This is an optimization exercise on Yosys and OpenROAD, whose aim is small area, a short achievable clock period and few clock cycles, not a production implementation.
In this exercise RTL edits were held to simulation tests only and were not proved equivalent to the original.
Some runs may be left out. An edit can pass the tests and still lose a function that they never use.

run_1/registers.png
Other sequential cells in the stronger grey, the rest of the logic in the fainter grey.
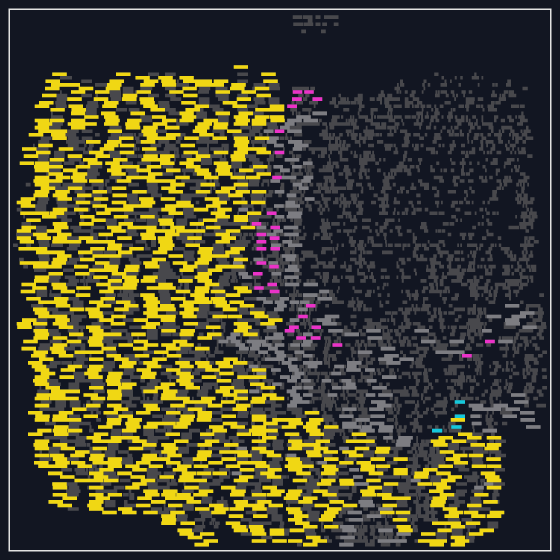
run_1/metal_stack.png
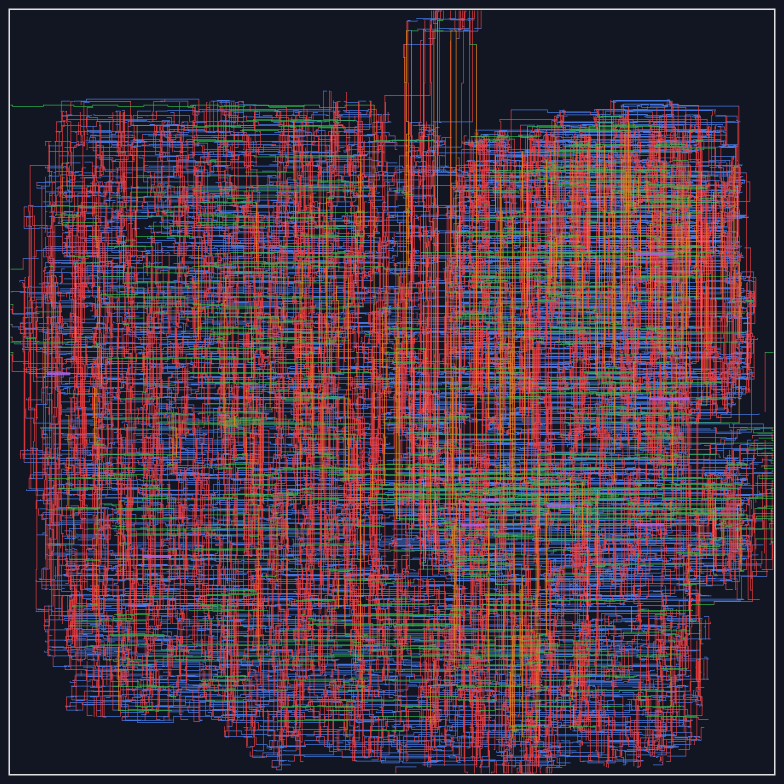
run_1/port_nets.png
Scale bar: 100 µm.
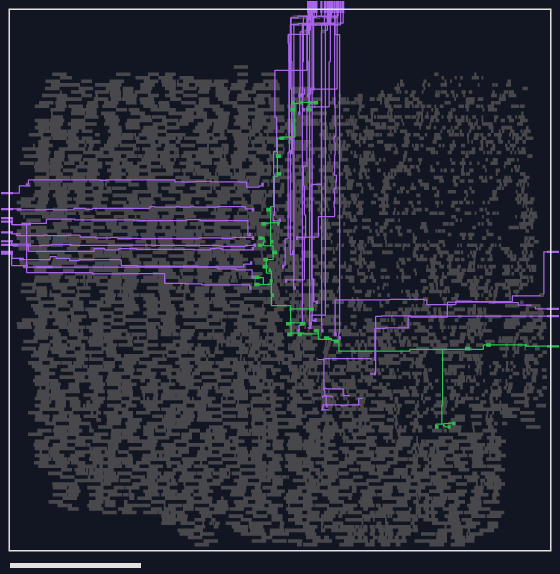
run_1/final_congestion.png
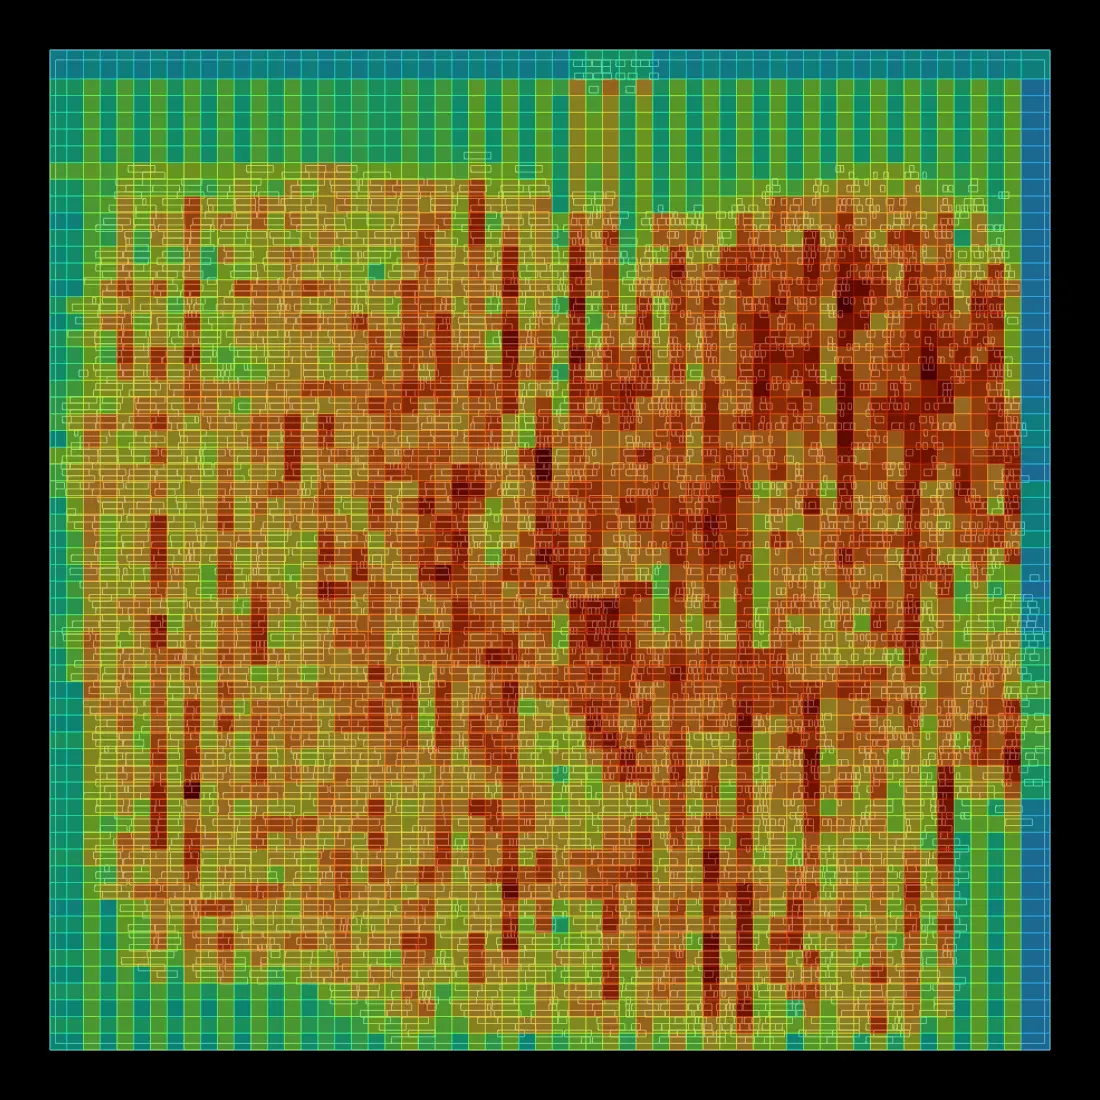
[design.v]
module alu(  
    input [31:0] srcA,  
    input [31:0] srcB,  
    output reg [31:0] result,  
    input [9:0] funct,  
    output reg zero  
);
always @(funct, srcA, srcB) begin
    case(funct)
        10'b0000000000:
            result = srcA + srcB;
        10'b1000000000:
            result = (srcA + srcB) & -32'd2;
        10'b0100000000:
            result = srcA - srcB;
        10'b0000000001:
            result = srcA << srcB[4:0];
        10'b0000000010:
            result = ((srcA[31] == 1 && srcB[31] == 0) || ((srcA[31] == srcB[31]) && (srcA[30:0] < srcB[30:0]))) ? 32'b1 : 32'b0;
        10'b0000000011:
            result = (srcA < srcB) ? 32'b1 : 32'b0;
        10'b0000000100:
            result = srcA ^ srcB;
        10'b0000000101:
            result = srcA >> srcB[4:0];
        10'b0100000101:
            result = ((srcA ^ {32{srcA[31]}}) >> srcB[4:0]) ^ {32{srcA[31]}};
        10'b0000000110:
            result = srcA | srcB;
        10'b0000000111:
            result = srcA & srcB;
        default: result = 32'b0;
    endcase
    zero = result == 32'b0;
end
endmodule
module load_extend(
  input [1:0] address,
  input [31:0] data_in,
  output reg [31:0] data_out,
  input [2:0] funct
);
reg [31:0] data_shift;
always @(address, data_in) begin
    case(address)
        2'b00:  
            data_shift = data_in;
        2'b01:  
            data_shift = data_in >> 8;
        2'b10:  
            data_shift = data_in >> 16;
        2'b11:  
            data_shift = data_in >> 24;
        default:
            data_shift = data_in;
    endcase
end
always @(funct, data_shift) begin
    case(funct)
        3'b000:  
            data_out = {{24{data_shift[7]}}, data_shift[7:0]};
        3'b001:  
            data_out = {{16{data_shift[15]}}, data_shift[15:0]};
        3'b010:  
            data_out = data_shift;
        3'b100:  
            data_out = {24'd0, data_shift[7:0]};
        3'b101:  
            data_out = {16'd0, data_shift[15:0]};
        default:
            data_out = data_shift;
    endcase
end
endmodule
module store_mask(
  input [1:0] address,
  input [31:0] data_in,
  input [31:0] data_current,
  output [31:0] data_out,
  input [1:0] funct
);
reg [31:0] data_masked;
reg [31:0] data_shifted;
reg [31:0] data_current_masked;
always @(funct, data_in) begin
    case(funct)
        2'b00:  
            data_masked = data_in & 32'hFF;
        2'b01:  
            data_masked = data_in & 32'hFFFF;
        2'b10:  
            data_masked = data_in;
        default:
            data_masked = data_in;
    endcase
end
always @(address, data_masked) begin
    case(address)
        2'b00:  
            data_shifted = data_masked;
        2'b01 :  
            data_shifted = data_masked << 8;
        2'b10:  
            data_shifted = data_masked << 16;
        2'b11:  
            data_shifted = data_masked << 24;
        default:
            data_shifted = data_masked;
    endcase
end
always @(funct, address, data_current) begin
    case(funct)
        2'b00:  
            case(address)
                2'b00:  
                    data_current_masked = data_current & 32'hFFFFFF00;
                2'b01:  
                    data_current_masked = data_current & 32'hFFFF00FF;
                2'b10:  
                    data_current_masked = data_current & 32'hFF00FFFF;
                2'b11:  
                    data_current_masked = data_current & 32'h00FFFFFF;
                default:
                    data_current_masked = 32'h0;
            endcase
        2'b01:  
            case(address)
                2'b00:  
                    data_current_masked = data_current & 32'hFFFF0000;
                2'b10:  
                    data_current_masked = data_current & 32'h0000FFFF;
                default:
                    data_current_masked = 32'h0;
            endcase
        2'b10:  
            data_current_masked = 32'h0;
        2'b11:
            data_current_masked = 32'h0;
        default:
            data_current_masked = 32'h0;
    endcase
end
assign data_out = data_current_masked | data_shifted;
endmodule
module regfile(  
    input clk,  
    input we,  
    input [4:0] rs1,  
    input [4:0] rs2,  
    input [4:0] rd,  
    input [31:0] wd,  
    output reg [31:0] rd1,  
    output reg [31:0] rd2  
);
reg [31:0] registers [31:1];  
always @(posedge clk) begin
    if(we == 1 && rd != 0) begin
        registers[rd] <= wd;
    end
    rd1 <= (rs1 == 0) ? 32'b0 : registers[rs1];
    rd2 <= (rs2 == 0) ? 32'b0 : registers[rs2];
end
endmodule
module control_unit(  
    input clk,  
    input resetn,  
    input zero,  
    input less,  
    input [6:0] opcode,  
    input [2:0] funct3,  
    input [6:0] funct7,  
    output reg [9:0] alu_control,  
    output reg pc_en,  
    output reg mem_en,
    output reg reg_en,
    output reg instr_en,
    output reg mask_en,
    output reg adr_sel,  
    output reg [2:0] imm_sel,
    output reg [1:0] srcA_sel,
    output reg [1:0] srcB_sel,
    output reg [1:0] result_sel,
    output reg mask_sel
);
reg [3:0] state, next_state;
parameter [3:0]
    FETCH = 4'd0,
    DECODE = 4'd1,
    R_EXECUTE = 4'd2,
    WRITE_BACK = 4'd3,
    I_EXECUTE = 4'd4,
    MEM_EXECUTE = 4'd5,
    MEM_READ = 4'd6,
    LOAD_WRITE_BACK = 4'd7,
    MEM_WRITE = 4'd8,
    COMPARE = 4'd9,
    DECIDE = 4'd10,
    LINK = 4'd11,
    JUMP = 4'd12,
    U_EXECUTE = 4'd13,
    MASK_EXECUTE = 4'd14,
    HALT = 4'd15;
parameter [6:0]
    rtype = 7'b0110011,
    itype = 7'b0010011,
    load = 7'b0000011,
    store = 7'b0100011,
    btype = 7'b1100011,
    jal = 7'b1101111,
    lui = 7'b0110111,
    auipc = 7'b0010111,
    jalr = 7'b1100111,
    ebreak = 7'b1110011;
always @(state, opcode, funct3, funct7, zero, less) begin
    pc_en = 1'b0;
    mem_en = 1'b0;
    reg_en = 1'b0;
    instr_en = 1'b0;
    mask_en = 1'b0;
    adr_sel = 1'b0;
    imm_sel = 3'b000;
    srcA_sel = 2'b01;
    srcB_sel = 2'b10;
    result_sel = 2'b10;
    mask_sel = 1'b0;
    alu_control = 10'b0000000000;
    next_state = FETCH;
    case(state)
        FETCH: begin
            instr_en = 1'b1;
            srcA_sel = 2'b00;
            srcB_sel = 2'b10;
            alu_control = 10'b0000000000;
            result_sel = 2'b00;
            pc_en = 1'b1;
            next_state = DECODE;
        end
        DECODE:
            case(opcode)
                rtype:
                    next_state = R_EXECUTE;
                itype:
                    next_state = I_EXECUTE;
                store, load:
                    next_state = MEM_EXECUTE;
                btype:
                    next_state = COMPARE;
                jal, jalr:
                    next_state = LINK;
                lui, auipc:
                    next_state = U_EXECUTE;
                ebreak:
                    next_state = HALT;
                default:
                    next_state = FETCH;
            endcase
        R_EXECUTE: begin
            srcA_sel = 2'b10;
            srcB_sel = 2'b00;
            alu_control = {funct7, funct3};
            next_state = WRITE_BACK;
        end
        WRITE_BACK: begin
            reg_en = 1'b1;
            result_sel = 2'b10;
            next_state = FETCH;
        end
        I_EXECUTE: begin
            srcA_sel = 2'b10;
            srcB_sel = 2'b01;
            alu_control = (funct3 == 3'b101) ? {funct7, funct3} : {7'd0, funct3};
            imm_sel = 3'b000;
            next_state = WRITE_BACK;
        end
        MEM_EXECUTE: begin
            srcA_sel = 2'b10;
            srcB_sel = 2'b01;
            alu_control = 10'b0000000000;
            if(opcode == load) begin
                imm_sel = 3'b000;
                next_state = MEM_READ;
            end else if(funct3 == 3'b010) begin
                imm_sel = 3'b001;
                next_state = MEM_WRITE;
            end else begin
                imm_sel = 3'b001;
                next_state = MASK_EXECUTE;
            end
        end
        MEM_READ: begin
            result_sel = 2'b10;
            adr_sel = 1'b1;
            next_state = LOAD_WRITE_BACK;
        end
        LOAD_WRITE_BACK: begin
            result_sel = 2'b01;
            reg_en = 1'b1;
            next_state = FETCH;
        end
        MEM_WRITE: begin
            result_sel = 2'b10;
            adr_sel = 1'b1;
            mem_en = 1'b1;
            if(funct3 != 3'b010)
                mask_sel = 1'b1;
            next_state = FETCH;
        end
        COMPARE: begin
            srcA_sel = 2'b10;
            srcB_sel = 2'b00;
                case(funct3)
                    3'b000, 3'b001:
                        alu_control = 10'b0100000000;
                    3'b100, 3'b101:
                        alu_control = 10'b0000000010;
                    3'b110, 3'b111:
                        alu_control = 10'b0000000011;
                    default:
                        alu_control = 10'b0000000000;
                endcase
            next_state = DECIDE;
        end
        DECIDE: begin
            srcA_sel = 2'b01;
            srcB_sel = 2'b01;
            imm_sel = 3'b010;
            alu_control = 10'b0000000000;
            result_sel = 2'b00;
            case(funct3)
                3'b000:
                    pc_en = zero;
                3'b001:
                    pc_en = ~zero;
                3'b100, 3'b110:
                    pc_en = less;
                3'b101, 3'b111:
                    pc_en = ~less;
                default:
                    pc_en = 1'b0;
            endcase
            next_state = FETCH;
        end
        LINK: begin
            srcA_sel = 2'b01;
            srcB_sel = 2'b10;
            alu_control = 10'b0000000000;
            result_sel = 2'b00;
            reg_en = 1'b1;
            next_state = JUMP;
        end
        JUMP: begin
            srcA_sel = (opcode == jal) ? 2'b01 : 2'b10;
            srcB_sel = 2'b01;
            imm_sel = (opcode == jal) ? 3'b011: 3'b000;
            alu_control = (opcode == jal) ? 10'b0000000000 : 10'b1000000000;
            result_sel = 2'b00;
            pc_en = 1'b1;
            next_state = FETCH;
        end
        U_EXECUTE: begin
            srcA_sel = (opcode == lui) ? 2'b11 : 2'b01;
            srcB_sel = 2'b01;
            imm_sel = 3'b101;
            alu_control = 10'b0000000000;
            next_state = WRITE_BACK;
        end
        MASK_EXECUTE: begin
            srcA_sel = 2'b10;
            srcB_sel = 2'b01;
            alu_control = 10'b0000000000;
            imm_sel = 3'b001;
            result_sel = 2'b10;
            adr_sel = 1'b1;
            mask_en = 1'b1;
            next_state = MEM_WRITE;
        end
        HALT:
            next_state = HALT;
        default:
            next_state = FETCH;
    endcase
end
always @(posedge clk) begin
    if (resetn == 1'b0) state <= FETCH;
    else state <= next_state;
end
endmodule
module core(  
  input clk,  
  input resetn,  
  output reg [31:0] address,  
  output [31:0] data_out,  
  input [31:0] data_in,  
  output we  
);
wire reg_en;
wire pc_en;
reg [31:0] instr;
wire [31:0] rd1;
wire [31:0] rd2;
reg [31:0] srcA;
reg [31:0] srcB;
wire [31:0] alu_result;
wire zero;
wire [9:0]  alu_control;
reg [31:0] alu_out;
reg zero_out;
reg [31:0] result;
reg [31:0] imm_ext;
wire instr_en;
wire adr_sel;
wire [1:0] srcA_sel;
wire [1:0] srcB_sel;
wire [2:0] imm_sel;
wire [1:0] result_sel;
wire mask_en;
wire mask_sel;
reg [31:0] pc_out;
reg [31:0] old_pc;
reg [31:0] data_in_stored;
wire [31:0] data_in_ext;
reg [31:0] data_current;
wire [31:0] data_masked;
store_mask smsk_inst(
  .data_in(rd2),
  .address(result[1:0]),
  .data_current(data_current),
  .data_out(data_masked),
  .funct(instr[13:12])
);
load_extend ext_inst(
  .data_in(data_in),
  .address(address[1:0]),
  .data_out(data_in_ext),
  .funct(instr[14:12])
);
alu alu_inst(
  .srcA(srcA),
  .srcB(srcB),
  .result(alu_result),
  .funct(alu_control),
  .zero(zero)
);
regfile reg_inst(
  .clk(clk),  
  .we(reg_en),  
  .rs1(instr[19:15]),  
  .rs2(instr[24:20]),  
  .rd(instr[11:7]),  
  .wd(result),  
  .rd1(rd1),  
  .rd2(rd2)  
);
control_unit ctrl_inst(
  .clk(clk),
  .resetn(resetn),
  .zero(zero_out),
  .less(alu_out[0]),
  .opcode(instr[6:0]),
  .funct3(instr[14:12]),
  .funct7(instr[31:25]),
  .alu_control(alu_control),
  .pc_en(pc_en),
  .mem_en(we),
  .reg_en(reg_en),
  .instr_en(instr_en),
  .mask_en(mask_en),
  .adr_sel(adr_sel),
  .imm_sel(imm_sel),
  .srcA_sel(srcA_sel),
  .srcB_sel(srcB_sel),
  .result_sel(result_sel),
  .mask_sel(mask_sel)
);
always @(adr_sel, pc_out, result) begin
  if(adr_sel == 1'b0) begin
    address = pc_out;
  end else begin
    address = result;
  end
end
always @(srcA_sel, pc_out, old_pc, rd1) begin
  case(srcA_sel)
    2'b00:
      srcA = pc_out;
    2'b01:
      srcA = old_pc;
    2'b10:
      srcA = rd1;
    2'b11:
      srcA = 32'd0;
    default:
      srcA = rd1;
  endcase
end
always @(srcB_sel, imm_ext, rd2) begin
  case(srcB_sel)
    2'b00:
      srcB = rd2;
    2'b01:
      srcB = imm_ext;
    2'b10:
      srcB = 32'd4;
    default:
      srcB = 32'd0;
  endcase
end
always @(result_sel, alu_result, alu_out, data_in_stored) begin
  case(result_sel)
    2'b00:
      result = alu_result;
    2'b01:
      result = data_in_stored;
    2'b10:
      result = alu_out;
    default:
      result = alu_out;
  endcase
end
always @(imm_sel, instr[31:7]) begin
  case(imm_sel)
    3'b000:
      imm_ext = {{21{instr[31]}}, instr[30:20]};
    3'b001:
      imm_ext = {{21{instr[31]}}, instr[30:25], instr[11:7]};
    3'b010:
      imm_ext = {{20{instr[31]}}, instr[7], instr[30:25], instr[11:8], 1'b0};
    3'b011:
      imm_ext = {{12{instr[31]}}, instr[19:12], instr[20], instr[30:21], 1'b0};
    3'b100:
      imm_ext = {{13{instr[31]}}, instr[30:12]};
    3'b101:
      imm_ext = {instr[31:12], 12'd0};
    default
      imm_ext = 32'd0;
  endcase
end
assign data_out = mask_sel ? data_masked : rd2;
always @(posedge clk) begin
  if(mask_en == 1'b1) begin
    data_current <= data_in;
  end
end
always @(posedge clk) begin
  data_in_stored <= data_in_ext;
end
always @(posedge clk) begin
  alu_out <= alu_result;
  zero_out <= zero;
end
always @(posedge clk) begin
  if(instr_en == 1'b1) begin
    old_pc <= pc_out;
    instr <= data_in;
  end
end
always @(posedge clk) begin
  if (resetn == 1'b0) begin
    pc_out <= 32'h00000000;
  end else if(pc_en == 1'b1) begin
    pc_out <= result;
  end
end
endmodule
[run.sh]
#!/bin/bash
# synth_recipe.tcl (not shown) runs the flow's synth.tcl, then flattens the netlist and writes it again
# the make line also repeats each setting of config.mk as NAME=value (left out here)
make -C /OpenROAD-flow-scripts/flow DESIGN_CONFIG=/design/flow/config.mk WORK_HOME=/design/flow/orfs CLKGATE_MAP_FILE= SYNTH_SCRIPT=/design/flow/synth_recipe.tcl finish
[config.mk]
export PLATFORM = sky130hd
export DESIGN_NAME = core
export DESIGN_NICKNAME = core
export VERILOG_FILES = /design/flow/design.v
export SDC_FILE = /design/flow/constraint.sdc
export NUM_CORES = 4
export LEC_CHECK = 0
export CAP_MARGIN = 20
export CORE_MARGIN = 2
export CORE_UTILIZATION = 40
export SLEW_MARGIN = 20
[constraint.sdc]
create_clock -name core_clock -period 12.0 [get_ports {clk}]
set_input_delay 2.4000 -clock core_clock [delete_from_list [all_inputs] [get_ports {clk}]]
set_output_delay 2.4000 -clock core_clock [all_outputs]
set_load 0.01 [all_outputs]
==> results.txt, run 1 <==
slowest stage delay, CP=approximately 540 ps; worst reg2reg setup slack=around 3200 ps; clock transition at the registers of the reported paths=60 ps; Detailed Route WL=257,000 µm; DP Wirelength=171,000 µm; worst min-delay path startpoint=pc_out[22]$_SDFFE_PN0P_; DRT iter0 DRCs=a little under 7,000; H-tree Lvls=4; largest net degree at the start of global routing=124; core area=around 170,000 µm²; Initial Util=0.403; top-count cell post-synth=edfxtp_1; Post-DRT Antenna Nets=0; Largest register FFs=992; clock buffer count from CTS=134; total congestion overflow=0; row cnt=about 150; die height=412 µm; WS Path Type=flop to output port; worst r2r src=instr[4]$_DFFE_PN_; Worst Max-Slew Pin Slew=approximately 1200 ps; I/O pin cnt=between 90 and 100; EDFF count, synth=about 1,100; Setup crit end=data_out[14]; Critical Path Stages=34; dpl cell area=between 70,000 and 80,000 µm²; Hold Path Sink=old_pc[22]$_DFFE_PN_; area delta synth->final=12.8%; IO buf count=between 90 and 100; Worst Setup Slack post-DPL=between 700 and 800 ps; Num Clock Sinks=~1,300; ys async rst share=0; post-synthesis mux area share=0.237; Via density=about 6.6; CP startpoint kind=flop; First-pass DRT Iterations=6; Max-cap violations=0; Main synth FF type=edfxtp_1; status=complete, no violations; Min-Delay Path Class=flop to flop; xor and xnor fraction of the mapped netlist area=0.00287; CTS root buf=clkbuf_16; Synth Area in Simple Gates=0.0679; CP Buf/Inv Count=8; Req. time, crit path=between 9000 and 10,000 ps; Synth top cells by count=1,088 x edfxtp_1, 593 x mux4_2, 377 x nor2_1; share of the synthesized area in the top cell type=0.490; area leader, netlist=edfxtp_1; Avg Inst Size Synth=14.2 µm²; Final Hold Fails=0; DR vias=46,679; Cells after Synth=4,693; Final setup viols=0; share of layout cells above drive strength 1=0.228; slowest stage cell, crit path=clkdlybuf4s50_1; commonest cells after routing, fill and taps aside=1,088 x edfxtp_1, 593 x mux4_2, 336 x nor2_1; final std cells w/o fill=a little over 7,000; CP max FO=23; first-pass GRT wire length=357,000 µm; final setup margin=approximately 400 ps; drt drc=0; design area=approximately 75,000 µm²; CP most frequent cell=buf_4; worst skew pair latency=just under 800 ps; vias in the first global route=between 40,000 and 50,000; yosys warns=6; Rel. slew slack=0.177; post-synthesis sequential area ratio=0.540; GRT busiest layer=met2; TritonCTS clock tree=yes; met2 Resource Use GR=0.458; initial antenna violation count=18; post-synthesis cell type count=~110; top cells by area, synth=edfxtp_1 49%, mux4_2 20%, dfxtp_1 5.0%; commonest non-fill, non-tap cell in the layout=edfxtp_1; flops & latches, synth=1,253; Mapped Area=roughly 67,000 µm²; final cycle utilization of the critical path=0.967; Die ar.=~170,000 µm²; Synth Area in Adders=0.0193; min Tclk post-route=11,600 ps; chip width=412 µm; R2R depth=33; Worst path top cell family by delay=compound AO/OA/AOI/OAI gates; largest family of logic cells by synthesized area=multiplexers; worst flop-to-flop path endpoint=zero_out$_DFF_P_; Max clock buf depth=3; Nets=4,889; placed cell count=approximately 7,000; crit path from=instr[4]$_DFFE_PN_; Post-Route Skew=approximately 48 ps
Testbench counts for the RTL of run 1, summed over its fixed seeds: cycles 693,069.
Back to the opening pictures, registers.png:
magenta -> pc_out  # sequential cells 32
yellow -> reg_inst.registers  # sequential cells 992
cyan -> ctrl_inst.state  # sequential cells 4, where bottom right

Back to the opening pictures, metal_stack.png:
purple -> met5  # wire length 110 µm
green -> met3  # wire length 25.9 mm
blue -> met1  # wire length 102 mm
orange -> met4  # wire length 12,700 µm
red -> met2  # wire length 116 mm

Back to the opening pictures, port_nets.png:
green -> resetn  # bits 1, direction input, edge right, end cells 35, wire 646 µm
purple -> address  # bits 32, direction output, edge 20 top, 9 left, 3 right, end cells 32, wire 6,350 µm

Back to the opening pictures, final_congestion.png:
routed length per instance: 36.4 µm
GRT met1 Usage: 0.410
GRT Total Usage: 0.299
met3 usage: 0.0676
Final Core Density: 0.455

-- run 1: layout make-up --
type	count	area [µm²]
Multi-Input combinational cell	2935	29000
Clock inverter	57	709
Antenna cell	1	2.50
Clock buffer	181	3650
Fill cell	14619	90000
Timing Repair Buffer	287	2490
Sequential cell	1253	36000
Tap cell	2189	2740
Inverter	144	547
-- run 1: through the flow --
stage	util	hold WS, ps	TNS (ps)
after floorplan	-	437	0
after global placement	0.428	457	0
final	0.455	493	0
after detailed placement	0.428	466	0
after CTS	0.454	489	0
after global routing	0.455	504	-101
-- run 1: kinds of logic (layout without fill, tap and decap cells) --
family          after synthesis  in the layout
xor+xnor                     21             21
simple gates                995            995
mux                         829            829
flops                      1253           1253
other cells                   0              1
fa+ha+maj                   101            101
compound gates              989            989
buf+inv                     505            669
-- run 1: routing by layer --
metal	vias up	part of all wire
met5	-	0.00043
met4	16	0.049
met3	571	0.10
met2	2818	0.45
met1	24220	0.40
li1	19054	-
-- run 1: repair_timing --
action                     in CTS  in global routing
setup endpoints to repair      15                 32
setup buffers                   0                 10
pin swaps                       0                  5
resized for setup               2                 13
cloned                          0                  0
hold buffers                    0                  0
==> run 2: a larger rewrite; changed files in full <==
==> design.v <==
module core(
  input clk,
  input resetn,
  output [31:0] address,
  output [31:0] data_out,
  input [31:0] data_in,
  output we
);
reg [31:0] ir;         
reg        v;          
reg [31:1] pc;         
reg        m;          
reg        halted;
reg [31:0] maddr;      
reg [4:0]  mrd;        
reg [2:0]  mf3;        
reg        mst;        
reg [4:0]  r2;         
reg [31:0] rf [1:31];
wire [6:0] op = ir[6:0];
wire [2:0] f3 = ir[14:12];
wire [4:0] rd = ir[11:7];
wire [4:0] rs1 = ir[19:15];
wire is_lui   = op == 7'b0110111;
wire is_auipc = op == 7'b0010111;
wire is_jal   = op == 7'b1101111;
wire is_jalr  = op == 7'b1100111;
wire is_br    = op == 7'b1100011;
wire is_load  = op == 7'b0000011;
wire is_store = op == 7'b0100011;
wire is_opi   = op == 7'b0010011;
wire is_op    = op == 7'b0110011;
wire is_sys   = op == 7'b1110011;
wire ex = v & ~m & ~halted;    
wire [31:0] imm_i = {{21{ir[31]}}, ir[30:20]};
wire [31:0] imm_s = {{21{ir[31]}}, ir[30:25], ir[11:7]};
wire [31:0] imm_b = {{20{ir[31]}}, ir[7], ir[30:25], ir[11:8], 1'b0};
wire [31:0] imm_u = {ir[31:12], 12'd0};
wire [31:0] imm_j = {{12{ir[31]}}, ir[19:12], ir[20], ir[30:21], 1'b0};
wire [31:0] a  = (rs1 == 5'd0) ? 32'd0 : rf[rs1];
wire [31:0] b  = (r2 == 5'd0) ? 32'd0 : rf[r2];
wire [31:0] pcv = {pc, 1'b0};
wire [31:0] pc4 = pcv + 32'd4;
reg [31:0] add_a, add_b;
always @(*) begin
  if (is_auipc | is_jal | is_br) add_a = pcv;
  else if (is_lui) add_a = 32'd0;
  else add_a = a;
  if (is_op) add_b = b;
  else if (is_store) add_b = imm_s;
  else if (is_br) add_b = imm_b;
  else if (is_jal) add_b = imm_j;
  else if (is_lui | is_auipc) add_b = imm_u;
  else add_b = imm_i;
end
wire [31:0] sum = add_a + add_b;
wire [31:0] cb = is_opi ? imm_i : b;
wire [32:0] diff = {1'b0, a} - {1'b0, cb};
wire ltu = diff[32];
wire lt  = (a[31] ^ cb[31]) ? a[31] : diff[31];
wire eq  = (a == b);
wire [4:0] shamt = is_op ? b[4:0] : ir[24:20];
wire shl = ~f3[2];
reg [31:0] sh_in, sh_rev;
integer k;
always @(*) begin
  for (k = 0; k < 32; k = k + 1) sh_in[k] = shl ? a[31-k] : a[k];
end
wire sh_fill = ir[30] & a[31] & ~shl;
wire [63:0] sh_ext = {{32{sh_fill}}, sh_in} >> shamt;
wire [31:0] sh_out = sh_ext[31:0];
always @(*) begin
  for (k = 0; k < 32; k = k + 1) sh_rev[k] = shl ? sh_out[31-k] : sh_out[k];
end
wire alt = is_op & ir[30];    
reg [31:0] alu;
always @(*) begin
  case (f3)
    3'b000: alu = alt ? diff[31:0] : sum;
    3'b001: alu = sh_rev;
    3'b010: alu = {31'd0, lt};
    3'b011: alu = {31'd0, ltu};
    3'b100: alu = a ^ cb;
    3'b101: alu = sh_rev;
    3'b110: alu = a | cb;
    default: alu = a & cb;
  endcase
end
reg taken;
always @(*) begin
  case (f3)
    3'b000: taken = eq;
    3'b001: taken = ~eq;
    3'b100: taken = lt;
    3'b101: taken = ~lt;
    3'b110: taken = ltu;
    3'b111: taken = ~ltu;
    default: taken = 1'b0;
  endcase
end
reg [31:0] ldata;
reg [31:0] lsh;
always @(*) begin
  lsh = data_in >> {maddr[1:0], 3'b000};
  case (mf3)
    3'b000: ldata = {{24{lsh[7]}}, lsh[7:0]};
    3'b001: ldata = {{16{lsh[15]}}, lsh[15:0]};
    3'b100: ldata = {24'd0, lsh[7:0]};
    3'b101: ldata = {16'd0, lsh[15:0]};
    default: ldata = lsh;
  endcase
end
reg [31:0] sdata;
always @(*) begin
  sdata = b;
  if (mf3[1:0] == 2'b00) begin
    sdata = data_in;
    case (maddr[1:0])
      2'b00: sdata[7:0]   = b[7:0];
      2'b01: sdata[15:8]  = b[7:0];
      2'b10: sdata[23:16] = b[7:0];
      default: sdata[31:24] = b[7:0];
    endcase
  end else if (mf3[1:0] == 2'b01) begin
    sdata = data_in;
    if (maddr[1]) sdata[31:16] = b[15:0];
    else sdata[15:0] = b[15:0];
  end
end
assign address  = m ? maddr : (v ? pc4 : pcv);
assign data_out = sdata;
assign we       = m & mst;
reg [31:0] wdata;
always @(*) begin
  if (m) wdata = ldata;
  else if (is_jal | is_jalr) wdata = pc4;
  else if (is_op | is_opi) wdata = alu;
  else wdata = sum;
end
wire wen_ex = ex & (is_op | is_opi | is_lui | is_auipc | is_jal | is_jalr);
wire wen = m ? ~mst : wen_ex;
wire [4:0] wa = m ? mrd : rd;
always @(posedge clk) begin
  if (wen && wa != 5'd0) rf[wa] <= wdata;
end
wire redirect = ex & (is_jal | is_jalr | (is_br & taken));
wire mem_op = ex & (is_load | is_store);
wire fetch = ~m & ~halted;
always @(posedge clk) begin
  if (!resetn) begin
    pc <= 31'd0;
    v <= 1'b0;
    m <= 1'b0;
    halted <= 1'b0;
  end else begin
    if (ex & is_sys) begin
      halted <= 1'b1;
      v <= 1'b0;
    end else if (redirect) begin
      pc <= sum[31:1];
      v <= 1'b0;
    end else if (fetch) begin
      pc <= address[31:1];
      v <= 1'b1;
    end
    m <= mem_op;
  end
end
always @(posedge clk) begin
  if (fetch) ir <= data_in;
  if (mem_op) begin
    maddr <= sum;
    mrd <= rd;
    mf3 <= f3;
    mst <= is_store;
  end
  if (fetch & ~(ex & is_store)) r2 <= data_in[24:20];
  else if (m) r2 <= ir[24:20];
end
endmodule
run_2/metal_stack.png
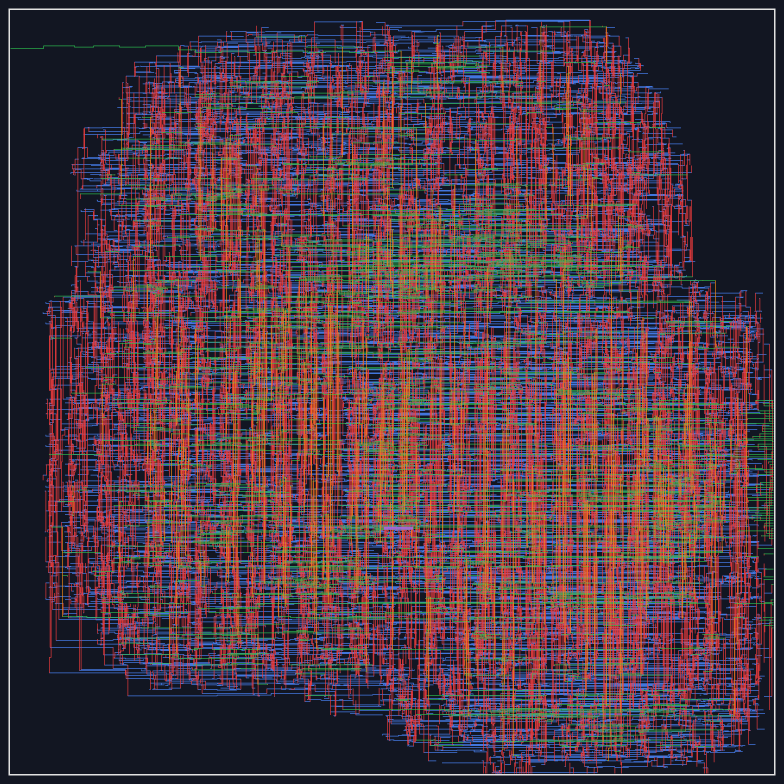
orange -> met4  # wire length 15,800 µm
red -> met2  # wire length 120 mm
blue -> met1  # wire length 108 mm
purple -> met5  # wire length 13.8 µm
green -> met3  # wire length 29.7 mm

run_2/final_congestion.png
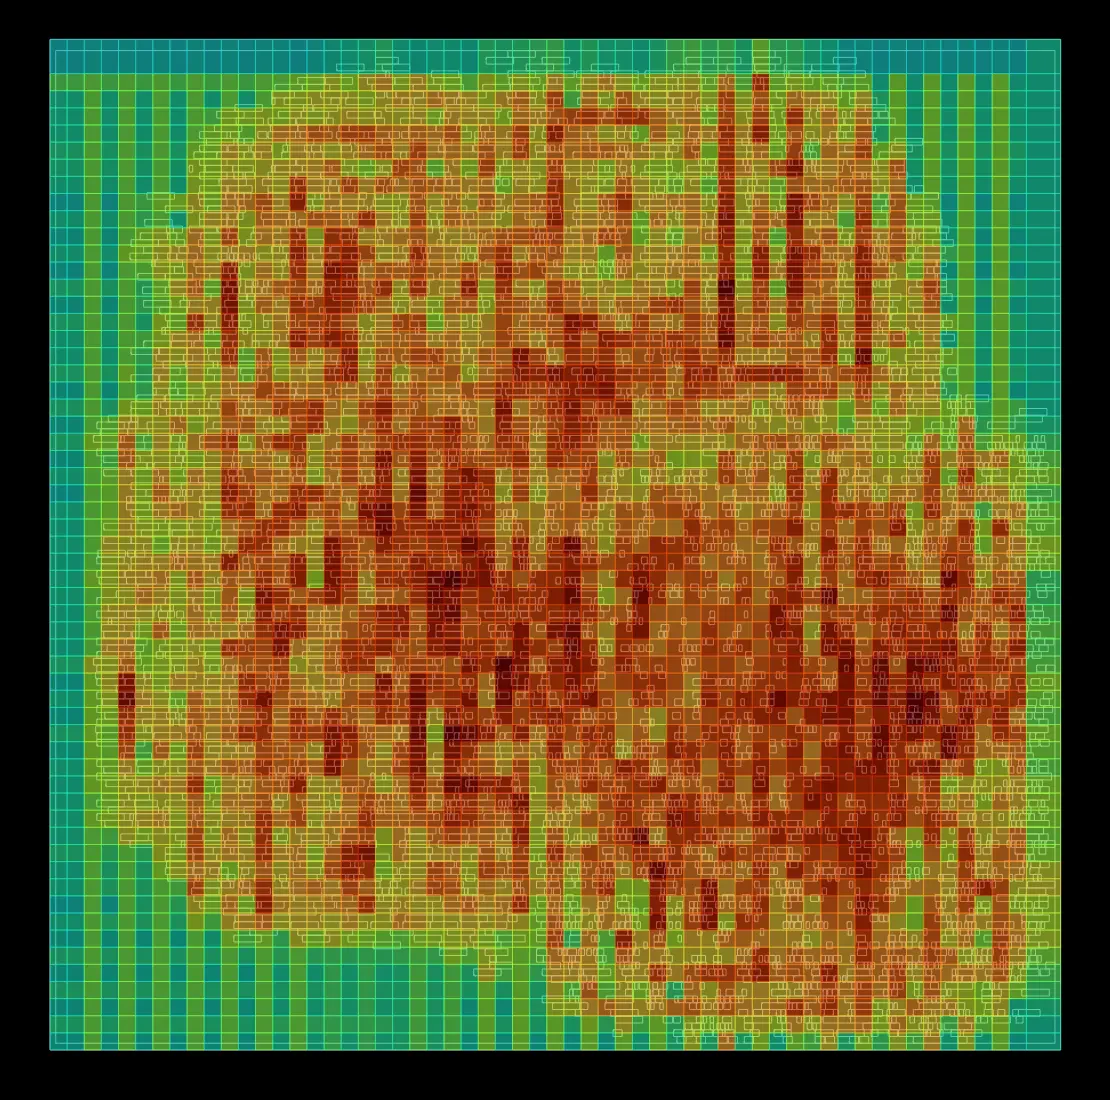
GRT busiest layer: met2
met2 Resource Use GR: 0.495

==> run 2 against run 1 <==
Still clean. Sequential share of layout area fell by 2.5 points. Area after synthesis fell by 2.4%. Routed wire length rose by 6.8%. Via count rose by 6.5%. Setup slack improved by 2900 ps. Flip-flop and latch count fell by 139. Critical path depth fell by 6. Count of clock-buffer cells in the layout fell by 38. Non-clock buffer count rose by 47.
==> results.txt, run 2 <==
final cycle utilization of the critical path=0.722 (was 0.967); Setup crit end=pc[20]$_SDFFE_PN0P_ (was data_out[14]); Final Core Density=0.452 (was 0.455); Via density=6.62 (about the same); row cnt=147 (was 149); H-tree Lvls=3 (was 4); Main synth FF type=edfxtp_1 (unchanged); CTS root buf=clkbuf_16 (unchanged); share of the synthesized area in the top cell type=0.494 (was 0.490); area leader, netlist=edfxtp_1 (unchanged); die height=407 µm (was 412 µm); EDFF count, synth=1,070 (was 1,088); CP Buf/Inv Count=2 (was 8); Nets=5,409 (was 4,889); chip width=407 µm (was 412 µm); CP startpoint kind=flop (unchanged); Initial Util=0.404 (was 0.403); Final Hold Fails=0 (unchanged); post-synthesis sequential area ratio=0.508 (was 0.540); Worst Max-Slew Pin Slew=1310 ps (was 1230 ps); Synth Area in Simple Gates=0.0815 (was 0.0679); Detailed Route WL=274,000 µm (was 257,000 µm); clock transition at the registers of the reported paths=60 ps (about the same); Fin Hold WS=546 ps (was 493 ps); Post-Route Skew=43.3 ps (was 47.6 ps); worst min-delay path startpoint=ir[11]$_DFFE_PP_ (was pc_out[22]$_SDFFE_PN0P_); drt drc=0 (unchanged); vias in the first global route=47,649 (was 45,140); Hold Path Sink=mrd[4]$_DFFE_PP_ (was old_pc[22]$_DFFE_PN_); top cells by area, synth=edfxtp_1 49%, mux4_2 9.9%, mux2i_1 7.9% (was edfxtp_1 49%, mux4_2 20%, dfxtp_1 5.0%); IO buf count=98 (unchanged); GRT Total Usage=0.327 (was 0.299); routed length per instance=36.5 µm (was 36.4 µm); Cells after Synth=5,160 (was 4,693); initial antenna violation count=7 (was 18); first-pass GRT wire length=378,000 µm (was 357,000 µm); WS Path Type=flop to flop (was flop to output port); Final setup viols=0 (unchanged); Avg Inst Size Synth=12.6 µm² (was 14.2 µm²); slowest stage cell, crit path=dfxtp_4 (was clkdlybuf4s50_1); flops & latches, synth=1,114 (was 1,253); ys async rst share=0 (unchanged); worst skew pair latency=780 ps (about the same); status=complete, no violations (unchanged); CP max FO=44 (was 23); Largest register FFs=992 (unchanged); Max-cap violations=0 (unchanged); Max clock buf depth=3 (unchanged)
Testbench counts for the RTL of run 2, summed over its fixed seeds: cycles 215,680.
run_2/registers.png
Other sequential cells in the stronger grey, the rest of the logic in the fainter grey.
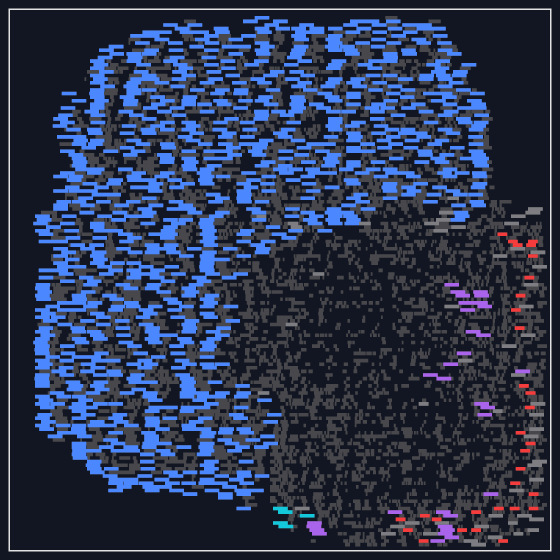
purple -> ir  # sequential cells 32
cyan -> mrd  # sequential cells 5, where bottom middle
red -> pc  # sequential cells 31
blue -> rf  # sequential cells 992, where widely spread
not coloured = 54

run 2: changes by cell type in the layout (fill, tap and decap cells not counted), sizes merged, moves of 88 or more:
cell / delta
o21ai: +121
mux4: -286
a211oi: +88
a22oi: +136
mux2i: +289
dfxtp: -121
run 2: through the flow:
step	setup slack [ps]	area [µm²]	std cells
detailed placement	3280	68900	7282
floorplan	4810	65000	5160
finish	3340	72800	7510
global route	2840	72800	7508
global placement	3330	68900	7280
CTS	3220	72700	7505
run 2: layer usage:
layer	up-vias	wire, µm	part of all wire	GRT usage
li1	20468	-	-	-
met1	25378	108000	0.39	0.444
met2	3193	120000	0.44	0.495
met3	657	29700	0.11	0.0701
met4	2	15800	0.057	0.162
met5	-	13	0.000047	0
run 2: cell type report:
class                           count  share of cell area
Antenna cell                        4            0.000138
Clock inverter                     80              0.0101
Tap cell                         2160              0.0371
Timing Repair Buffer              334              0.0392
Inverter                          124             0.00639
Multi-Input combinational cell   3551               0.411
Sequential cell                  1114               0.454
Clock buffer                      143              0.0422
## Run 3: files that changed since run 2, shown whole
removed: run.sh
==> design.v <==
module core(
  input clk,
  input resetn,
  output [31:0] address,
  output [31:0] data_out,
  input [31:0] data_in,
  output we
);
reg [31:0] areg;       
reg [31:1] fpc;        
reg [31:0] sd;         
reg [31:0] ir;         
reg        v;          
reg [31:1] alt;        
reg [31:0] ra;         
reg [31:0] bx;         
reg        cin;        
reg        bpa, bpb, bps;   
reg is_lui, is_auipc, is_jal, is_jalr, is_br, is_load, is_store, is_opi, is_op, is_sys;
reg        m;          
reg        mw;         
reg        halted;
reg [4:0]  mrd;        
reg [2:0]  mf3;        
reg        mst;        
reg [31:0] wb;         
reg [4:0]  wbr;        
reg        wbv;        
reg [31:0] rf [1:31];
wire [2:0] f3 = ir[14:12];
wire [4:0] rd = ir[11:7];
wire ex = v & ~m & ~halted;
wire [31:0] xa = bpa ? wb : ra;
wire [31:0] xb = bpb ? (cin ? ~wb : wb) : bx;
wire [32:0] sum = {1'b0, xa} + {1'b0, xb} + {32'd0, cin};
wire ltu = ~sum[32];
wire lt  = (xa[31] == xb[31]) ? xa[31] : sum[31];
wire eq  = &(xa ^ xb);    
wire [4:0] shamt = xb[4:0];
wire shl = ~f3[2];
reg [31:0] sh_in, sh_rev;
integer k;
always @(*) begin
  for (k = 0; k < 32; k = k + 1) sh_in[k] = shl ? xa[31-k] : xa[k];
end
wire sh_fill = ir[30] & xa[31] & ~shl;
wire [63:0] sh_ext = {{32{sh_fill}}, sh_in} >> shamt;
wire [31:0] sh_out = sh_ext[31:0];
always @(*) begin
  for (k = 0; k < 32; k = k + 1) sh_rev[k] = shl ? sh_out[31-k] : sh_out[k];
end
reg [31:0] alu;
always @(*) begin
  case (f3)
    3'b000: alu = sum[31:0];
    3'b001: alu = sh_rev;
    3'b010: alu = {31'd0, lt};
    3'b011: alu = {31'd0, ltu};
    3'b100: alu = xa ^ xb;
    3'b101: alu = sh_rev;
    3'b110: alu = xa | xb;
    default: alu = xa & xb;
  endcase
end
reg taken;
always @(*) begin
  case (f3)
    3'b000: taken = eq;
    3'b001: taken = ~eq;
    3'b100: taken = lt;
    3'b101: taken = ~lt;
    3'b110: taken = ltu;
    3'b111: taken = ~ltu;
    default: taken = 1'b0;
  endcase
end
wire pred = is_br & ir[31];
wire redirect = ex & (is_jalr | is_jal | (is_br & (taken ^ pred)));
wire mem_op = ex & (is_load | is_store);
reg [31:0] result;
always @(*) begin
  if (is_op | is_opi) result = alu;
  else if (is_auipc) result = sum[31:0];
  else if (is_lui) result = bx;
  else result = {alt, 1'b0};
end
wire e_wr = ex & (is_op | is_opi | is_lui | is_auipc | is_jal | is_jalr);
reg [31:0] lsh, ldata;
always @(*) begin
  lsh = data_in >> {areg[1:0], 3'b000};
  case (mf3)
    3'b000: ldata = {{24{lsh[7]}}, lsh[7:0]};
    3'b001: ldata = {{16{lsh[15]}}, lsh[15:0]};
    3'b100: ldata = {24'd0, lsh[7:0]};
    3'b101: ldata = {16'd0, lsh[15:0]};
    default: ldata = lsh;
  endcase
end
reg [31:0] merged;
always @(*) begin
  merged = data_in;
  if (mf3[0]) begin
    if (areg[1]) merged[31:16] = sd[15:0];
    else merged[15:0] = sd[15:0];
  end else begin
    case (areg[1:0])
      2'b00: merged[7:0]   = sd[7:0];
      2'b01: merged[15:8]  = sd[7:0];
      2'b10: merged[23:16] = sd[7:0];
      default: merged[31:24] = sd[7:0];
    endcase
  end
end
wire sub_word = ~mf3[1];             
wire m_last = m & (mw | ~mst | ~sub_word);
wire [31:0] faddr = areg;
assign address  = areg;
assign data_out = sd;
assign we       = m & mst & (mw | ~sub_word);
always @(posedge clk) begin
  if (wbv && wbr != 5'd0) rf[wbr] <= wb;
end
wire fetch = ~m & ~halted;
wire [31:0] fi = data_in;
wire f_jal   = fi[6:0] == 7'b1101111;
wire f_jalr  = fi[6:0] == 7'b1100111;
wire f_br    = fi[6:0] == 7'b1100011;
wire f_auipc = fi[6:0] == 7'b0010111;
wire f_lui   = fi[6:0] == 7'b0110111;
wire f_store = fi[6:0] == 7'b0100011;
wire f_op    = fi[6:0] == 7'b0110011;
wire kill = ex & is_store & f_store;    
wire f_pred  = f_br & fi[31];
wire [12:0] f_imm = {fi[31], fi[7], fi[30:25], fi[11:8], 1'b0};
wire [13:0] f_lo;
wire [18:0] f_hi = faddr[31:13];
wire [18:0] f_hi_p, f_hi_m, f_up;
core_add13 u_flo (.a(faddr[12:0]), .b(f_imm), .s(f_lo));
core_incdec19 u_fhi (.h(f_hi), .hp(f_hi_p), .hm(f_hi_m));
core_csel19 u_fup (.h(f_hi), .hp(f_hi_p), .hm(f_hi_m), .neg(fi[31]), .c(f_lo[13]), .up(f_up));
wire [31:0] f_tgt = {f_up, f_lo[12:0]};
wire [31:0] f_seq = faddr + 32'd4;
wire [4:0] rs1 = fi[19:15];
wire [4:0] rs2 = fi[24:20];
reg [31:0] rd1, rd2;
integer i;
always @(*) begin
  rd1 = 32'd0;
  rd2 = 32'd0;
  for (i = 1; i < 32; i = i + 1) begin
    rd1 = rd1 | ({32{rs1 == i}} & rf[i]);
    rd2 = rd2 | ({32{rs2 == i}} & rf[i]);
  end
end
wire fw = wbv & (wbr != 5'd0);
wire [31:0] opa = (fw && wbr == rs1) ? wb : rd1;
wire [31:0] opb = (fw && wbr == rs2) ? wb : rd2;
wire e_dst = (e_wr | (ex & is_load)) & (rd != 5'd0);
wire f_use1 = ~(f_lui | f_auipc | f_jal);
wire hit1 = e_dst & (rd == rs1);
wire hit2 = e_dst & (rd == rs2);
wire [2:0] s_f3 = fi[14:12];
wire s_cmp = (s_f3 == 3'b010) | (s_f3 == 3'b011);
reg [31:0] s_b;
reg s_inv;
always @(*) begin
  s_inv = 1'b0;
  case (fi[6:0])
    7'b0110011: begin    
      s_b = opb;
      s_inv = s_cmp | (s_f3 == 3'b000 & fi[30]);
    end
    7'b1100011: begin    
      s_b = opb;
      s_inv = 1'b1;
    end
    7'b0100011: s_b = {{21{fi[31]}}, fi[30:25], fi[11:7]};    
    7'b0110111, 7'b0010111: s_b = {fi[31:12], 12'd0};          
    7'b1101111: s_b = {{12{fi[31]}}, fi[19:12], fi[20], fi[30:21], 1'b0};   
    default: begin        
      s_b = {{21{fi[31]}}, fi[30:20]};
      s_inv = (fi[6:0] == 7'b0010011) & s_cmp;
    end
  endcase
end
always @(posedge clk) begin
  if (!resetn) begin
    areg <= 32'd0;
    v <= 1'b0;
    m <= 1'b0;
    mw <= 1'b0;
    halted <= 1'b0;
    wbv <= 1'b0;
  end else begin
    if (ex & is_sys) begin
      halted <= 1'b1;
      v <= 1'b0;
    end else if (fetch) begin
      v <= ~redirect & ~kill;
    end
    if (mem_op) areg <= sum[31:0];
    else if (m_last) areg <= {fpc, 1'b0};
    else if (m | halted) areg <= areg;
    else if (redirect) areg <= is_br ? {alt, 1'b0} : {sum[31:1], 1'b0};
    else areg <= f_pred ? f_tgt : f_seq;
    if (mem_op) m <= 1'b1;
    else if (m_last) m <= 1'b0;
    mw <= m & ~mw & mst & sub_word;
    wbv <= (m & ~mst) | e_wr;
  end
end
always @(posedge clk) begin
  if (m) begin
    wb <= ldata;
    wbr <= mrd;
  end else begin
    wb <= result;
    wbr <= rd;
  end
  if (m) begin
    if (~m_last) sd <= merged;
  end else if (ex & is_store) begin
    if (bps) sd <= wb;
  end else if (fetch & f_store) sd <= opb;
  if (fetch) begin
    ir <= fi;
    fpc <= kill ? faddr[31:1] : f_pred ? f_tgt[31:1] : f_seq[31:1];
    alt <= (f_pred | f_jalr | f_jal) ? f_seq[31:1] : f_tgt[31:1];
    is_lui   <= f_lui;
    is_auipc <= f_auipc;
    is_jal   <= f_jal;
    is_jalr  <= f_jalr;
    is_br    <= f_br;
    is_load  <= fi[6:0] == 7'b0000011;
    is_store <= f_store;
    is_opi   <= fi[6:0] == 7'b0010011;
    is_op    <= f_op;
    is_sys   <= fi[6:0] == 7'b1110011;
    ra <= (f_auipc | f_jal) ? faddr : opa;
    bx <= s_inv ? ~s_b : s_b;
    cin <= s_inv;
    bpa <= hit1 & f_use1;
    bpb <= hit2 & (f_op | f_br);
    bps <= hit2 & f_store;
  end
  if (mem_op) begin
    mrd <= rd;
    mf3 <= f3;
    mst <= is_store;
  end
end
endmodule
module core_add13(input [12:0] a, input [12:0] b, output [13:0] s);
assign s = {1'b0, a} + {1'b0, b};
endmodule
module core_incdec19(input [18:0] h, output [18:0] hp, output [18:0] hm);
assign hp = h + 19'd1;
assign hm = h - 19'd1;
endmodule
module core_csel19(input [18:0] h, input [18:0] hp, input [18:0] hm, input neg, input c, output [18:0] up);
assign up = (neg == c) ? h : (c ? hp : hm);
endmodule
==> flow/run.sh <==
#!/bin/bash
# The standard layout (standard.sh) in two parts:
#  - synthesis to clock tree: adders are not mapped to the library's full/half-adder cells
#    (slow carry chains), ports are buffered with buf_4 (instead of a delay cell), and timing
#    repair aims at a 7.5 ns setup slack margin;
#  - global and detailed route: timing repair aims at a 7.0 ns margin, so it only fixes what
#    routing parasitics made worse.
# Registers are mapped as in the standard synthesis. Each part's make output goes to its own log.
set -euo pipefail
COMMON=(ADDER_MAP_FILE= "BUFFER_PORTS_ARGS=-buffer_cell sky130_fd_sc_hd__buf_4")
bash standard.sh "${COMMON[@]}" SETUP_SLACK_MARGIN=7.5 cts > make_to_cts.log 2>&1
bash standard.sh "${COMMON[@]}" SETUP_SLACK_MARGIN=7.0 finish > make_finish.log 2>&1
==> standard.sh <==
#!/bin/bash
# synth_recipe.tcl (not shown) runs the flow's synth.tcl, then flattens the netlist and writes it again
# the make line also repeats each setting of config.mk as NAME=value (left out here)
make -C /OpenROAD-flow-scripts/flow DESIGN_CONFIG=/design/flow/config.mk WORK_HOME=/design/flow/orfs CLKGATE_MAP_FILE= SYNTH_SCRIPT=/design/flow/synth_recipe.tcl "${@:-finish}"
==> config.mk <==
export PLATFORM = sky130hd
export DESIGN_NAME = core
export DESIGN_NICKNAME = core
export VERILOG_FILES = /design/flow/design.v
export SDC_FILE = /design/flow/constraint.sdc
export NUM_CORES = 4
export LEC_CHECK = 0
export CAP_MARGIN = 20
export CORE_MARGIN = 2
export CORE_UTILIZATION = 45
export SLEW_MARGIN = 20
export SYNTH_HIERARCHICAL = 1
run_3/port_nets.png
Scale bar: 100 µm.
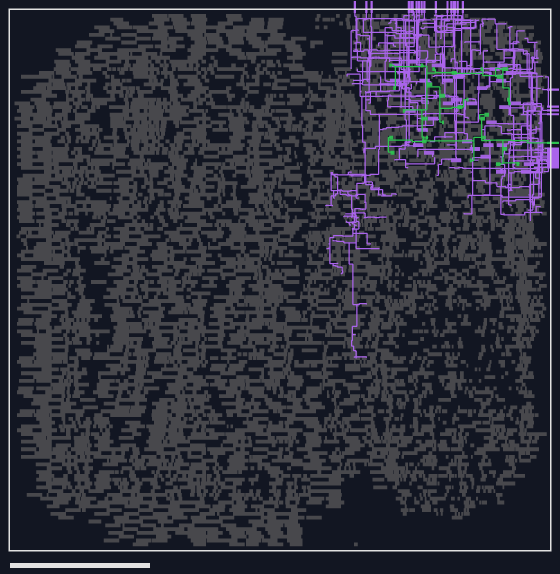
green -> resetn  # bits 1, direction input, edge right, end cells 28, wire 491 µm
purple -> address  # bits 32, direction output, edge 17 top, 15 right, end cells 32, wire 6,320 µm

run_3/metal_stack.png
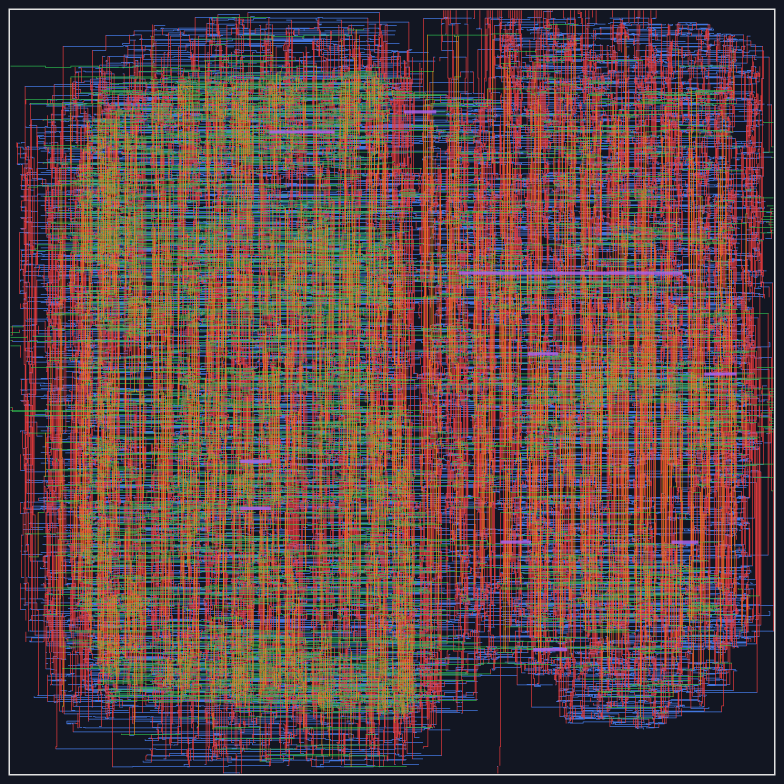
green -> met3  # wire length 53.8 mm
blue -> met1  # wire length 118 mm
orange -> met4  # wire length 37.9 mm
purple -> met5  # wire length 255 µm
red -> met2  # wire length 147 mm

==> run 3 against run 2 <==
Still clean. Flip-flop and latch count increased by 143. Clock skew decreased by 12 ps. Non-clock buffer count increased by 145. Final cell count increased by 3.5%.
==> results.txt, run 3 <==
design area=77,700 µm² (was 72,800 µm²); largest net degree at the start of global routing=73 (was 114); GRT met1 Usage=0.552 (was 0.444); area delta synth->final=18.1% (was 12.0%); vias in the first global route=56,307 (was 47,649); post-synthesis cell type count=104 (was 105); GRT busiest layer=met2 (unchanged); Num Clock Sinks=1,257 (was 1,114); commonest non-fill, non-tap cell in the layout=edfxtp_1 (unchanged); IO buf count=98 (unchanged); worst r2r src=bpa$_DFFE_PP_; CP startpoint kind=input port (was flop); slowest stage delay, CP=440 ps (was 940 ps); WS Path Type=input port to flop (was flop to flop); Post-CTS Hold Buffers=0 (unchanged); CP most frequent cell=buf_4 (was o21ai_0); die height=386 µm (was 407 µm); dpl cell area=69,300 µm² (was 68,900 µm²); Max clock buf depth=3 (unchanged); status=complete, no violations (unchanged); M1 WL=118,000 µm (was 108,000 µm); Final setup viols=0 (unchanged); yosys warns=7 (was 1); core area=145,000 µm² (was 161,000 µm²); routed length per instance=45.9 µm (was 36.5 µm); GRT Total Usage=0.467 (was 0.327); top sig layer=met5 (unchanged); Synth top cells by count=1,183 x edfxtp_1, 434 x a22oi_1, 369 x nor2_1 (was 1,070 x edfxtp_1, 514 x mux2i_1, 403 x nor2_1); Synth Area in Adders=0.00487 (was 0.0256); Hold Path Sink=mw$_SDFF_PN0_ (was mrd[4]$_DFFE_PP_); Die ar.=149,000 µm² (was 166,000 µm²); final cycle utilization of the critical path=0.412 (was 0.722); R2R depth=17 (was 28); share of the synthesized area in the top cell type=0.540 (was 0.494); worst reg2reg setup slack=7250 ps (was 3340 ps); worst skew pair latency=830 ps (was 780 ps); clock buffer count from CTS=138 (was 119); Main synth FF type=edfxtp_1 (unchanged); commonest cells after routing, fill and taps aside=1,183 x edfxtp_1, 434 x a22oi_1, 381 x buf_4 (was 1,070 x edfxtp_1, 513 x mux2i_1, 369 x nor2_1); DR vias=60,947 (was 49,698); setup TNS=0 ps (unchanged); xor and xnor fraction of the mapped netlist area=0.0351 (was 0.0182); DP Wirelength=210,000 µm (was 184,000 µm); Cells after Synth=5,597 (was 5,160); met2 Resource Use GR=0.666 (was 0.495); Nets=5,767 (was 5,409); drt drc=0 (unchanged); First-pass DRT Iterations=14 (was 6); Worst path top cell family by delay=compound AO/OA/AOI/OAI gates (unchanged); area leader, netlist=edfxtp_1 (unchanged); min Tclk post-route=4940 ps (was 8660 ps); clock transition at the registers of the reported paths=60 ps (about the same); share of layout cells above drive strength 1=0.198 (was 0.174); initial antenna violation count=25 (was 7); ys async rst share=0 (unchanged); DRT iter0 DRCs=13,123 (was 7,209); met2 WL post-DR=147,000 µm (was 120,000 µm); EDFF count, synth=1,183 (was 1,070); Min-Delay Path Class=flop to flop (unchanged); Final Hold Fails=0 (unchanged); flops & latches, synth=1,257 (was 1,114); slowest stage cell, crit path=nor3_1 (was dfxtp_4); crit path from=data_in[15]; worst flop-to-flop path endpoint=areg[18]$_SDFFE_PN0P_ (was pc[20]$_SDFFE_PN0P_); Fin Hold WS=436 ps (was 546 ps); CP max FO=29 (was 44); number of gates resized after CTS=365 (was 0); Initial Util=0.453 (was 0.404); chip width=386 µm (was 407 µm); met3 usage=0.188 (was 0.0701); fillers=12,386 (was 14,491); worst min-delay path startpoint=mw$_SDFF_PN0_ (was ir[11]$_DFFE_PP_); Post-Route Skew=30.9 ps (was 43.3 ps); Final Core Density=0.534 (was 0.452)
Testbench counts for the RTL of run 3, summed over its fixed seeds: cycles 196,504.
run_3/registers.png
Other sequential cells in the stronger grey, the rest of the logic in the fainter grey.
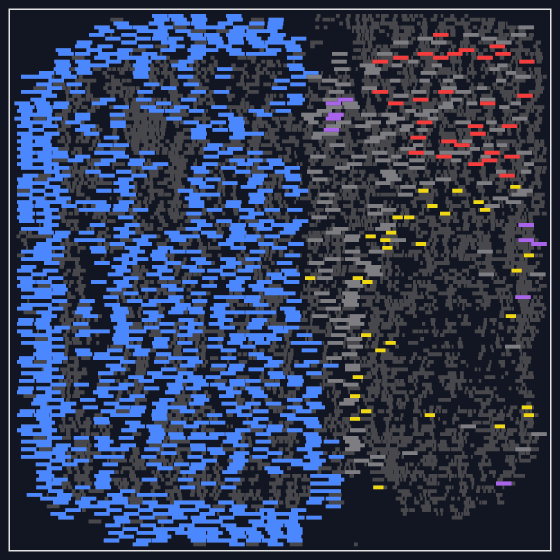
yellow -> wb  # sequential cells 32
blue -> rf  # sequential cells 992
red -> fpc  # sequential cells 31, where top right
purple -> ir  # sequential cells 10

run 3: metrics by stage:
stage / cells / setup slack, ps
floorplan: 5599 / 7280
detailed placement: 7325 / 5350
CTS: 7759 / 7370
global route: 7761 / 7140
finish: 7771 / 7060
global placement: 7324 / 5360
run 3: cell families (layout without fill, tap and decap cells):
group                      after synthesis  count (layout)
muxes                                  309             309
AOI/OAI and AO/OA                     1978            1978
DFF                                   1257            1257
buffers and inverters                  517             758
adders and majority gates               31              31
other                                    1              15
and+or+nand+nor                       1240            1242
xor gates and xnor gates               264             264
run 3: layout make-up:
type,count,area (µm²),area share
clock buffer,166,3610,0.0465
inverter,30,136,0.00176
tap,1917,2400,0.0309
clock inverter,83,1060,0.0136
multi-input combinational,3827,28900,0.372
sequential,1257,37000,0.476
antenna,12,30.0,0.000387
timing repair buffer,479,4570,0.0588
==> run 3 -> run 4 <==
==> flow/run.sh (replaced) <==
#!/bin/bash
# The standard layout (standard.sh) in two parts:
#  - synthesis to clock tree: adders are not mapped to the library's full/half-adder cells
#    (slow carry chains), ports are buffered with buf_4 (instead of a delay cell), the clock
#    tree uses clkbuf_4/clkbuf_8, and timing repair aims at a 7.5 ns setup slack margin;
#  - global and detailed route: timing repair aims at a 7.0 ns margin, so it only fixes what
#    routing parasitics made worse.
# Registers are mapped as in the standard synthesis. Each part's make output goes to its own log.
set -euo pipefail
COMMON=(ADDER_MAP_FILE= "BUFFER_PORTS_ARGS=-buffer_cell sky130_fd_sc_hd__buf_4"
        "CTS_BUF_LIST=sky130_fd_sc_hd__clkbuf_4 sky130_fd_sc_hd__clkbuf_8")
bash standard.sh "${COMMON[@]}" SETUP_SLACK_MARGIN=7.5 cts > make_to_cts.log 2>&1
bash standard.sh "${COMMON[@]}" SETUP_SLACK_MARGIN=7.0 finish > make_finish.log 2>&1
run_4/met3.png
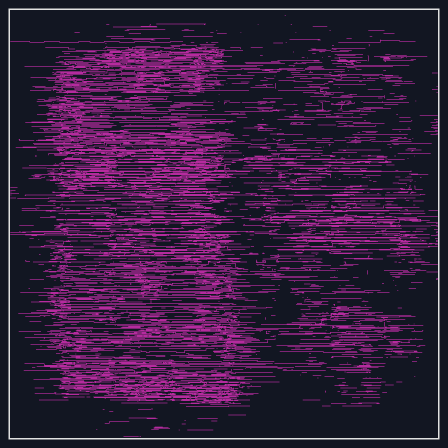
share of all routed wire = 15%
longest straight run = 183 µm
wire length on this layer = 54.8 mm

run_4/final_congestion.png
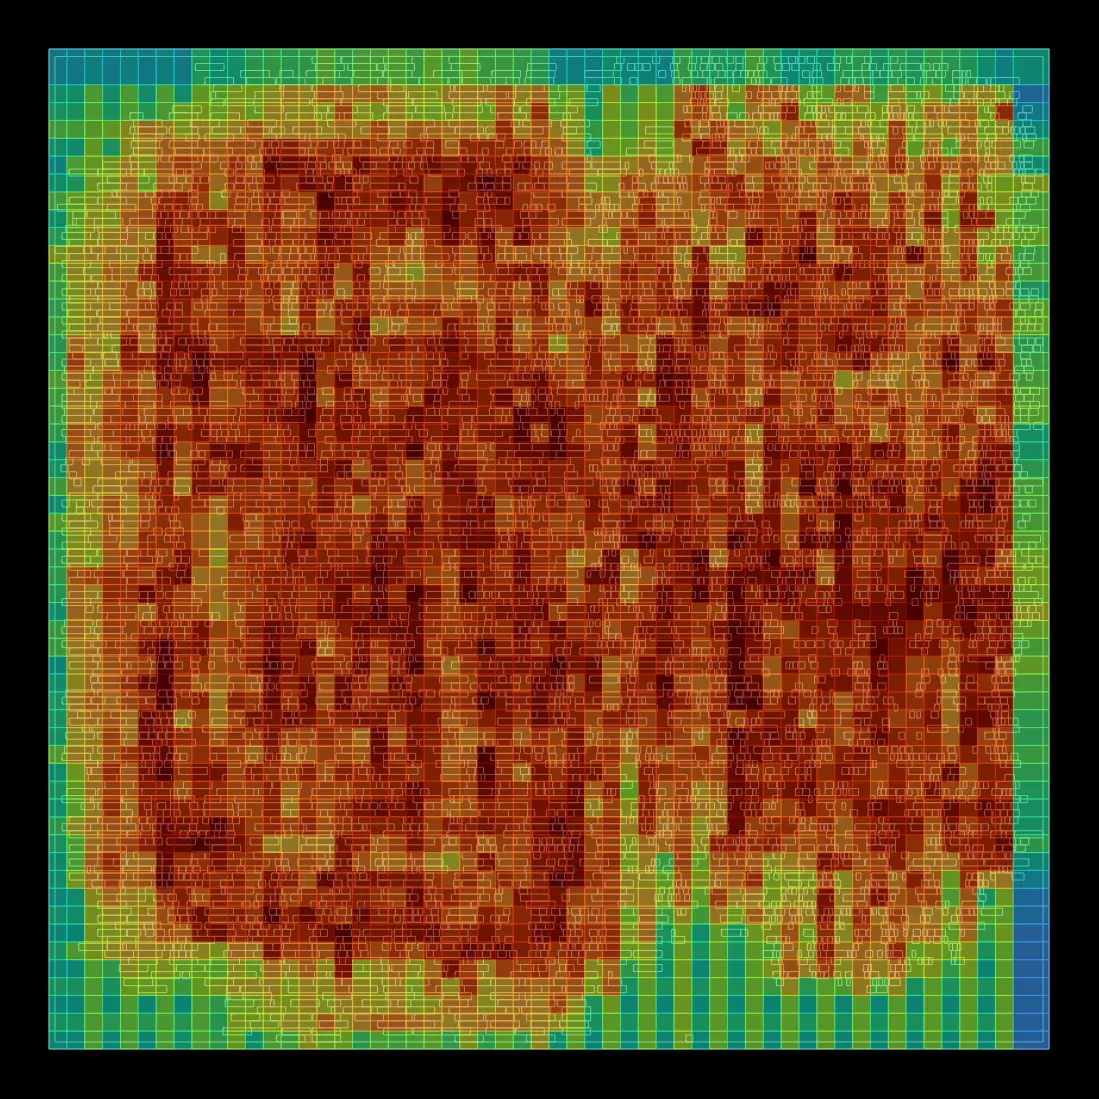
GRT Total Usage: 0.466
met3 usage: 0.191
GRT met1 Usage: 0.548
Final Core Density: 0.528
met2 Resource Use GR: 0.661

==> run 4 against run 3 <==
Die area is the same. Sequential share of layout area is 0.59 points higher. Register-to-register slack barely moved. Maximum frequency up 0.37%. Critical path type unchanged.
==> results.txt, run 4 <==
flops & latches, synth=1,257 (unchanged); status=complete, no violations (unchanged); Critical Path Stages=12 (unchanged); CP most frequent cell=buf_4 (unchanged); post-synthesis mux area share=0.0550 (unchanged); final std cells w/o fill=7,893 (was 7,771); Num Clock Sinks=1,257 (unchanged); Post-CTS Setup Inserts=166 (was 169); IO buf count=98 (unchanged); Initial Util=0.453 (unchanged); min Tclk post-route=4920 ps (was 4940 ps); Post-DRT Antenna Nets=0 (unchanged); commonest non-fill, non-tap cell in the layout=edfxtp_1 (unchanged); Avg Inst Size Synth=11.8 µm² (unchanged); First-pass DRT Iterations=10 (was 14); largest family of logic cells by synthesized area=compound AO/OA/AOI/OAI gates (unchanged); Detailed Route WL=356,000 µm (was 357,000 µm); vias in the first global route=56,814 (was 56,307); top cells by area, synth=edfxtp_1 54%, a22oi_1 5.0%, a221oi_1 3.8% (unchanged); H-tree Lvls=4 (unchanged); final setup margin=7080 ps (was 7060 ps); setup TNS=0 ps (unchanged); WL met3=54,800 µm (was 53,800 µm); slowest stage cell, crit path=nor3_1 (unchanged); routed length per instance=45.1 µm (was 45.9 µm); met2 WL post-DR=146,000 µm (was 147,000 µm); area delta synth->final=16.6% (was 18.1%); Mapped Area=65,800 µm² (unchanged); commonest cells after routing, fill and taps aside=1,183 x edfxtp_1, 434 x a22oi_1, 398 x buf_4 (was 1,183 x edfxtp_1, 434 x a22oi_1, 381 x buf_4); Max clock buf depth=3 (unchanged); post-synthesis sequential area ratio=0.562 (unchanged); number of gates resized after CTS=285 (was 365); total congestion overflow=0 (unchanged); CTS root buf=clkbuf_8 (was clkbuf_16); chip width=386 µm (unchanged); worst reg2reg setup slack=7260 ps (was 7250 ps)
run_4/registers.png
Other sequential cells in the stronger grey, the rest of the logic in the fainter grey.
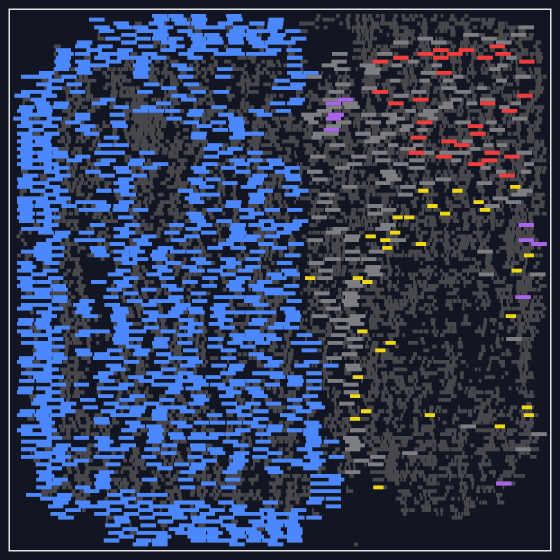
blue -> rf  # sequential cells 992
purple -> ir  # sequential cells 10
yellow -> wb  # sequential cells 32
red -> fpc  # sequential cells 31, where top right
not coloured = 192

[run 4: cell count changes in the layout (fill, tap and decap cells not counted), sizes merged, moves of 2 or more]
cell,before,now
clkinvlp,9,7
bufbuf,9,5
buf,470,466
clkbuf,166,276
inv,39,37
clkinv,45,77
bufinv,20,14
[run 4: final cells by class]
| cell class | count | area, µm² |
|---|---|---|
| antenna | 11 | 27.5 |
| multi-input combinational | 3826 | 28600 |
| clock inverter | 105 | 942 |
| timing repair buffer | 471 | 4220 |
| fill | 12624 | 68700 |
| inverter | 30 | 136 |
| clock buffer | 276 | 3390 |
| tap | 1917 | 2400 |
| sequential | 1257 | 37000 |
[run 4: per-stage QoR]
stage	hold WS (ps)	area, µm²
2_1_floorplan	407	66000
3_3_place_gp	418	69300
3_5_place_dp	423	69300
4_1_cts	431	76700
5_1_grt	455	76700
6_report	433	76700
==> run 4 -> run 5 <==
--- a/flow/run.sh
+++ b/flow/run.sh
@@ -5,4 +5,4 @@
 #    tree uses clkbuf_4/clkbuf_8, and timing repair aims at a 7.5 ns setup slack margin;
-#  - global and detailed route: timing repair aims at a 7.0 ns margin, so it only fixes what
-#    routing parasitics made worse.
+#  - global and detailed route: timing repair aims at the same 7.5 ns margin, and fixes what
+#    global-routing parasitics made worse.
 # Registers are mapped as in the standard synthesis. Each part's make output goes to its own log.
@@ -12,2 +12,2 @@
 bash standard.sh "${COMMON[@]}" SETUP_SLACK_MARGIN=7.5 cts > make_to_cts.log 2>&1
-bash standard.sh "${COMMON[@]}" SETUP_SLACK_MARGIN=7.0 finish > make_finish.log 2>&1
+bash standard.sh "${COMMON[@]}" SETUP_SLACK_MARGIN=7.5 finish > make_finish.log 2>&1
run_5/port_nets.png
Scale bar: 100 µm.
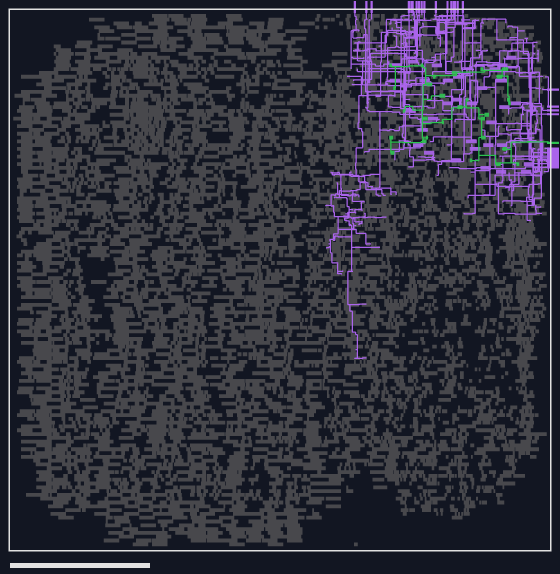
green -> resetn  # bits 1, direction input, edge right, end cells 28, wire 466 µm
purple -> address  # bits 32, direction output, edge 17 top, 15 right, end cells 32, wire 6,460 µm

run_5/final_congestion.png
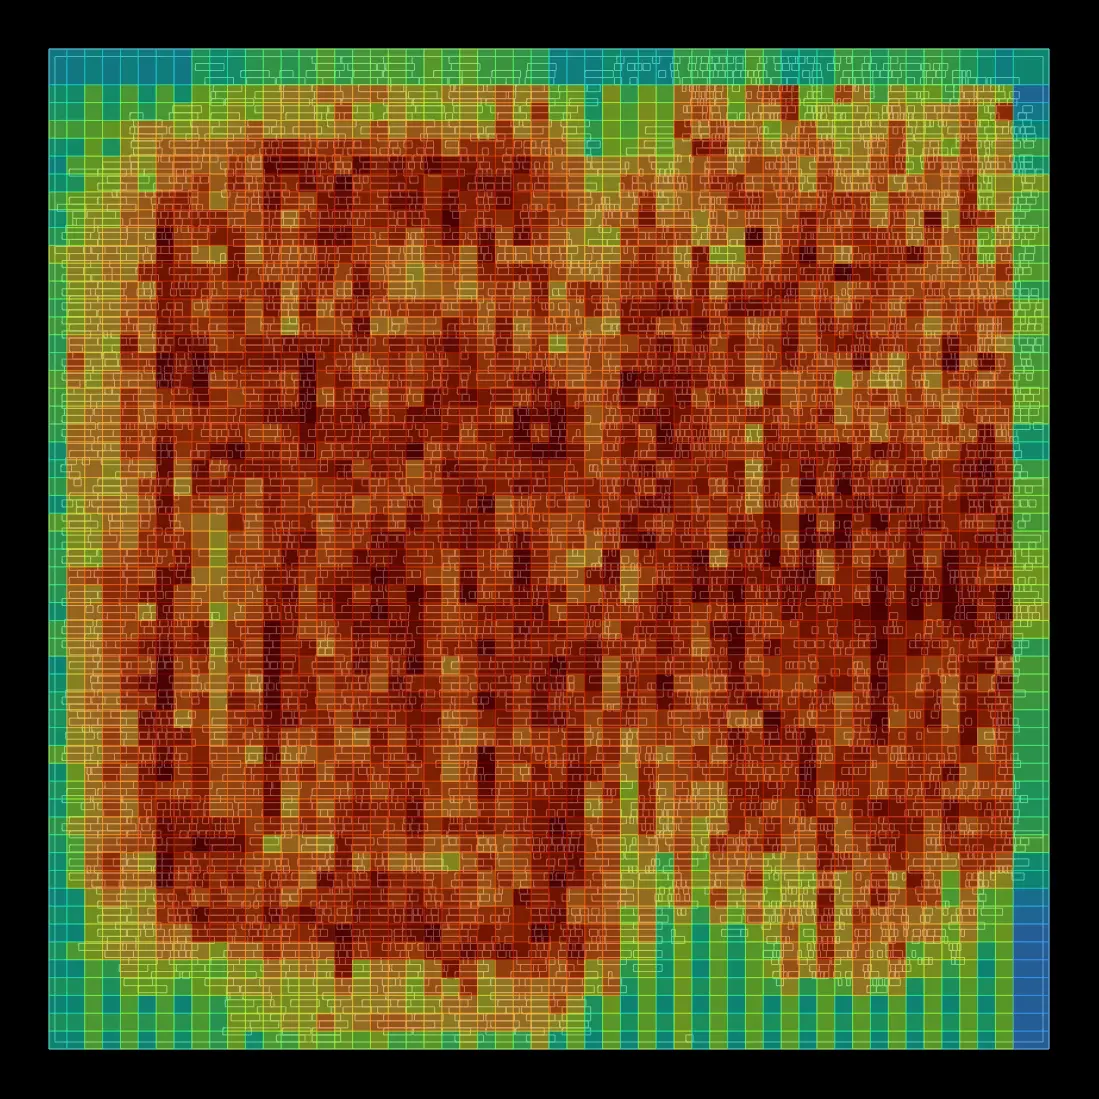
Final Core Density: 0.536
routed length per instance: 45.1 µm

==> run 5 against run 4 <==
Count of clock-buffer cells in the layout is the same. Still clean on timing, DRC and antenna. Non-clock buffer count grew 40. Hold slack gained 20 ps. Sequential share of layout area shrank 0.71 points. Final cell count grew 0.49%. Critical path type unchanged. Via count grew 0.40%.
==> results.txt, run 5 <==
status=complete, no violations (unchanged); clock buffer count from CTS=205 (unchanged); Max-cap violations=0 (unchanged); Mapped Area=65,800 µm² (unchanged); Post-CTS Hold Buffers=0 (unchanged); largest net degree at the start of global routing=73 (unchanged); post-synthesis mux area share=0.0550 (unchanged); Synth Area in Simple Gates=0.0890 (unchanged); I/O pin cnt=99 (unchanged); chip width=386 µm (unchanged); CTS root buf=clkbuf_8 (unchanged); R2R depth=16 (was 13); first-pass GRT wire length=475,000 µm (unchanged); vias in the first global route=56,814 (unchanged); Seq area share=0.475 (was 0.482); H-tree Lvls=4 (unchanged); fraction of area in clock buffers and inverters=0.0556 (was 0.0565); Signal buffers=511 (was 471); ys async rst share=0 (unchanged); Num Clock Sinks=1,257 (unchanged); GRT met1 Usage=0.548 (unchanged); DP Wirelength=210,000 µm (unchanged); Nets=5,866 (was 5,825); Setup crit end=sd[27]$_DFFE_PP_ (was ra[0]$_DFFE_PP_); top sig layer=met5 (unchanged); Min-Delay Path Class=flop to flop (unchanged); area delta synth->final=18.4% (was 16.6%); total congestion overflow=0 (unchanged); CP max FO=27 (was 18); count of multi-input gates=3,827 (was 3,826); TritonCTS clock tree=yes (unchanged); met2 Resource Use GR=0.661 (unchanged); setup TNS=0 ps (unchanged); inverters=30 (unchanged); met2 WL post-DR=145,000 µm (was 146,000 µm); tap cells=1,917 (unchanged); drt drc=0 (unchanged); commonest non-fill, non-tap cell in the layout=edfxtp_1 (unchanged); crit path from=data_in[22] (was data_in[17]); final cycle utilization of the critical path=0.390 (was 0.410); Final Hold Fails=0 (unchanged); IO buf count=98 (unchanged); worst flop-to-flop path endpoint=areg[17]$_SDFFE_PN0P_ (was wb[3]$_DFF_P_); M1 WL=117,000 µm (about the same); diode count=9 (was 11); dominant class by area=registers (unchanged); yosys warns=7 (unchanged); EDFF count, synth=1,183 (unchanged); min Tclk post-route=4670 ps (was 4920 ps); Post-DRT Antenna Nets=0 (unchanged); xor and xnor fraction of the mapped netlist area=0.0351 (unchanged); worst r2r src=cin$_DFFE_PP_ (was bpa$_DFFE_PP_); post-synthesis cell type count=104 (unchanged); Via density=7.74 (was 7.75); GRT busiest layer=met2 (unchanged); First-pass DRT Iterations=16 (was 10); Post-Route Skew=73.3 ps (was 65.9 ps); final setup margin=7330 ps (was 7080 ps); Die ar.=149,000 µm² (unchanged); worst min-delay path startpoint=mw$_SDFF_PN0_ (unchanged); Worst Max-Slew Pin Slew=1240 ps (was 1270 ps); initial antenna violation count=18 (was 19); share of layout cells above drive strength 1=0.229 (was 0.213); Cells after Synth=5,597 (unchanged); WL met3=55,200 µm (was 54,800 µm)
run_5/metal_stack.png
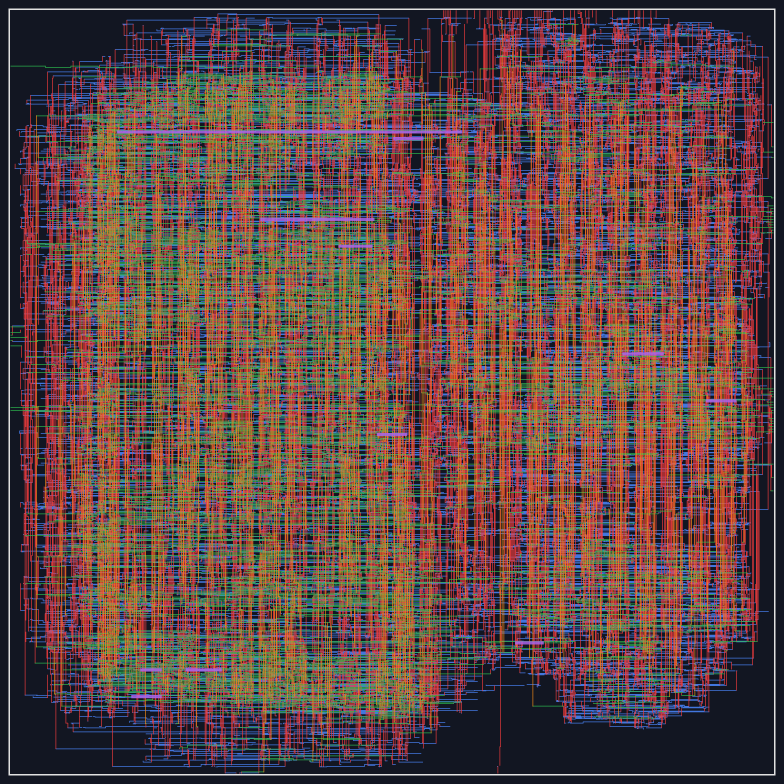
green -> met3  # wire length 55.2 mm
purple -> met5  # wire length 358 µm
red -> met2  # wire length 145 mm
blue -> met1  # wire length 117 mm
orange -> met4  # wire length 40.2 mm

## run 5: cell count changes in the layout (fill, tap and decap cells not counted), moves of 9 or more
cell,delta
nor3_4,+17
a21oi_1,-12
nor3_1,-9
buf_8,+10
buf_12,+9
a21oi_2,+11
buf_4,+12
## run 5: what timing repair did
item	in CTS	in global routing
resized for setup	285	169
buffers inserted	166	38
setup endpoints to repair	183	133
pin swaps	88	79
cloned	10	3
## run 5: critical path: stages
cell      delay, ps
buf_8           200
nand3_2         290
nor2_4          390
buf_6           590
a22o_1          220
a221oi_1         50
nand4_1         170
nor3_2           90
a21oi_1         280
mux2i_1         200
a21oi_1         450
## run 5: logic make-up after synthesis
| group | after synthesis |
|---|---|
| AOI/OAI and AO/OA | 1978 |
| xor gates and xnor gates | 264 |
| adders and majority gates | 31 |
| buffers and inverters | 517 |
| DFF | 1257 |
| muxes | 309 |
| other | 1 |
| and+or+nand+nor | 1240 |
==> run 5 -> run 6 <==
--- a/design.v
+++ b/design.v
@@ -10,2 +10,3 @@
 reg [31:1] fpc;        
+reg [31:2] xaddr;      
 reg [31:0] sd;         
@@ -132,2 +133,3 @@
 wire kill = ex & is_store & f_store;    
+wire smc = mst & v & (areg[31:16] == 16'd0) & (areg[15:2] == xaddr[15:2]);
 wire f_pred  = f_br & fi[31];
@@ -199,5 +201,7 @@
       v <= ~redirect & ~kill;
+    end else if (m_last & smc) begin
+      v <= 1'b0;
     end
     if (mem_op) areg <= sum[31:0];
-    else if (m_last) areg <= {fpc, 1'b0};
+    else if (m_last) areg <= smc ? {xaddr, 2'b00} : {fpc, 1'b0};
     else if (m | halted) areg <= areg;
@@ -245,2 +249,3 @@
   end
+  if (ex & is_store) xaddr <= faddr[31:2];
   if (mem_op) begin
run_6/final_congestion.png
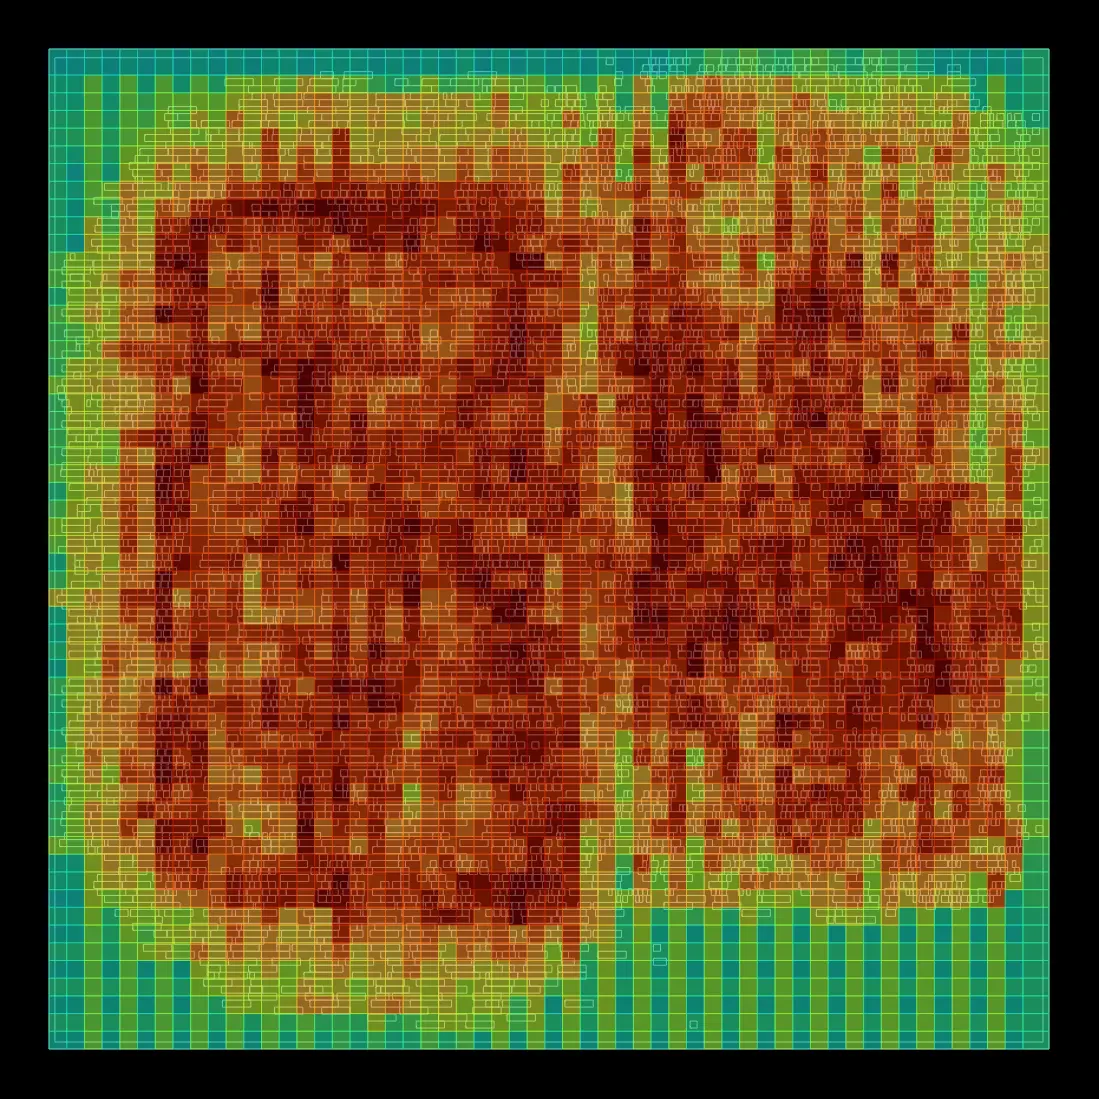
met3 usage: 0.180
routed length per instance: 43.0 µm
Final Core Density: 0.534
met2 Resource Use GR: 0.617

run_6/metal_stack.png
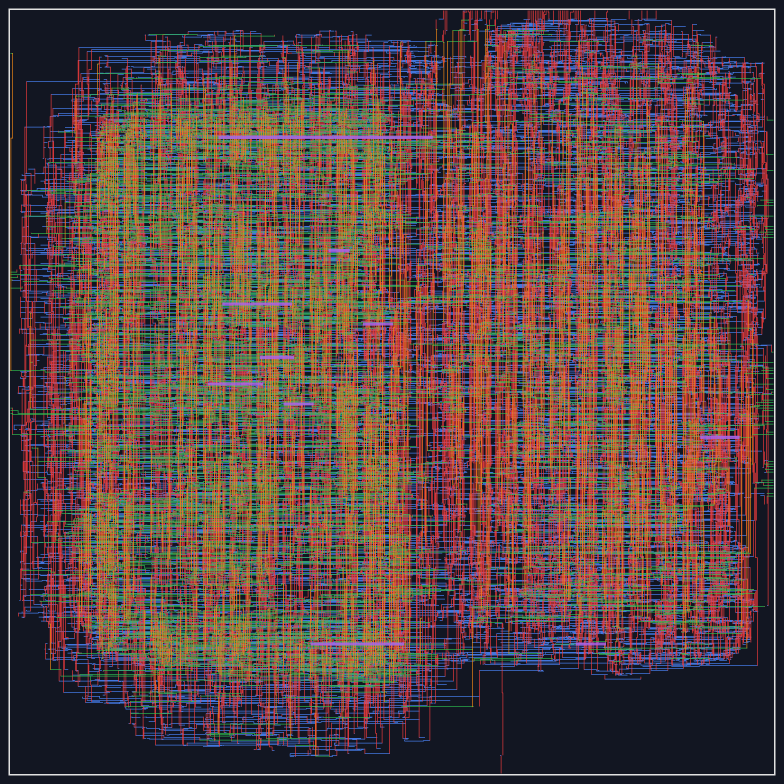
purple -> met5  # wire length 299 µm
orange -> met4  # wire length 37.1 mm
green -> met3  # wire length 57.4 mm
blue -> met1  # wire length 113 mm
red -> met2  # wire length 138 mm

==> run 6 against run 5 <==
Still clean. Sequential share of layout area up 0.54 points. Non-clock buffer count up 21.
==> results.txt, run 6 <==
Worst Setup Slack post-DPL=5470 ps (was 5350 ps); Final setup viols=0 (unchanged); worst min-delay path startpoint=mw$_SDFF_PN0_ (unchanged); Post-CTS Hold Buffers=0 (unchanged); yosys warns=7 (unchanged); commonest cells after routing, fill and taps aside=1,213 x edfxtp_1, 438 x buf_4, 416 x a22oi_1 (was 1,183 x edfxtp_1, 434 x a22oi_1, 410 x buf_4); share of layout cells above drive strength 1=0.228 (was 0.229); GRT met1 Usage=0.530 (was 0.548); post-synthesis sequential area ratio=0.566 (was 0.562); area delta synth->final=17.9% (was 18.4%); R2R depth=17 (was 16); inverters=27 (was 30); number of clock buffers in the layout=276 (unchanged); Critical Path Stages=17 (was 11); Die ar.=152,000 µm² (was 149,000 µm²); Max-cap violations=0 (unchanged); flops & latches, synth=1,287 (was 1,257); GRT Total Usage=0.437 (was 0.466); Mapped Area=66,900 µm² (was 65,800 µm²); fraction of area in clock buffers and inverters=0.0537 (was 0.0556); worst reg2reg setup slack=7260 ps (was 7340 ps); Worst Max-Slew Pin Slew=1220 ps (was 1240 ps); design area=78,900 µm² (was 77,900 µm²); met2 WL post-DR=138,000 µm (was 145,000 µm); clock transition at the registers of the reported paths=60 ps (was 70 ps); IO buf count=98 (unchanged); WS Path Type=flop to flop (was input port to flop); core area=148,000 µm² (was 145,000 µm²); top sig layer=met5 (unchanged); Worst path top cell family by delay=compound AO/OA/AOI/OAI gates (unchanged); Setup crit end=areg[4]$_SDFFE_PN0P_ (was sd[27]$_DFFE_PP_); drt drc=0 (unchanged); final setup margin=7260 ps (was 7330 ps); Post-Route Skew=133 ps (was 73.3 ps); worst skew pair latency=1020 ps (was 1040 ps); largest net degree at the start of global routing=71 (was 73); Via density=7.72 (was 7.74); CP max FO=15 (was 27); CP Buf/Inv Count=3 (was 2); status=complete, no violations (unchanged); clock buffer count from CTS=210 (was 205); worst flop-to-flop path endpoint=areg[4]$_SDFFE_PN0P_ (was areg[17]$_SDFFE_PN0P_); dpl cell area=70,600 µm² (was 69,300 µm²); area leader, netlist=edfxtp_1 (unchanged); Avg Inst Size Synth=11.8 µm² (about the same); worst r2r src=bpa$_DFFE_PP_ (was cin$_DFFE_PP_); Signal buffers=532 (was 511); crit path from=bpa$_DFFE_PP_ (was data_in[22]); I/O pin cnt=99 (unchanged); register area=37,900 µm² (was 37,000 µm²); M1 WL=113,000 µm (was 117,000 µm); H-tree Lvls=4 (unchanged); Fin Hold WS=429 ps (was 454 ps); Max clock buf depth=3 (unchanged); min Tclk post-route=4740 ps (was 4670 ps); EDFF count, synth=1,213 (was 1,183); Largest register FFs=992 (unchanged); TritonCTS clock tree=yes (unchanged); setup TNS=0 ps (unchanged); Final Hold Fails=0 (unchanged); First-pass DRT Iterations=17 (was 16); fraction of area in multi-input gates=0.372 (was 0.375); die height=390 µm (was 386 µm); CP startpoint kind=flop (was input port); commonest non-fill, non-tap cell in the layout=edfxtp_1 (unchanged); Initial Util=0.453 (about the same); dominant class by area=registers (unchanged); Post-DRT Antenna Nets=0 (unchanged); Synth top cells by count=1,213 x edfxtp_1, 416 x a22oi_1, 380 x nor2_1 (was 1,183 x edfxtp_1, 434 x a22oi_1, 369 x nor2_1); DR vias=62,039 (was 61,422); final cycle utilization of the critical path=0.395 (was 0.390); Req. time, crit path=12,890 ps (was 12,730 ps); Hold Path Sink=mw$_SDFF_PN0_ (unchanged); Multi-input gate area=29,400 µm² (was 29,200 µm²); critical-path cell list=buf_12 > bufbuf_16 > mux2i_2 > a211oi_2 > maj3_1 > a311oi_2 > nor3_2 > o21ai_1 > o311a_4 > o32ai_4 > mux2i_2 > mux2_4 > or2_4 > buf_8 > mux2_4 > a221o_1 > a221oi_2 (was buf_8 > nand3_2 > nor2_4 > buf_6 > a22o_1 > a221oi_1 > nand4_1 > nor3_2 > a21oi_1 > mux2i_1 > a21oi_1); Min-Delay Path Class=flop to flop (unchanged); count of multi-input gates=3,874 (was 3,827); Num Clock Sinks=1,287 (was 1,257); Main synth FF type=edfxtp_1 (unchanged); top cells by area, synth=edfxtp_1 54%, a22oi_1 4.7%, a221oi_1 3.7% (was edfxtp_1 54%, a22oi_1 5.0%, a221oi_1 3.8%)
Testbench counts for the RTL of run 6, summed over its fixed seeds: cycles 196,504.
run_6/met3.png
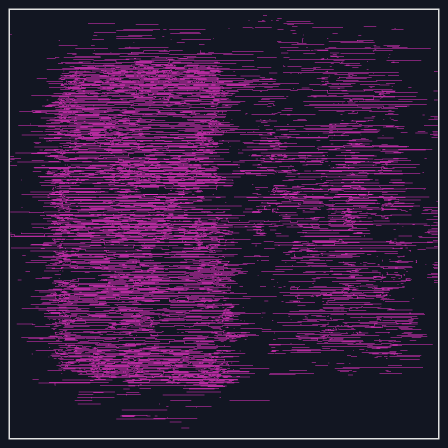
nets with wire on the layer = 1,429
main direction = horizontal
longest straight run = 167 µm
wire length on this layer = 57.4 mm

[run 6: cell count changes in the layout (fill, tap and decap cells not counted), sizes merged, moves of 17 or more]
| cell | before | now |
|---|---|---|
| a21oi | 285 | 330 |
| edfxtp | 1183 | 1213 |
| buf | 505 | 524 |
| a22oi | 434 | 416 |
| mux2 | 60 | 77 |
[run 6: repair_timing]
| item | in CTS | in global routing |
|---|---|---|
| resized for setup | 231 | 199 |
| pin swaps | 71 | 84 |
| setup endpoints to repair | 184 | 169 |
| buffers inserted | 103 | 99 |
| cloned | 8 | 6 |
[run 6: kinds of logic after synthesis]
group / count (synthesis) / share of synthesized area
DFF: 1287 / 0.566
adders and majority gates: 29 / 0.00447
other: 1 / 0.0000560
xor gates and xnor gates: 276 / 0.0361
and+or+nand+nor: 1239 / 0.0867
AOI/OAI and AO/OA: 1994 / 0.217
muxes: 331 / 0.0574
buffers and inverters: 515 / 0.0321
==> run 6 -> run 7 <==
--- a/design.v
+++ b/design.v
@@ -146,12 +146,22 @@
 wire [4:0] rs2 = fi[24:20];
-reg [31:0] rd1, rd2;
+reg [31:1] sel1, sel2;
 integer i;
 always @(*) begin
-  rd1 = 32'd0;
-  rd2 = 32'd0;
   for (i = 1; i < 32; i = i + 1) begin
-    rd1 = rd1 | ({32{rs1 == i}} & rf[i]);
-    rd2 = rd2 | ({32{rs2 == i}} & rf[i]);
-  end
-end
+    sel1[i] = rs1 == i;
+    sel2[i] = rs2 == i;
+  end
+end
+wire [31:0] rd1, rd2;
+genvar gb, gr;
+generate
+  for (gb = 0; gb < 32; gb = gb + 1) begin : g_rd
+    wire [31:1] col;
+    for (gr = 1; gr < 32; gr = gr + 1) begin : g_col
+      assign col[gr] = rf[gr][gb];
+    end
+    core_rdbit u_rd1 (.d(col), .s(sel1), .y(rd1[gb]));
+    core_rdbit u_rd2 (.d(col), .s(sel2), .y(rd2[gb]));
+  end
+endgenerate
 wire fw = wbv & (wbr != 5'd0);
@@ -267 +277,16 @@
 endmodule
+module core_rdbit(input [31:1] d, input [31:1] s, output y);
+wire [10:0] n;
+genvar g;
+generate
+  for (g = 0; g < 10; g = g + 1) begin : g_aoi
+    core_aoi222 u (.a0(d[3*g+1]), .b0(s[3*g+1]), .a1(d[3*g+2]), .b1(s[3*g+2]),
+                   .a2(d[3*g+3]), .b2(s[3*g+3]), .y(n[g]));
+  end
+endgenerate
+assign n[10] = ~(d[31] & s[31]);
+assign y = ~(&n);
+endmodule
+module core_aoi222(input a0, input b0, input a1, input b1, input a2, input b2, output y);
+assign y = ~((a0 & b0) | (a1 & b1) | (a2 & b2));
+endmodule
run_7/registers.png
Other sequential cells in the stronger grey, the rest of the logic in the fainter grey.
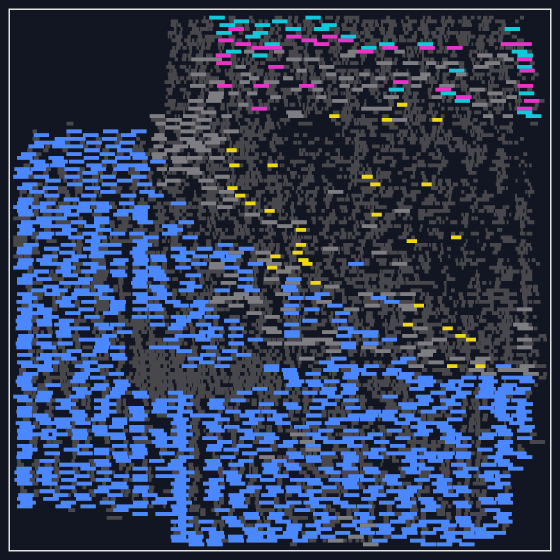
yellow -> wb  # sequential cells 32
magenta -> fpc  # sequential cells 31
blue -> rf  # sequential cells 992
cyan -> xaddr  # sequential cells 30

run_7/final_congestion.png
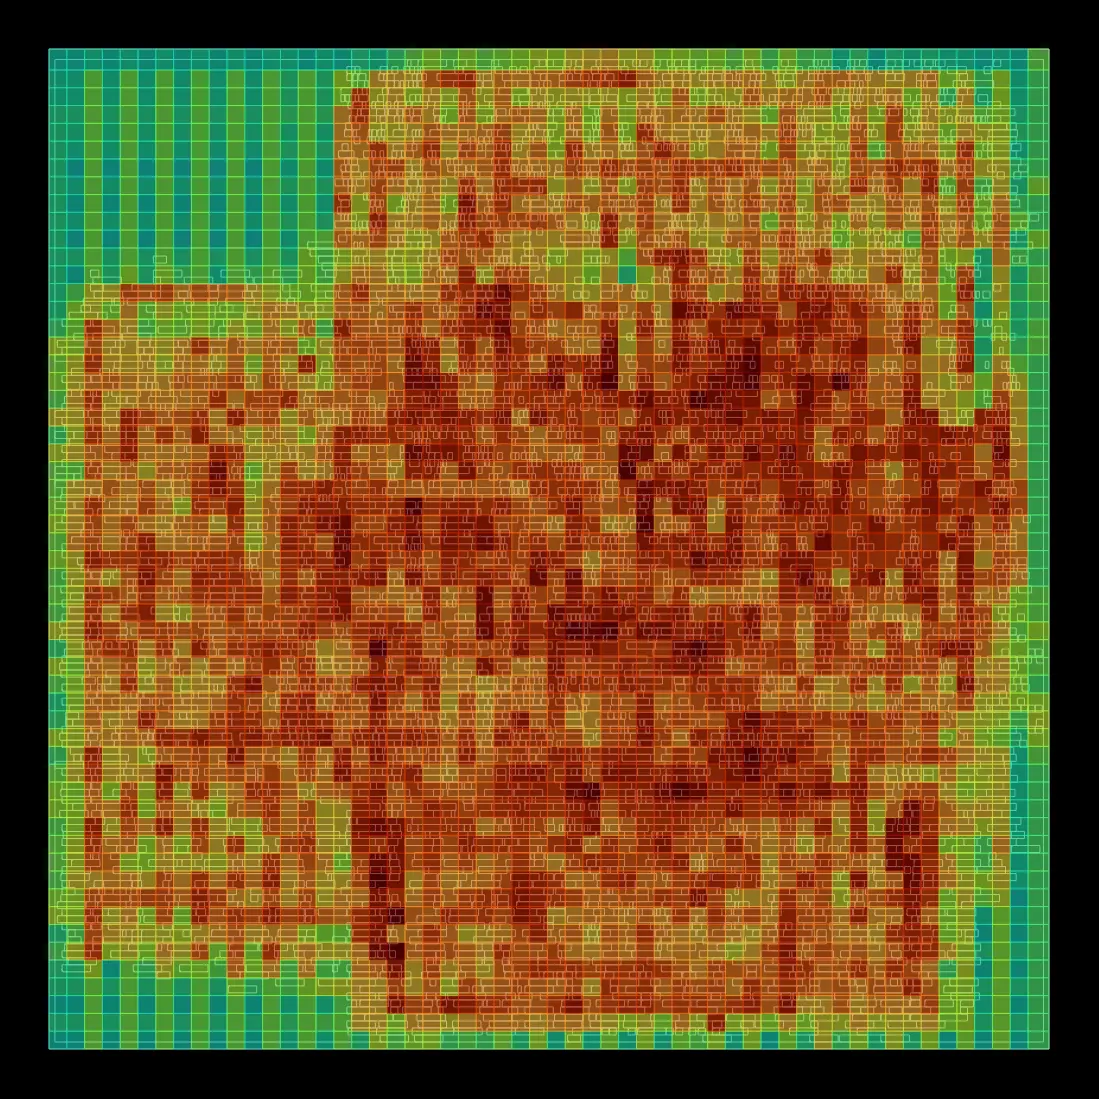
GRT met1 Usage: 0.529
met2 Resource Use GR: 0.549

==> run 7 against run 6 <==
Die area down 1.0%. Setup slack better by 44 ps. First-iteration DRC count down 9.1%.
==> results.txt, run 7 <==
commonest cells after routing, fill and taps aside=1,213 x edfxtp_1, 644 x a222oi_1, 378 x buf_4 (was 1,213 x edfxtp_1, 438 x buf_4, 416 x a22oi_1); CP startpoint kind=input port (was flop); CP Buf/Inv Count=3 (unchanged); critical-path cell list=buf_12 > nand2b_4 > buf_4 > nor3_4 > buf_8 > a222oi_1 > nand4_1 > a2111o_1 > mux2i_1 > o21ai_0 (was buf_12 > bufbuf_16 > mux2i_2 > a211oi_2 > maj3_1 > a311oi_2 > nor3_2 > o21ai_1 > o311a_4 > o32ai_4 > mux2i_2 > mux2_4 > or2_4 > buf_8 > mux2_4 > a221o_1 > a221oi_2); worst r2r src=bpa$_DFFE_PP_ (unchanged); Final setup viols=0 (unchanged); Non-clock buffering overhead=0.0653 (was 0.0613); Cells after Synth=5,197 (was 5,672); slowest stage cell, crit path=nand4_1 (was maj3_1); area leader, netlist=edfxtp_1 (unchanged); post-synthesis cell type count=110 (was 98); CTS root buf=clkbuf_8 (unchanged); fraction of area in multi-input gates=0.362 (was 0.372); I/O pin cnt=99 (unchanged); worst min-delay path startpoint=mw$_SDFF_PN0_ (unchanged); CP max FO=32 (was 15); share of the synthesized area in the top cell type=0.550 (was 0.544); met3 usage=0.170 (was 0.180); status=complete, no violations (unchanged); WS Path Type=input port to flop (was flop to flop); area delta synth->final=18.5% (was 17.9%); inverters=37 (was 27); Post-Route Skew=79.6 ps (was 133 ps); Final Hold Fails=0 (unchanged); DR vias=58,201 (was 62,039); ys async rst share=0 (unchanged); dpl cell area=70,500 µm² (was 70,600 µm²); Setup crit end=ra[25]$_DFFE_PP_ (was areg[4]$_SDFFE_PN0P_); clock transition at the registers of the reported paths=60 ps (about the same); final setup margin=7310 ps (was 7260 ps); GRT Total Usage=0.398 (was 0.437); Req. time, crit path=12,660 ps (was 12,890 ps); num sequential=1,287 (unchanged); placed cell count=7,111 (was 7,434); IO buf count=98 (unchanged); tap cells=1,917 (was 1,930); Mapped Area=66,200 µm² (was 66,900 µm²); die height=388 µm (was 390 µm); routed length per instance=41.3 µm (was 43.0 µm); largest net degree at the start of global routing=154 (was 71); worst reg2reg setup slack=7530 ps (was 7260 ps); Post-CTS Hold Buffers=0 (unchanged); clock buffer count from CTS=209 (was 210); total congestion overflow=0 (unchanged); Nets=5,630 (was 5,966); post-synthesis sequential area ratio=0.572 (was 0.566); number of clock buffers in the layout=279 (was 276); Detailed Route WL=318,000 µm (was 346,000 µm); crit path from=data_in[15] (was bpa$_DFFE_PP_); setup TNS=0 ps (unchanged); min Tclk post-route=4690 ps (was 4740 ps); top sig layer=met5 (unchanged); register area=37,900 µm² (about the same); dominant class by area=registers (unchanged); top-count cell post-synth=edfxtp_1 (unchanged); row cnt=140 (was 141); Multi-input gate area=28,400 µm² (was 29,400 µm²); R2R depth=15 (was 17); M1 WL=113,000 µm (about the same); WL met3=54,400 µm (was 57,400 µm); First-pass DRT Iterations=19 (was 17); Avg Inst Size Synth=12.7 µm² (was 11.8 µm²); Signal buffers=492 (was 532); Final Core Density=0.538 (was 0.534); DP Wirelength=198,000 µm (was 204,000 µm); Via density=7.56 (was 7.72); initial antenna violation count=32 (was 14); worst flop-to-flop path endpoint=wb[12]$_DFF_P_ (was areg[4]$_SDFFE_PN0P_); worst skew pair latency=980 ps (was 1020 ps); final cycle utilization of the critical path=0.391 (was 0.395); GRT busiest layer=met2 (unchanged)
Testbench counts for the RTL of run 7, summed over its fixed seeds: cycles 196,504.
run_7/met3.png
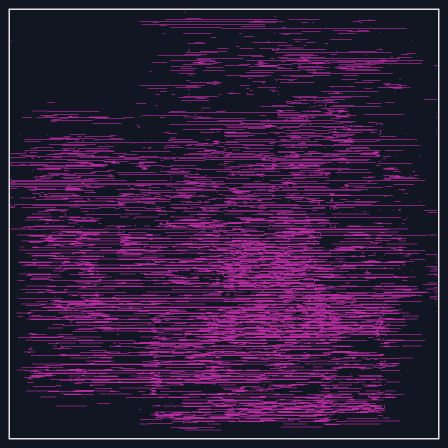
share of all routed wire = 17%
nets with wire on the layer = 1,171
main direction = horizontal

## run 7: logic make-up (layout without fill, tap and decap cells)
| kind of cell | Yosys count | after routing | synth area share |
|---|---|---|---|
| buf+inv | 347 | 912 | 0.0252 |
| compound gates | 1703 | 1703 | 0.206 |
| simple gates | 1108 | 1111 | 0.0789 |
| other cells | 1 | 16 | 0.0000566 |
| fa+ha+maj | 27 | 27 | 0.00421 |
| mux | 449 | 449 | 0.0772 |
| flops | 1287 | 1287 | 0.572 |
| xor+xnor | 275 | 275 | 0.0365 |
## run 7: per-module statistics from Yosys, one instance, submodules excluded
module / cell area [µm²] / times used
core_add13: 651 / 1
core_csel19: 642 / 1
core_incdec19: 619 / 1
core_aoi222: 10.0 / 640
core_rdbit: 27.5 / 64
core: 56100 / 1
## run 7: what timing repair did
action	4_1_cts	5_1_grt
cloned	12	22
setup buffers	78	78
setup endpoints to repair	179	92
pin swaps	46	86
gates resized for setup	176	150
==> run 7 -> run 8 <==
--- a/config.mk
+++ b/config.mk
@@ -9,3 +9,3 @@
 export CORE_MARGIN = 2
-export CORE_UTILIZATION = 45
+export CORE_UTILIZATION = 50
 export SLEW_MARGIN = 20
run_8/port_nets.png
Scale bar: 100 µm.
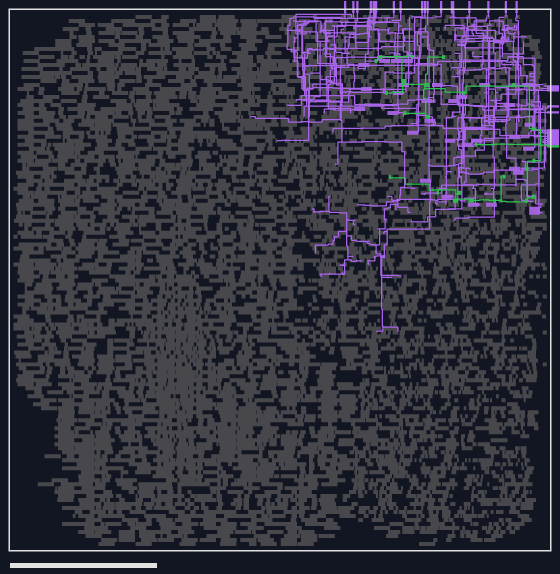
purple -> address  # bits 32, direction output, edge 19 top, 13 right, end cells 32, wire 7,430 µm
green -> resetn  # bits 1, direction input, edge right, end cells 25, wire 523 µm

run_8/registers.png
Other sequential cells in the stronger grey, the rest of the logic in the fainter grey.
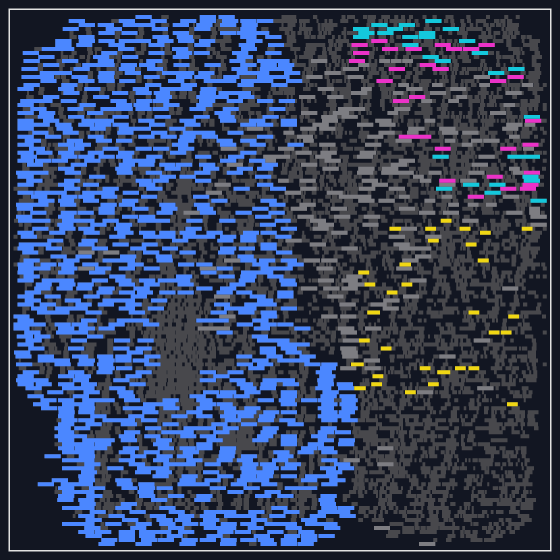
yellow -> wb  # sequential cells 32, where right middle
magenta -> fpc  # sequential cells 31, where top right
blue -> rf  # sequential cells 992
cyan -> xaddr  # sequential cells 30, where top right
not coloured = 202

==> run 8 against run 7 <==
Still clean on timing, DRC and antenna. Setup slack got worse by 170 ps. Non-clock buffer count increased by 71. Die area shrank 9.9%. Critical path depth fell by 1. Flip-flop and latch count is the same. Maximum frequency is 3.6% lower. Routed wire length is 2.3% higher. Global-route usage up 5.4 points. First-iteration DRC count increased by 8.0%. Final cell count fell by 1.1%. Critical path type unchanged.
==> results.txt, run 8 <==
status=complete, no violations (unchanged); final setup margin=7140 ps (was 7310 ps); worst r2r src=bpa$_DFFE_PP_ (unchanged); R2R depth=16 (was 15); IO buf count=98 (unchanged); Post-Route Skew=63.6 ps (was 79.6 ps); clock buffer count from CTS=208 (was 209); crit path from=data_in[18] (was data_in[15]); fraction of area in clock buffers and inverters=0.0547 (was 0.0564); die height=368 µm (was 388 µm); min Tclk post-route=4860 ps (was 4690 ps); chip width=368 µm (was 388 µm); TritonCTS clock tree=yes (unchanged); top-count cell post-synth=edfxtp_1 (unchanged); top cells by area, synth=edfxtp_1 55%, a222oi_1 9.7%, mux2i_1 4.9% (unchanged); Seq area share=0.479 (was 0.483); commonest non-fill, non-tap cell in the layout=edfxtp_1 (unchanged); CP startpoint kind=input port (unchanged); post-synthesis cell type count=110 (unchanged); Req. time, crit path=12,670 ps (was 12,660 ps); Worst Max-Slew Pin Slew=1350 ps (was 1200 ps); design area=79,100 µm² (was 78,500 µm²); num sequential=1,287 (unchanged); Non-clock buffering overhead=0.0720 (was 0.0653); Final setup viols=0 (unchanged); Rel. slew slack=0.0959 (was 0.198); setup TNS=0 ps (unchanged); Setup crit end=ra[4]$_DFFE_PP_ (was ra[25]$_DFFE_PP_); worst flop-to-flop path endpoint=areg[31]$_SDFFE_PN0P_ (was wb[12]$_DFF_P_); routed length per instance=42.7 µm (was 41.3 µm); Fin Hold WS=471 ps (was 458 ps); Mapped Area=66,200 µm² (unchanged); number of clock buffers in the layout=272 (was 279); H-tree Lvls=4 (unchanged); Largest register FFs=992 (unchanged); placed cell count=6,951 (was 7,111); Avg Inst Size Synth=12.7 µm² (unchanged); ys async rst share=0 (unchanged); Min-Delay Path Class=flop to flop (unchanged); vias in the first global route=53,033 (was 52,813); worst skew pair latency=1010 ps (was 980 ps); Nets=5,702 (was 5,630); Cells after Synth=5,197 (unchanged); Hold Path Sink=wbr[3]$_DFF_P_ (was mw$_SDFF_PN0_); post-synthesis sequential area ratio=0.572 (unchanged); Final Hold Fails=0 (unchanged); Final Core Density=0.602 (was 0.538); Signal buffers=563 (was 492); Multi-input gate area=28,800 µm² (was 28,400 µm²); yosys warns=7 (unchanged); Num Clock Sinks=1,287 (unchanged); drt drc=0 (unchanged); total congestion overflow=0 (unchanged); row cnt=133 (was 140); final cycle utilization of the critical path=0.405 (was 0.391); Post-DRT Antenna Nets=0 (unchanged); Max clock buf depth=3 (unchanged); commonest cells after routing, fill and taps aside=1,213 x edfxtp_1, 644 x a222oi_1, 430 x buf_4 (was 1,213 x edfxtp_1, 644 x a222oi_1, 378 x buf_4); I/O pin cnt=99 (unchanged)
run_8/final_congestion.png
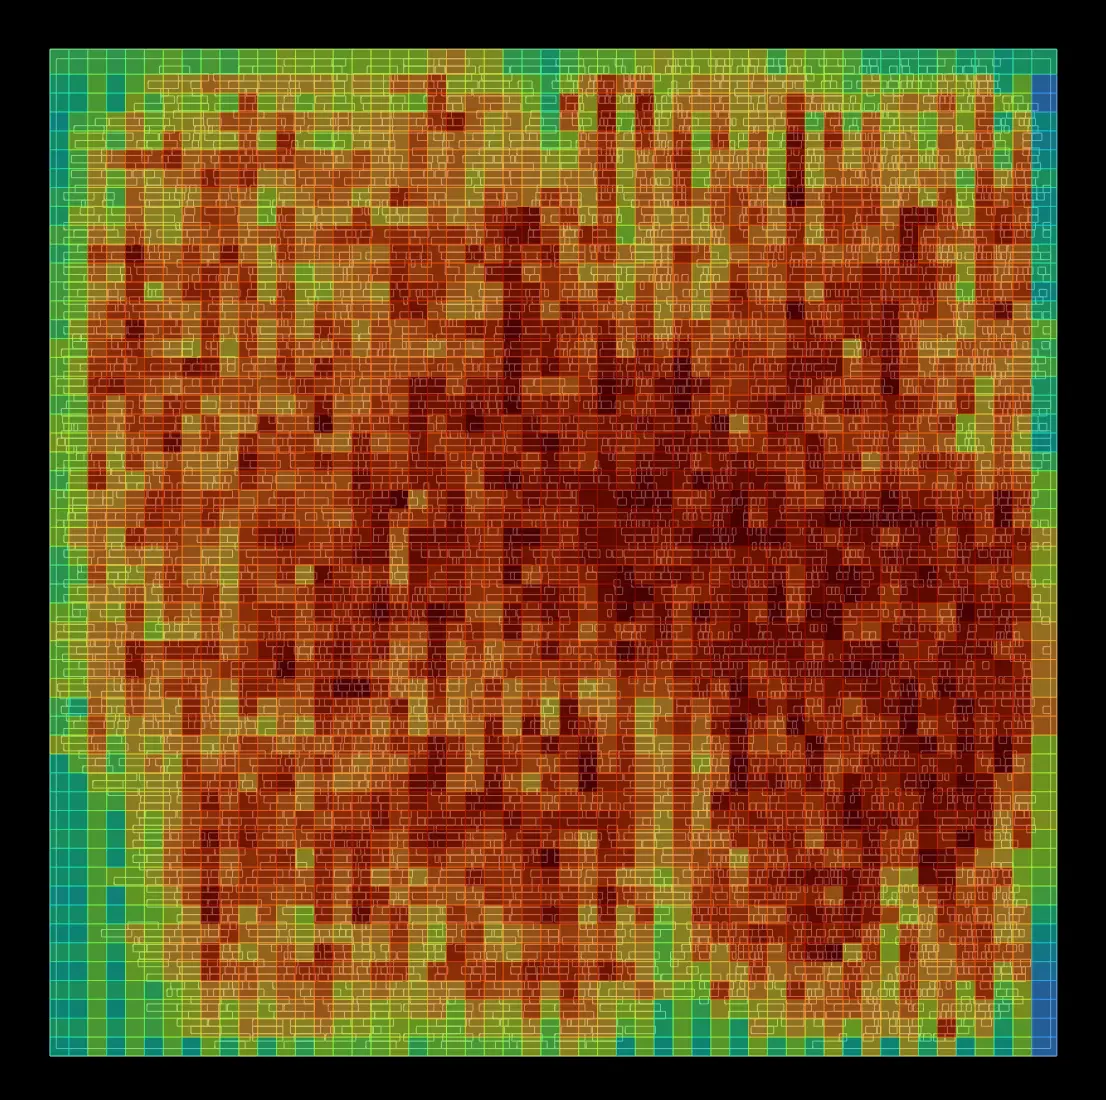
GRT Total Usage: 0.452
met3 usage: 0.138
met2 Resource Use GR: 0.651
GRT met1 Usage: 0.566

[run 8: critical path, stage by stage]
cell and delay [ps]:
buf_8 150, nand2_8 180, nor2_4 60, buf_6 220
a222oi_1 610, nand4_1 830, a2111o_1 640, mux2i_1 230
o21ai_1 150
[run 8: logic make-up (layout without fill, tap and decap cells)]
| kind of cell | Yosys count | after routing | synth area share |
|---|---|---|---|
| AO/OA/AOI/OAI | 1703 | 1703 | 0.206 |
| multiplexers | 449 | 449 | 0.0772 |
| XOR/XNOR | 275 | 275 | 0.0365 |
| adder cells (fa/ha/maj) | 27 | 27 | 0.00421 |
| AND/OR/NAND/NOR | 1108 | 1113 | 0.0789 |
| flip-flops | 1287 | 1287 | 0.572 |
| other | 1 | 16 | 0.0000566 |
| buffers and inverters | 347 | 988 | 0.0252 |
[run 8: routing by layer]
layer  routed length [µm]  vias up  global-route usage
met5                   78        -             0.00178
met4                34500       14               0.356
met3                48800     1520               0.138
met2               135000     5925               0.651
met1               107000    28899               0.566
li1                     -    23092                   -
==> run 8 -> run 9 <==
--- a/config.mk
+++ b/config.mk
@@ -7,6 +7,6 @@
 export LEC_CHECK = 0
-export CAP_MARGIN = 20
+export CAP_MARGIN = 10
 export CORE_MARGIN = 2
-export CORE_UTILIZATION = 50
-export SLEW_MARGIN = 20
+export CORE_UTILIZATION = 45
+export SLEW_MARGIN = 10
 export SYNTH_HIERARCHICAL = 1
run_9/registers.png
Other sequential cells in the stronger grey, the rest of the logic in the fainter grey.
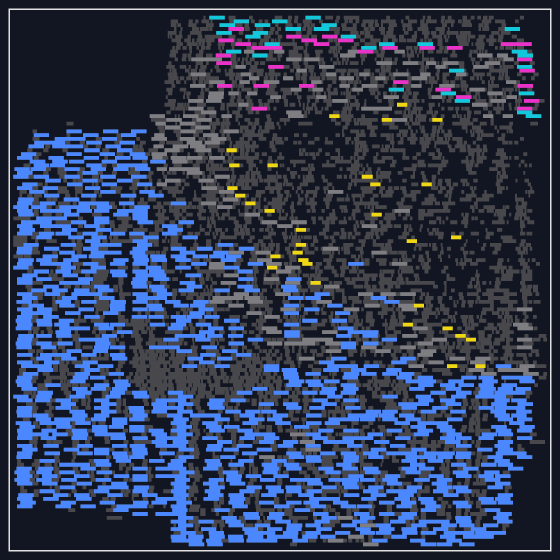
magenta -> fpc  # sequential cells 31
blue -> rf  # sequential cells 992
yellow -> wb  # sequential cells 32
cyan -> xaddr  # sequential cells 30

run_9/metal_stack.png
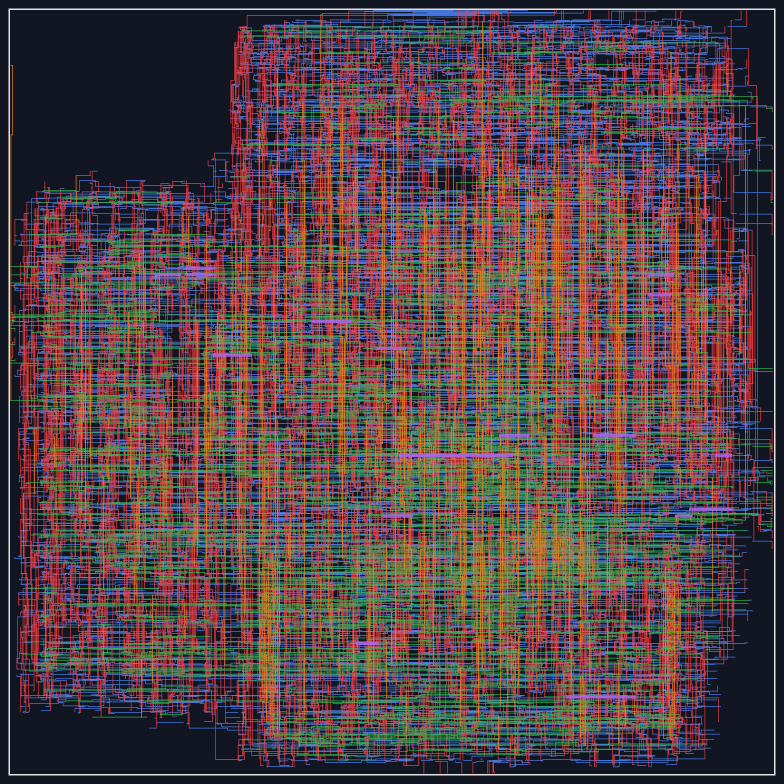
red -> met2  # wire length 127 mm
green -> met3  # wire length 54.8 mm
orange -> met4  # wire length 22.9 mm
purple -> met5  # wire length 295 µm
blue -> met1  # wire length 113 mm

==> run 9 against run 8 <==
Flip-flop and latch count unchanged. Area after synthesis unchanged. Non-clock buffer count shrank 72. Die area up 11%. Core utilization shrank 6.4 points. Final cell count is 1.1% higher. Via count decreased by 2.1%.
==> results.txt, run 9 <==
IO buf count=98 (unchanged); min Tclk post-route=4630 ps (was 4860 ps); top cells by area, synth=edfxtp_1 55%, a222oi_1 9.7%, mux2i_1 4.9% (unchanged); placed cell count=7,111 (was 6,951); commonest non-fill, non-tap cell in the layout=edfxtp_1 (unchanged); Setup crit end=ra[25]$_DFFE_PP_ (was ra[4]$_DFFE_PP_); status=complete, no violations (unchanged); inverters=37 (unchanged); row cnt=140 (was 133); Avg Inst Size Synth=12.7 µm² (unchanged); I/O pin cnt=99 (unchanged); core area=146,000 µm² (was 131,000 µm²); CP startpoint kind=input port (unchanged); CTS root buf=clkbuf_8 (unchanged); total congestion overflow=0 (unchanged); tap cells=1,917 (was 1,755); post-synthesis sequential area ratio=0.572 (unchanged); Nets=5,629 (was 5,702); worst r2r src=bpa$_DFFE_PP_ (unchanged); Mapped Area=66,200 µm² (unchanged); M1 WL=113,000 µm (was 107,000 µm); worst reg2reg setup slack=7540 ps (was 7340 ps); Main synth FF type=edfxtp_1 (unchanged); commonest cells after routing, fill and taps aside=1,213 x edfxtp_1, 644 x a222oi_1, 378 x buf_4 (was 1,213 x edfxtp_1, 644 x a222oi_1, 430 x buf_4); GRT Total Usage=0.398 (was 0.452); worst min-delay path startpoint=mw$_SDFF_PN0_ (was mrd[3]$_DFFE_PP_); WL met3=54,800 µm (was 48,800 µm); fillers=12,299 (was 10,482); H-tree Lvls=4 (unchanged); Max clock buf depth=3 (unchanged); count of multi-input gates=3,569 (was 3,571); flops & latches, synth=1,287 (unchanged); Synth top cells by count=1,213 x edfxtp_1, 644 x a222oi_1, 358 x nand2_1 (unchanged); First-pass DRT Iterations=33 (was 15); CP max FO=32 (unchanged); Post-Route Skew=75.7 ps (was 63.6 ps); crit path from=data_in[15] (was data_in[18]); top-count cell post-synth=edfxtp_1 (unchanged); GRT busiest layer=met2 (unchanged); slowest stage delay, CP=570 ps (was 830 ps); worst flop-to-flop path endpoint=wb[12]$_DFF_P_ (was areg[31]$_SDFFE_PN0P_); TritonCTS clock tree=yes (unchanged); slowest stage cell, crit path=nand4_1 (unchanged); Seq area share=0.483 (was 0.479); die height=388 µm (was 368 µm); clock buffer count from CTS=209 (was 208); register area=37,900 µm² (about the same); met2 WL post-DR=127,000 µm (was 135,000 µm); critical-path cell list=buf_12 > nand2b_4 > buf_4 > nor3_4 > buf_8 > a222oi_1 > nand4_1 > a2111o_1 > mux2i_1 > o21ai_0 (was buf_8 > nand2_8 > nor2_4 > buf_6 > a222oi_1 > nand4_1 > a2111o_1 > mux2i_1 > o21ai_1); Rel. slew slack=0.198 (was 0.0959); first-pass GRT wire length=422,000 µm (was 428,000 µm); Synth Area in Simple Gates=0.0789 (unchanged); design area=78,500 µm² (was 79,100 µm²); worst skew pair latency=970 ps (was 1010 ps); Worst Max-Slew Pin Slew=1200 ps (was 1350 ps); Num Clock Sinks=1,287 (unchanged)
run_9/port_nets.png
Scale bar: 100 µm.
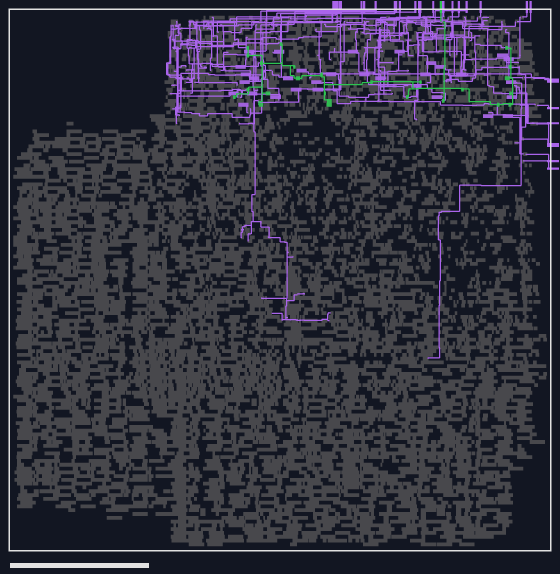
green -> resetn  # bits 1, direction input, edge top, end cells 25, wire 471 µm
purple -> address  # bits 32, direction output, edge 24 top, 8 right, end cells 32, wire 7,120 µm

==> run 9: cell counts after synthesis <==
No cell type changed its count.
==> run 9: modules after synthesis, one instance, submodules excluded <==
module / cells / cell area (µm²) / flops+latches / times used
core_incdec19: 91 / 619 / 0 / 1
core_csel19: 63 / 642 / 0 / 1
core_aoi222: 1 / 10.0 / 0 / 640
core_rdbit: 4 / 27.5 / 0 / 64
core: 4048 / 56100 / 1287 / 1
core_add13: 99 / 651 / 0 / 1
==> run 9: per-stage QoR <==
stage,util
finish,0.538
global route,0.538
CTS,0.525
detailed placement,0.483
global placement,0.483
floorplan,-
==> run 9: timing repair <==
action | in CTS | in global routing
pin swaps | 46 | 86
gates resized for setup | 176 | 150
endpoints found under the setup margin | 179 | 92
setup buffers | 78 | 78
gates cloned | 12 | 22
==> run 9: worst min-delay path by stage <==
stage                          to
finish              mw$_SDFF_PN0_
global route        mw$_SDFF_PN0_
CTS                 mw$_SDFF_PN0_
floorplan           mw$_SDFF_PN0_
detailed placement  mw$_SDFF_PN0_
global placement    mw$_SDFF_PN0_

afterwards: timing with drivers on the ports:
Ports are ideal in the flow. The routed layouts listed here were re-timed in OpenROAD. Step 1 (the two cells are an assumption about what drives the block):
set clk [get_ports {clk}]
set_driving_cell -lib_cell sky130_fd_sc_hd__clkbuf_16 $clk
set_driving_cell -lib_cell sky130_fd_sc_hd__buf_2 [delete_from_list [all_inputs] $clk]
Step 2 also shifts input and output timing later by t, the mid clock arrival at the registers, as if the neighbouring blocks saw the same clock. Three values: ideal ports, drivers, drivers and shift; two values: the first two.
run	t, ns	slack for setup (ns)	slew at the worst register clock pin (ns)	worst slew at a driven data input, ns
run 1	0.839	0.399 / 0.314 / 1.153	0.08 / 0.08	0.09
run 2	0.843	3.341 / 3.341 / 3.341	0.08 / 0.08	0.06
run 3	0.896	7.060 / 7.113 / 6.217	0.07 / 0.07	0.18
run 4	1.062	7.078 / 7.137 / 6.075	0.08 / 0.08	0.16
run 5	1.091	7.326 / 7.299 / 6.208	0.08 / 0.08	0.16
run 6	1.035	7.264 / 7.238 / 6.203	0.08 / 0.08	0.23
run 7	1.016	7.309 / 7.213 / 6.197	0.07 / 0.07	0.33
run 8	1.053	7.135 / 6.948 / 5.895	0.08 / 0.08	0.31
run 9	1.018	7.368 / 7.205 / 6.188	0.08 / 0.08	0.32
After both steps every run listed still meets setup and hold. For run 8, which loses most, drivers alone change the setup slack by -0.187 ns; drivers and shift together by -1.240 ns.
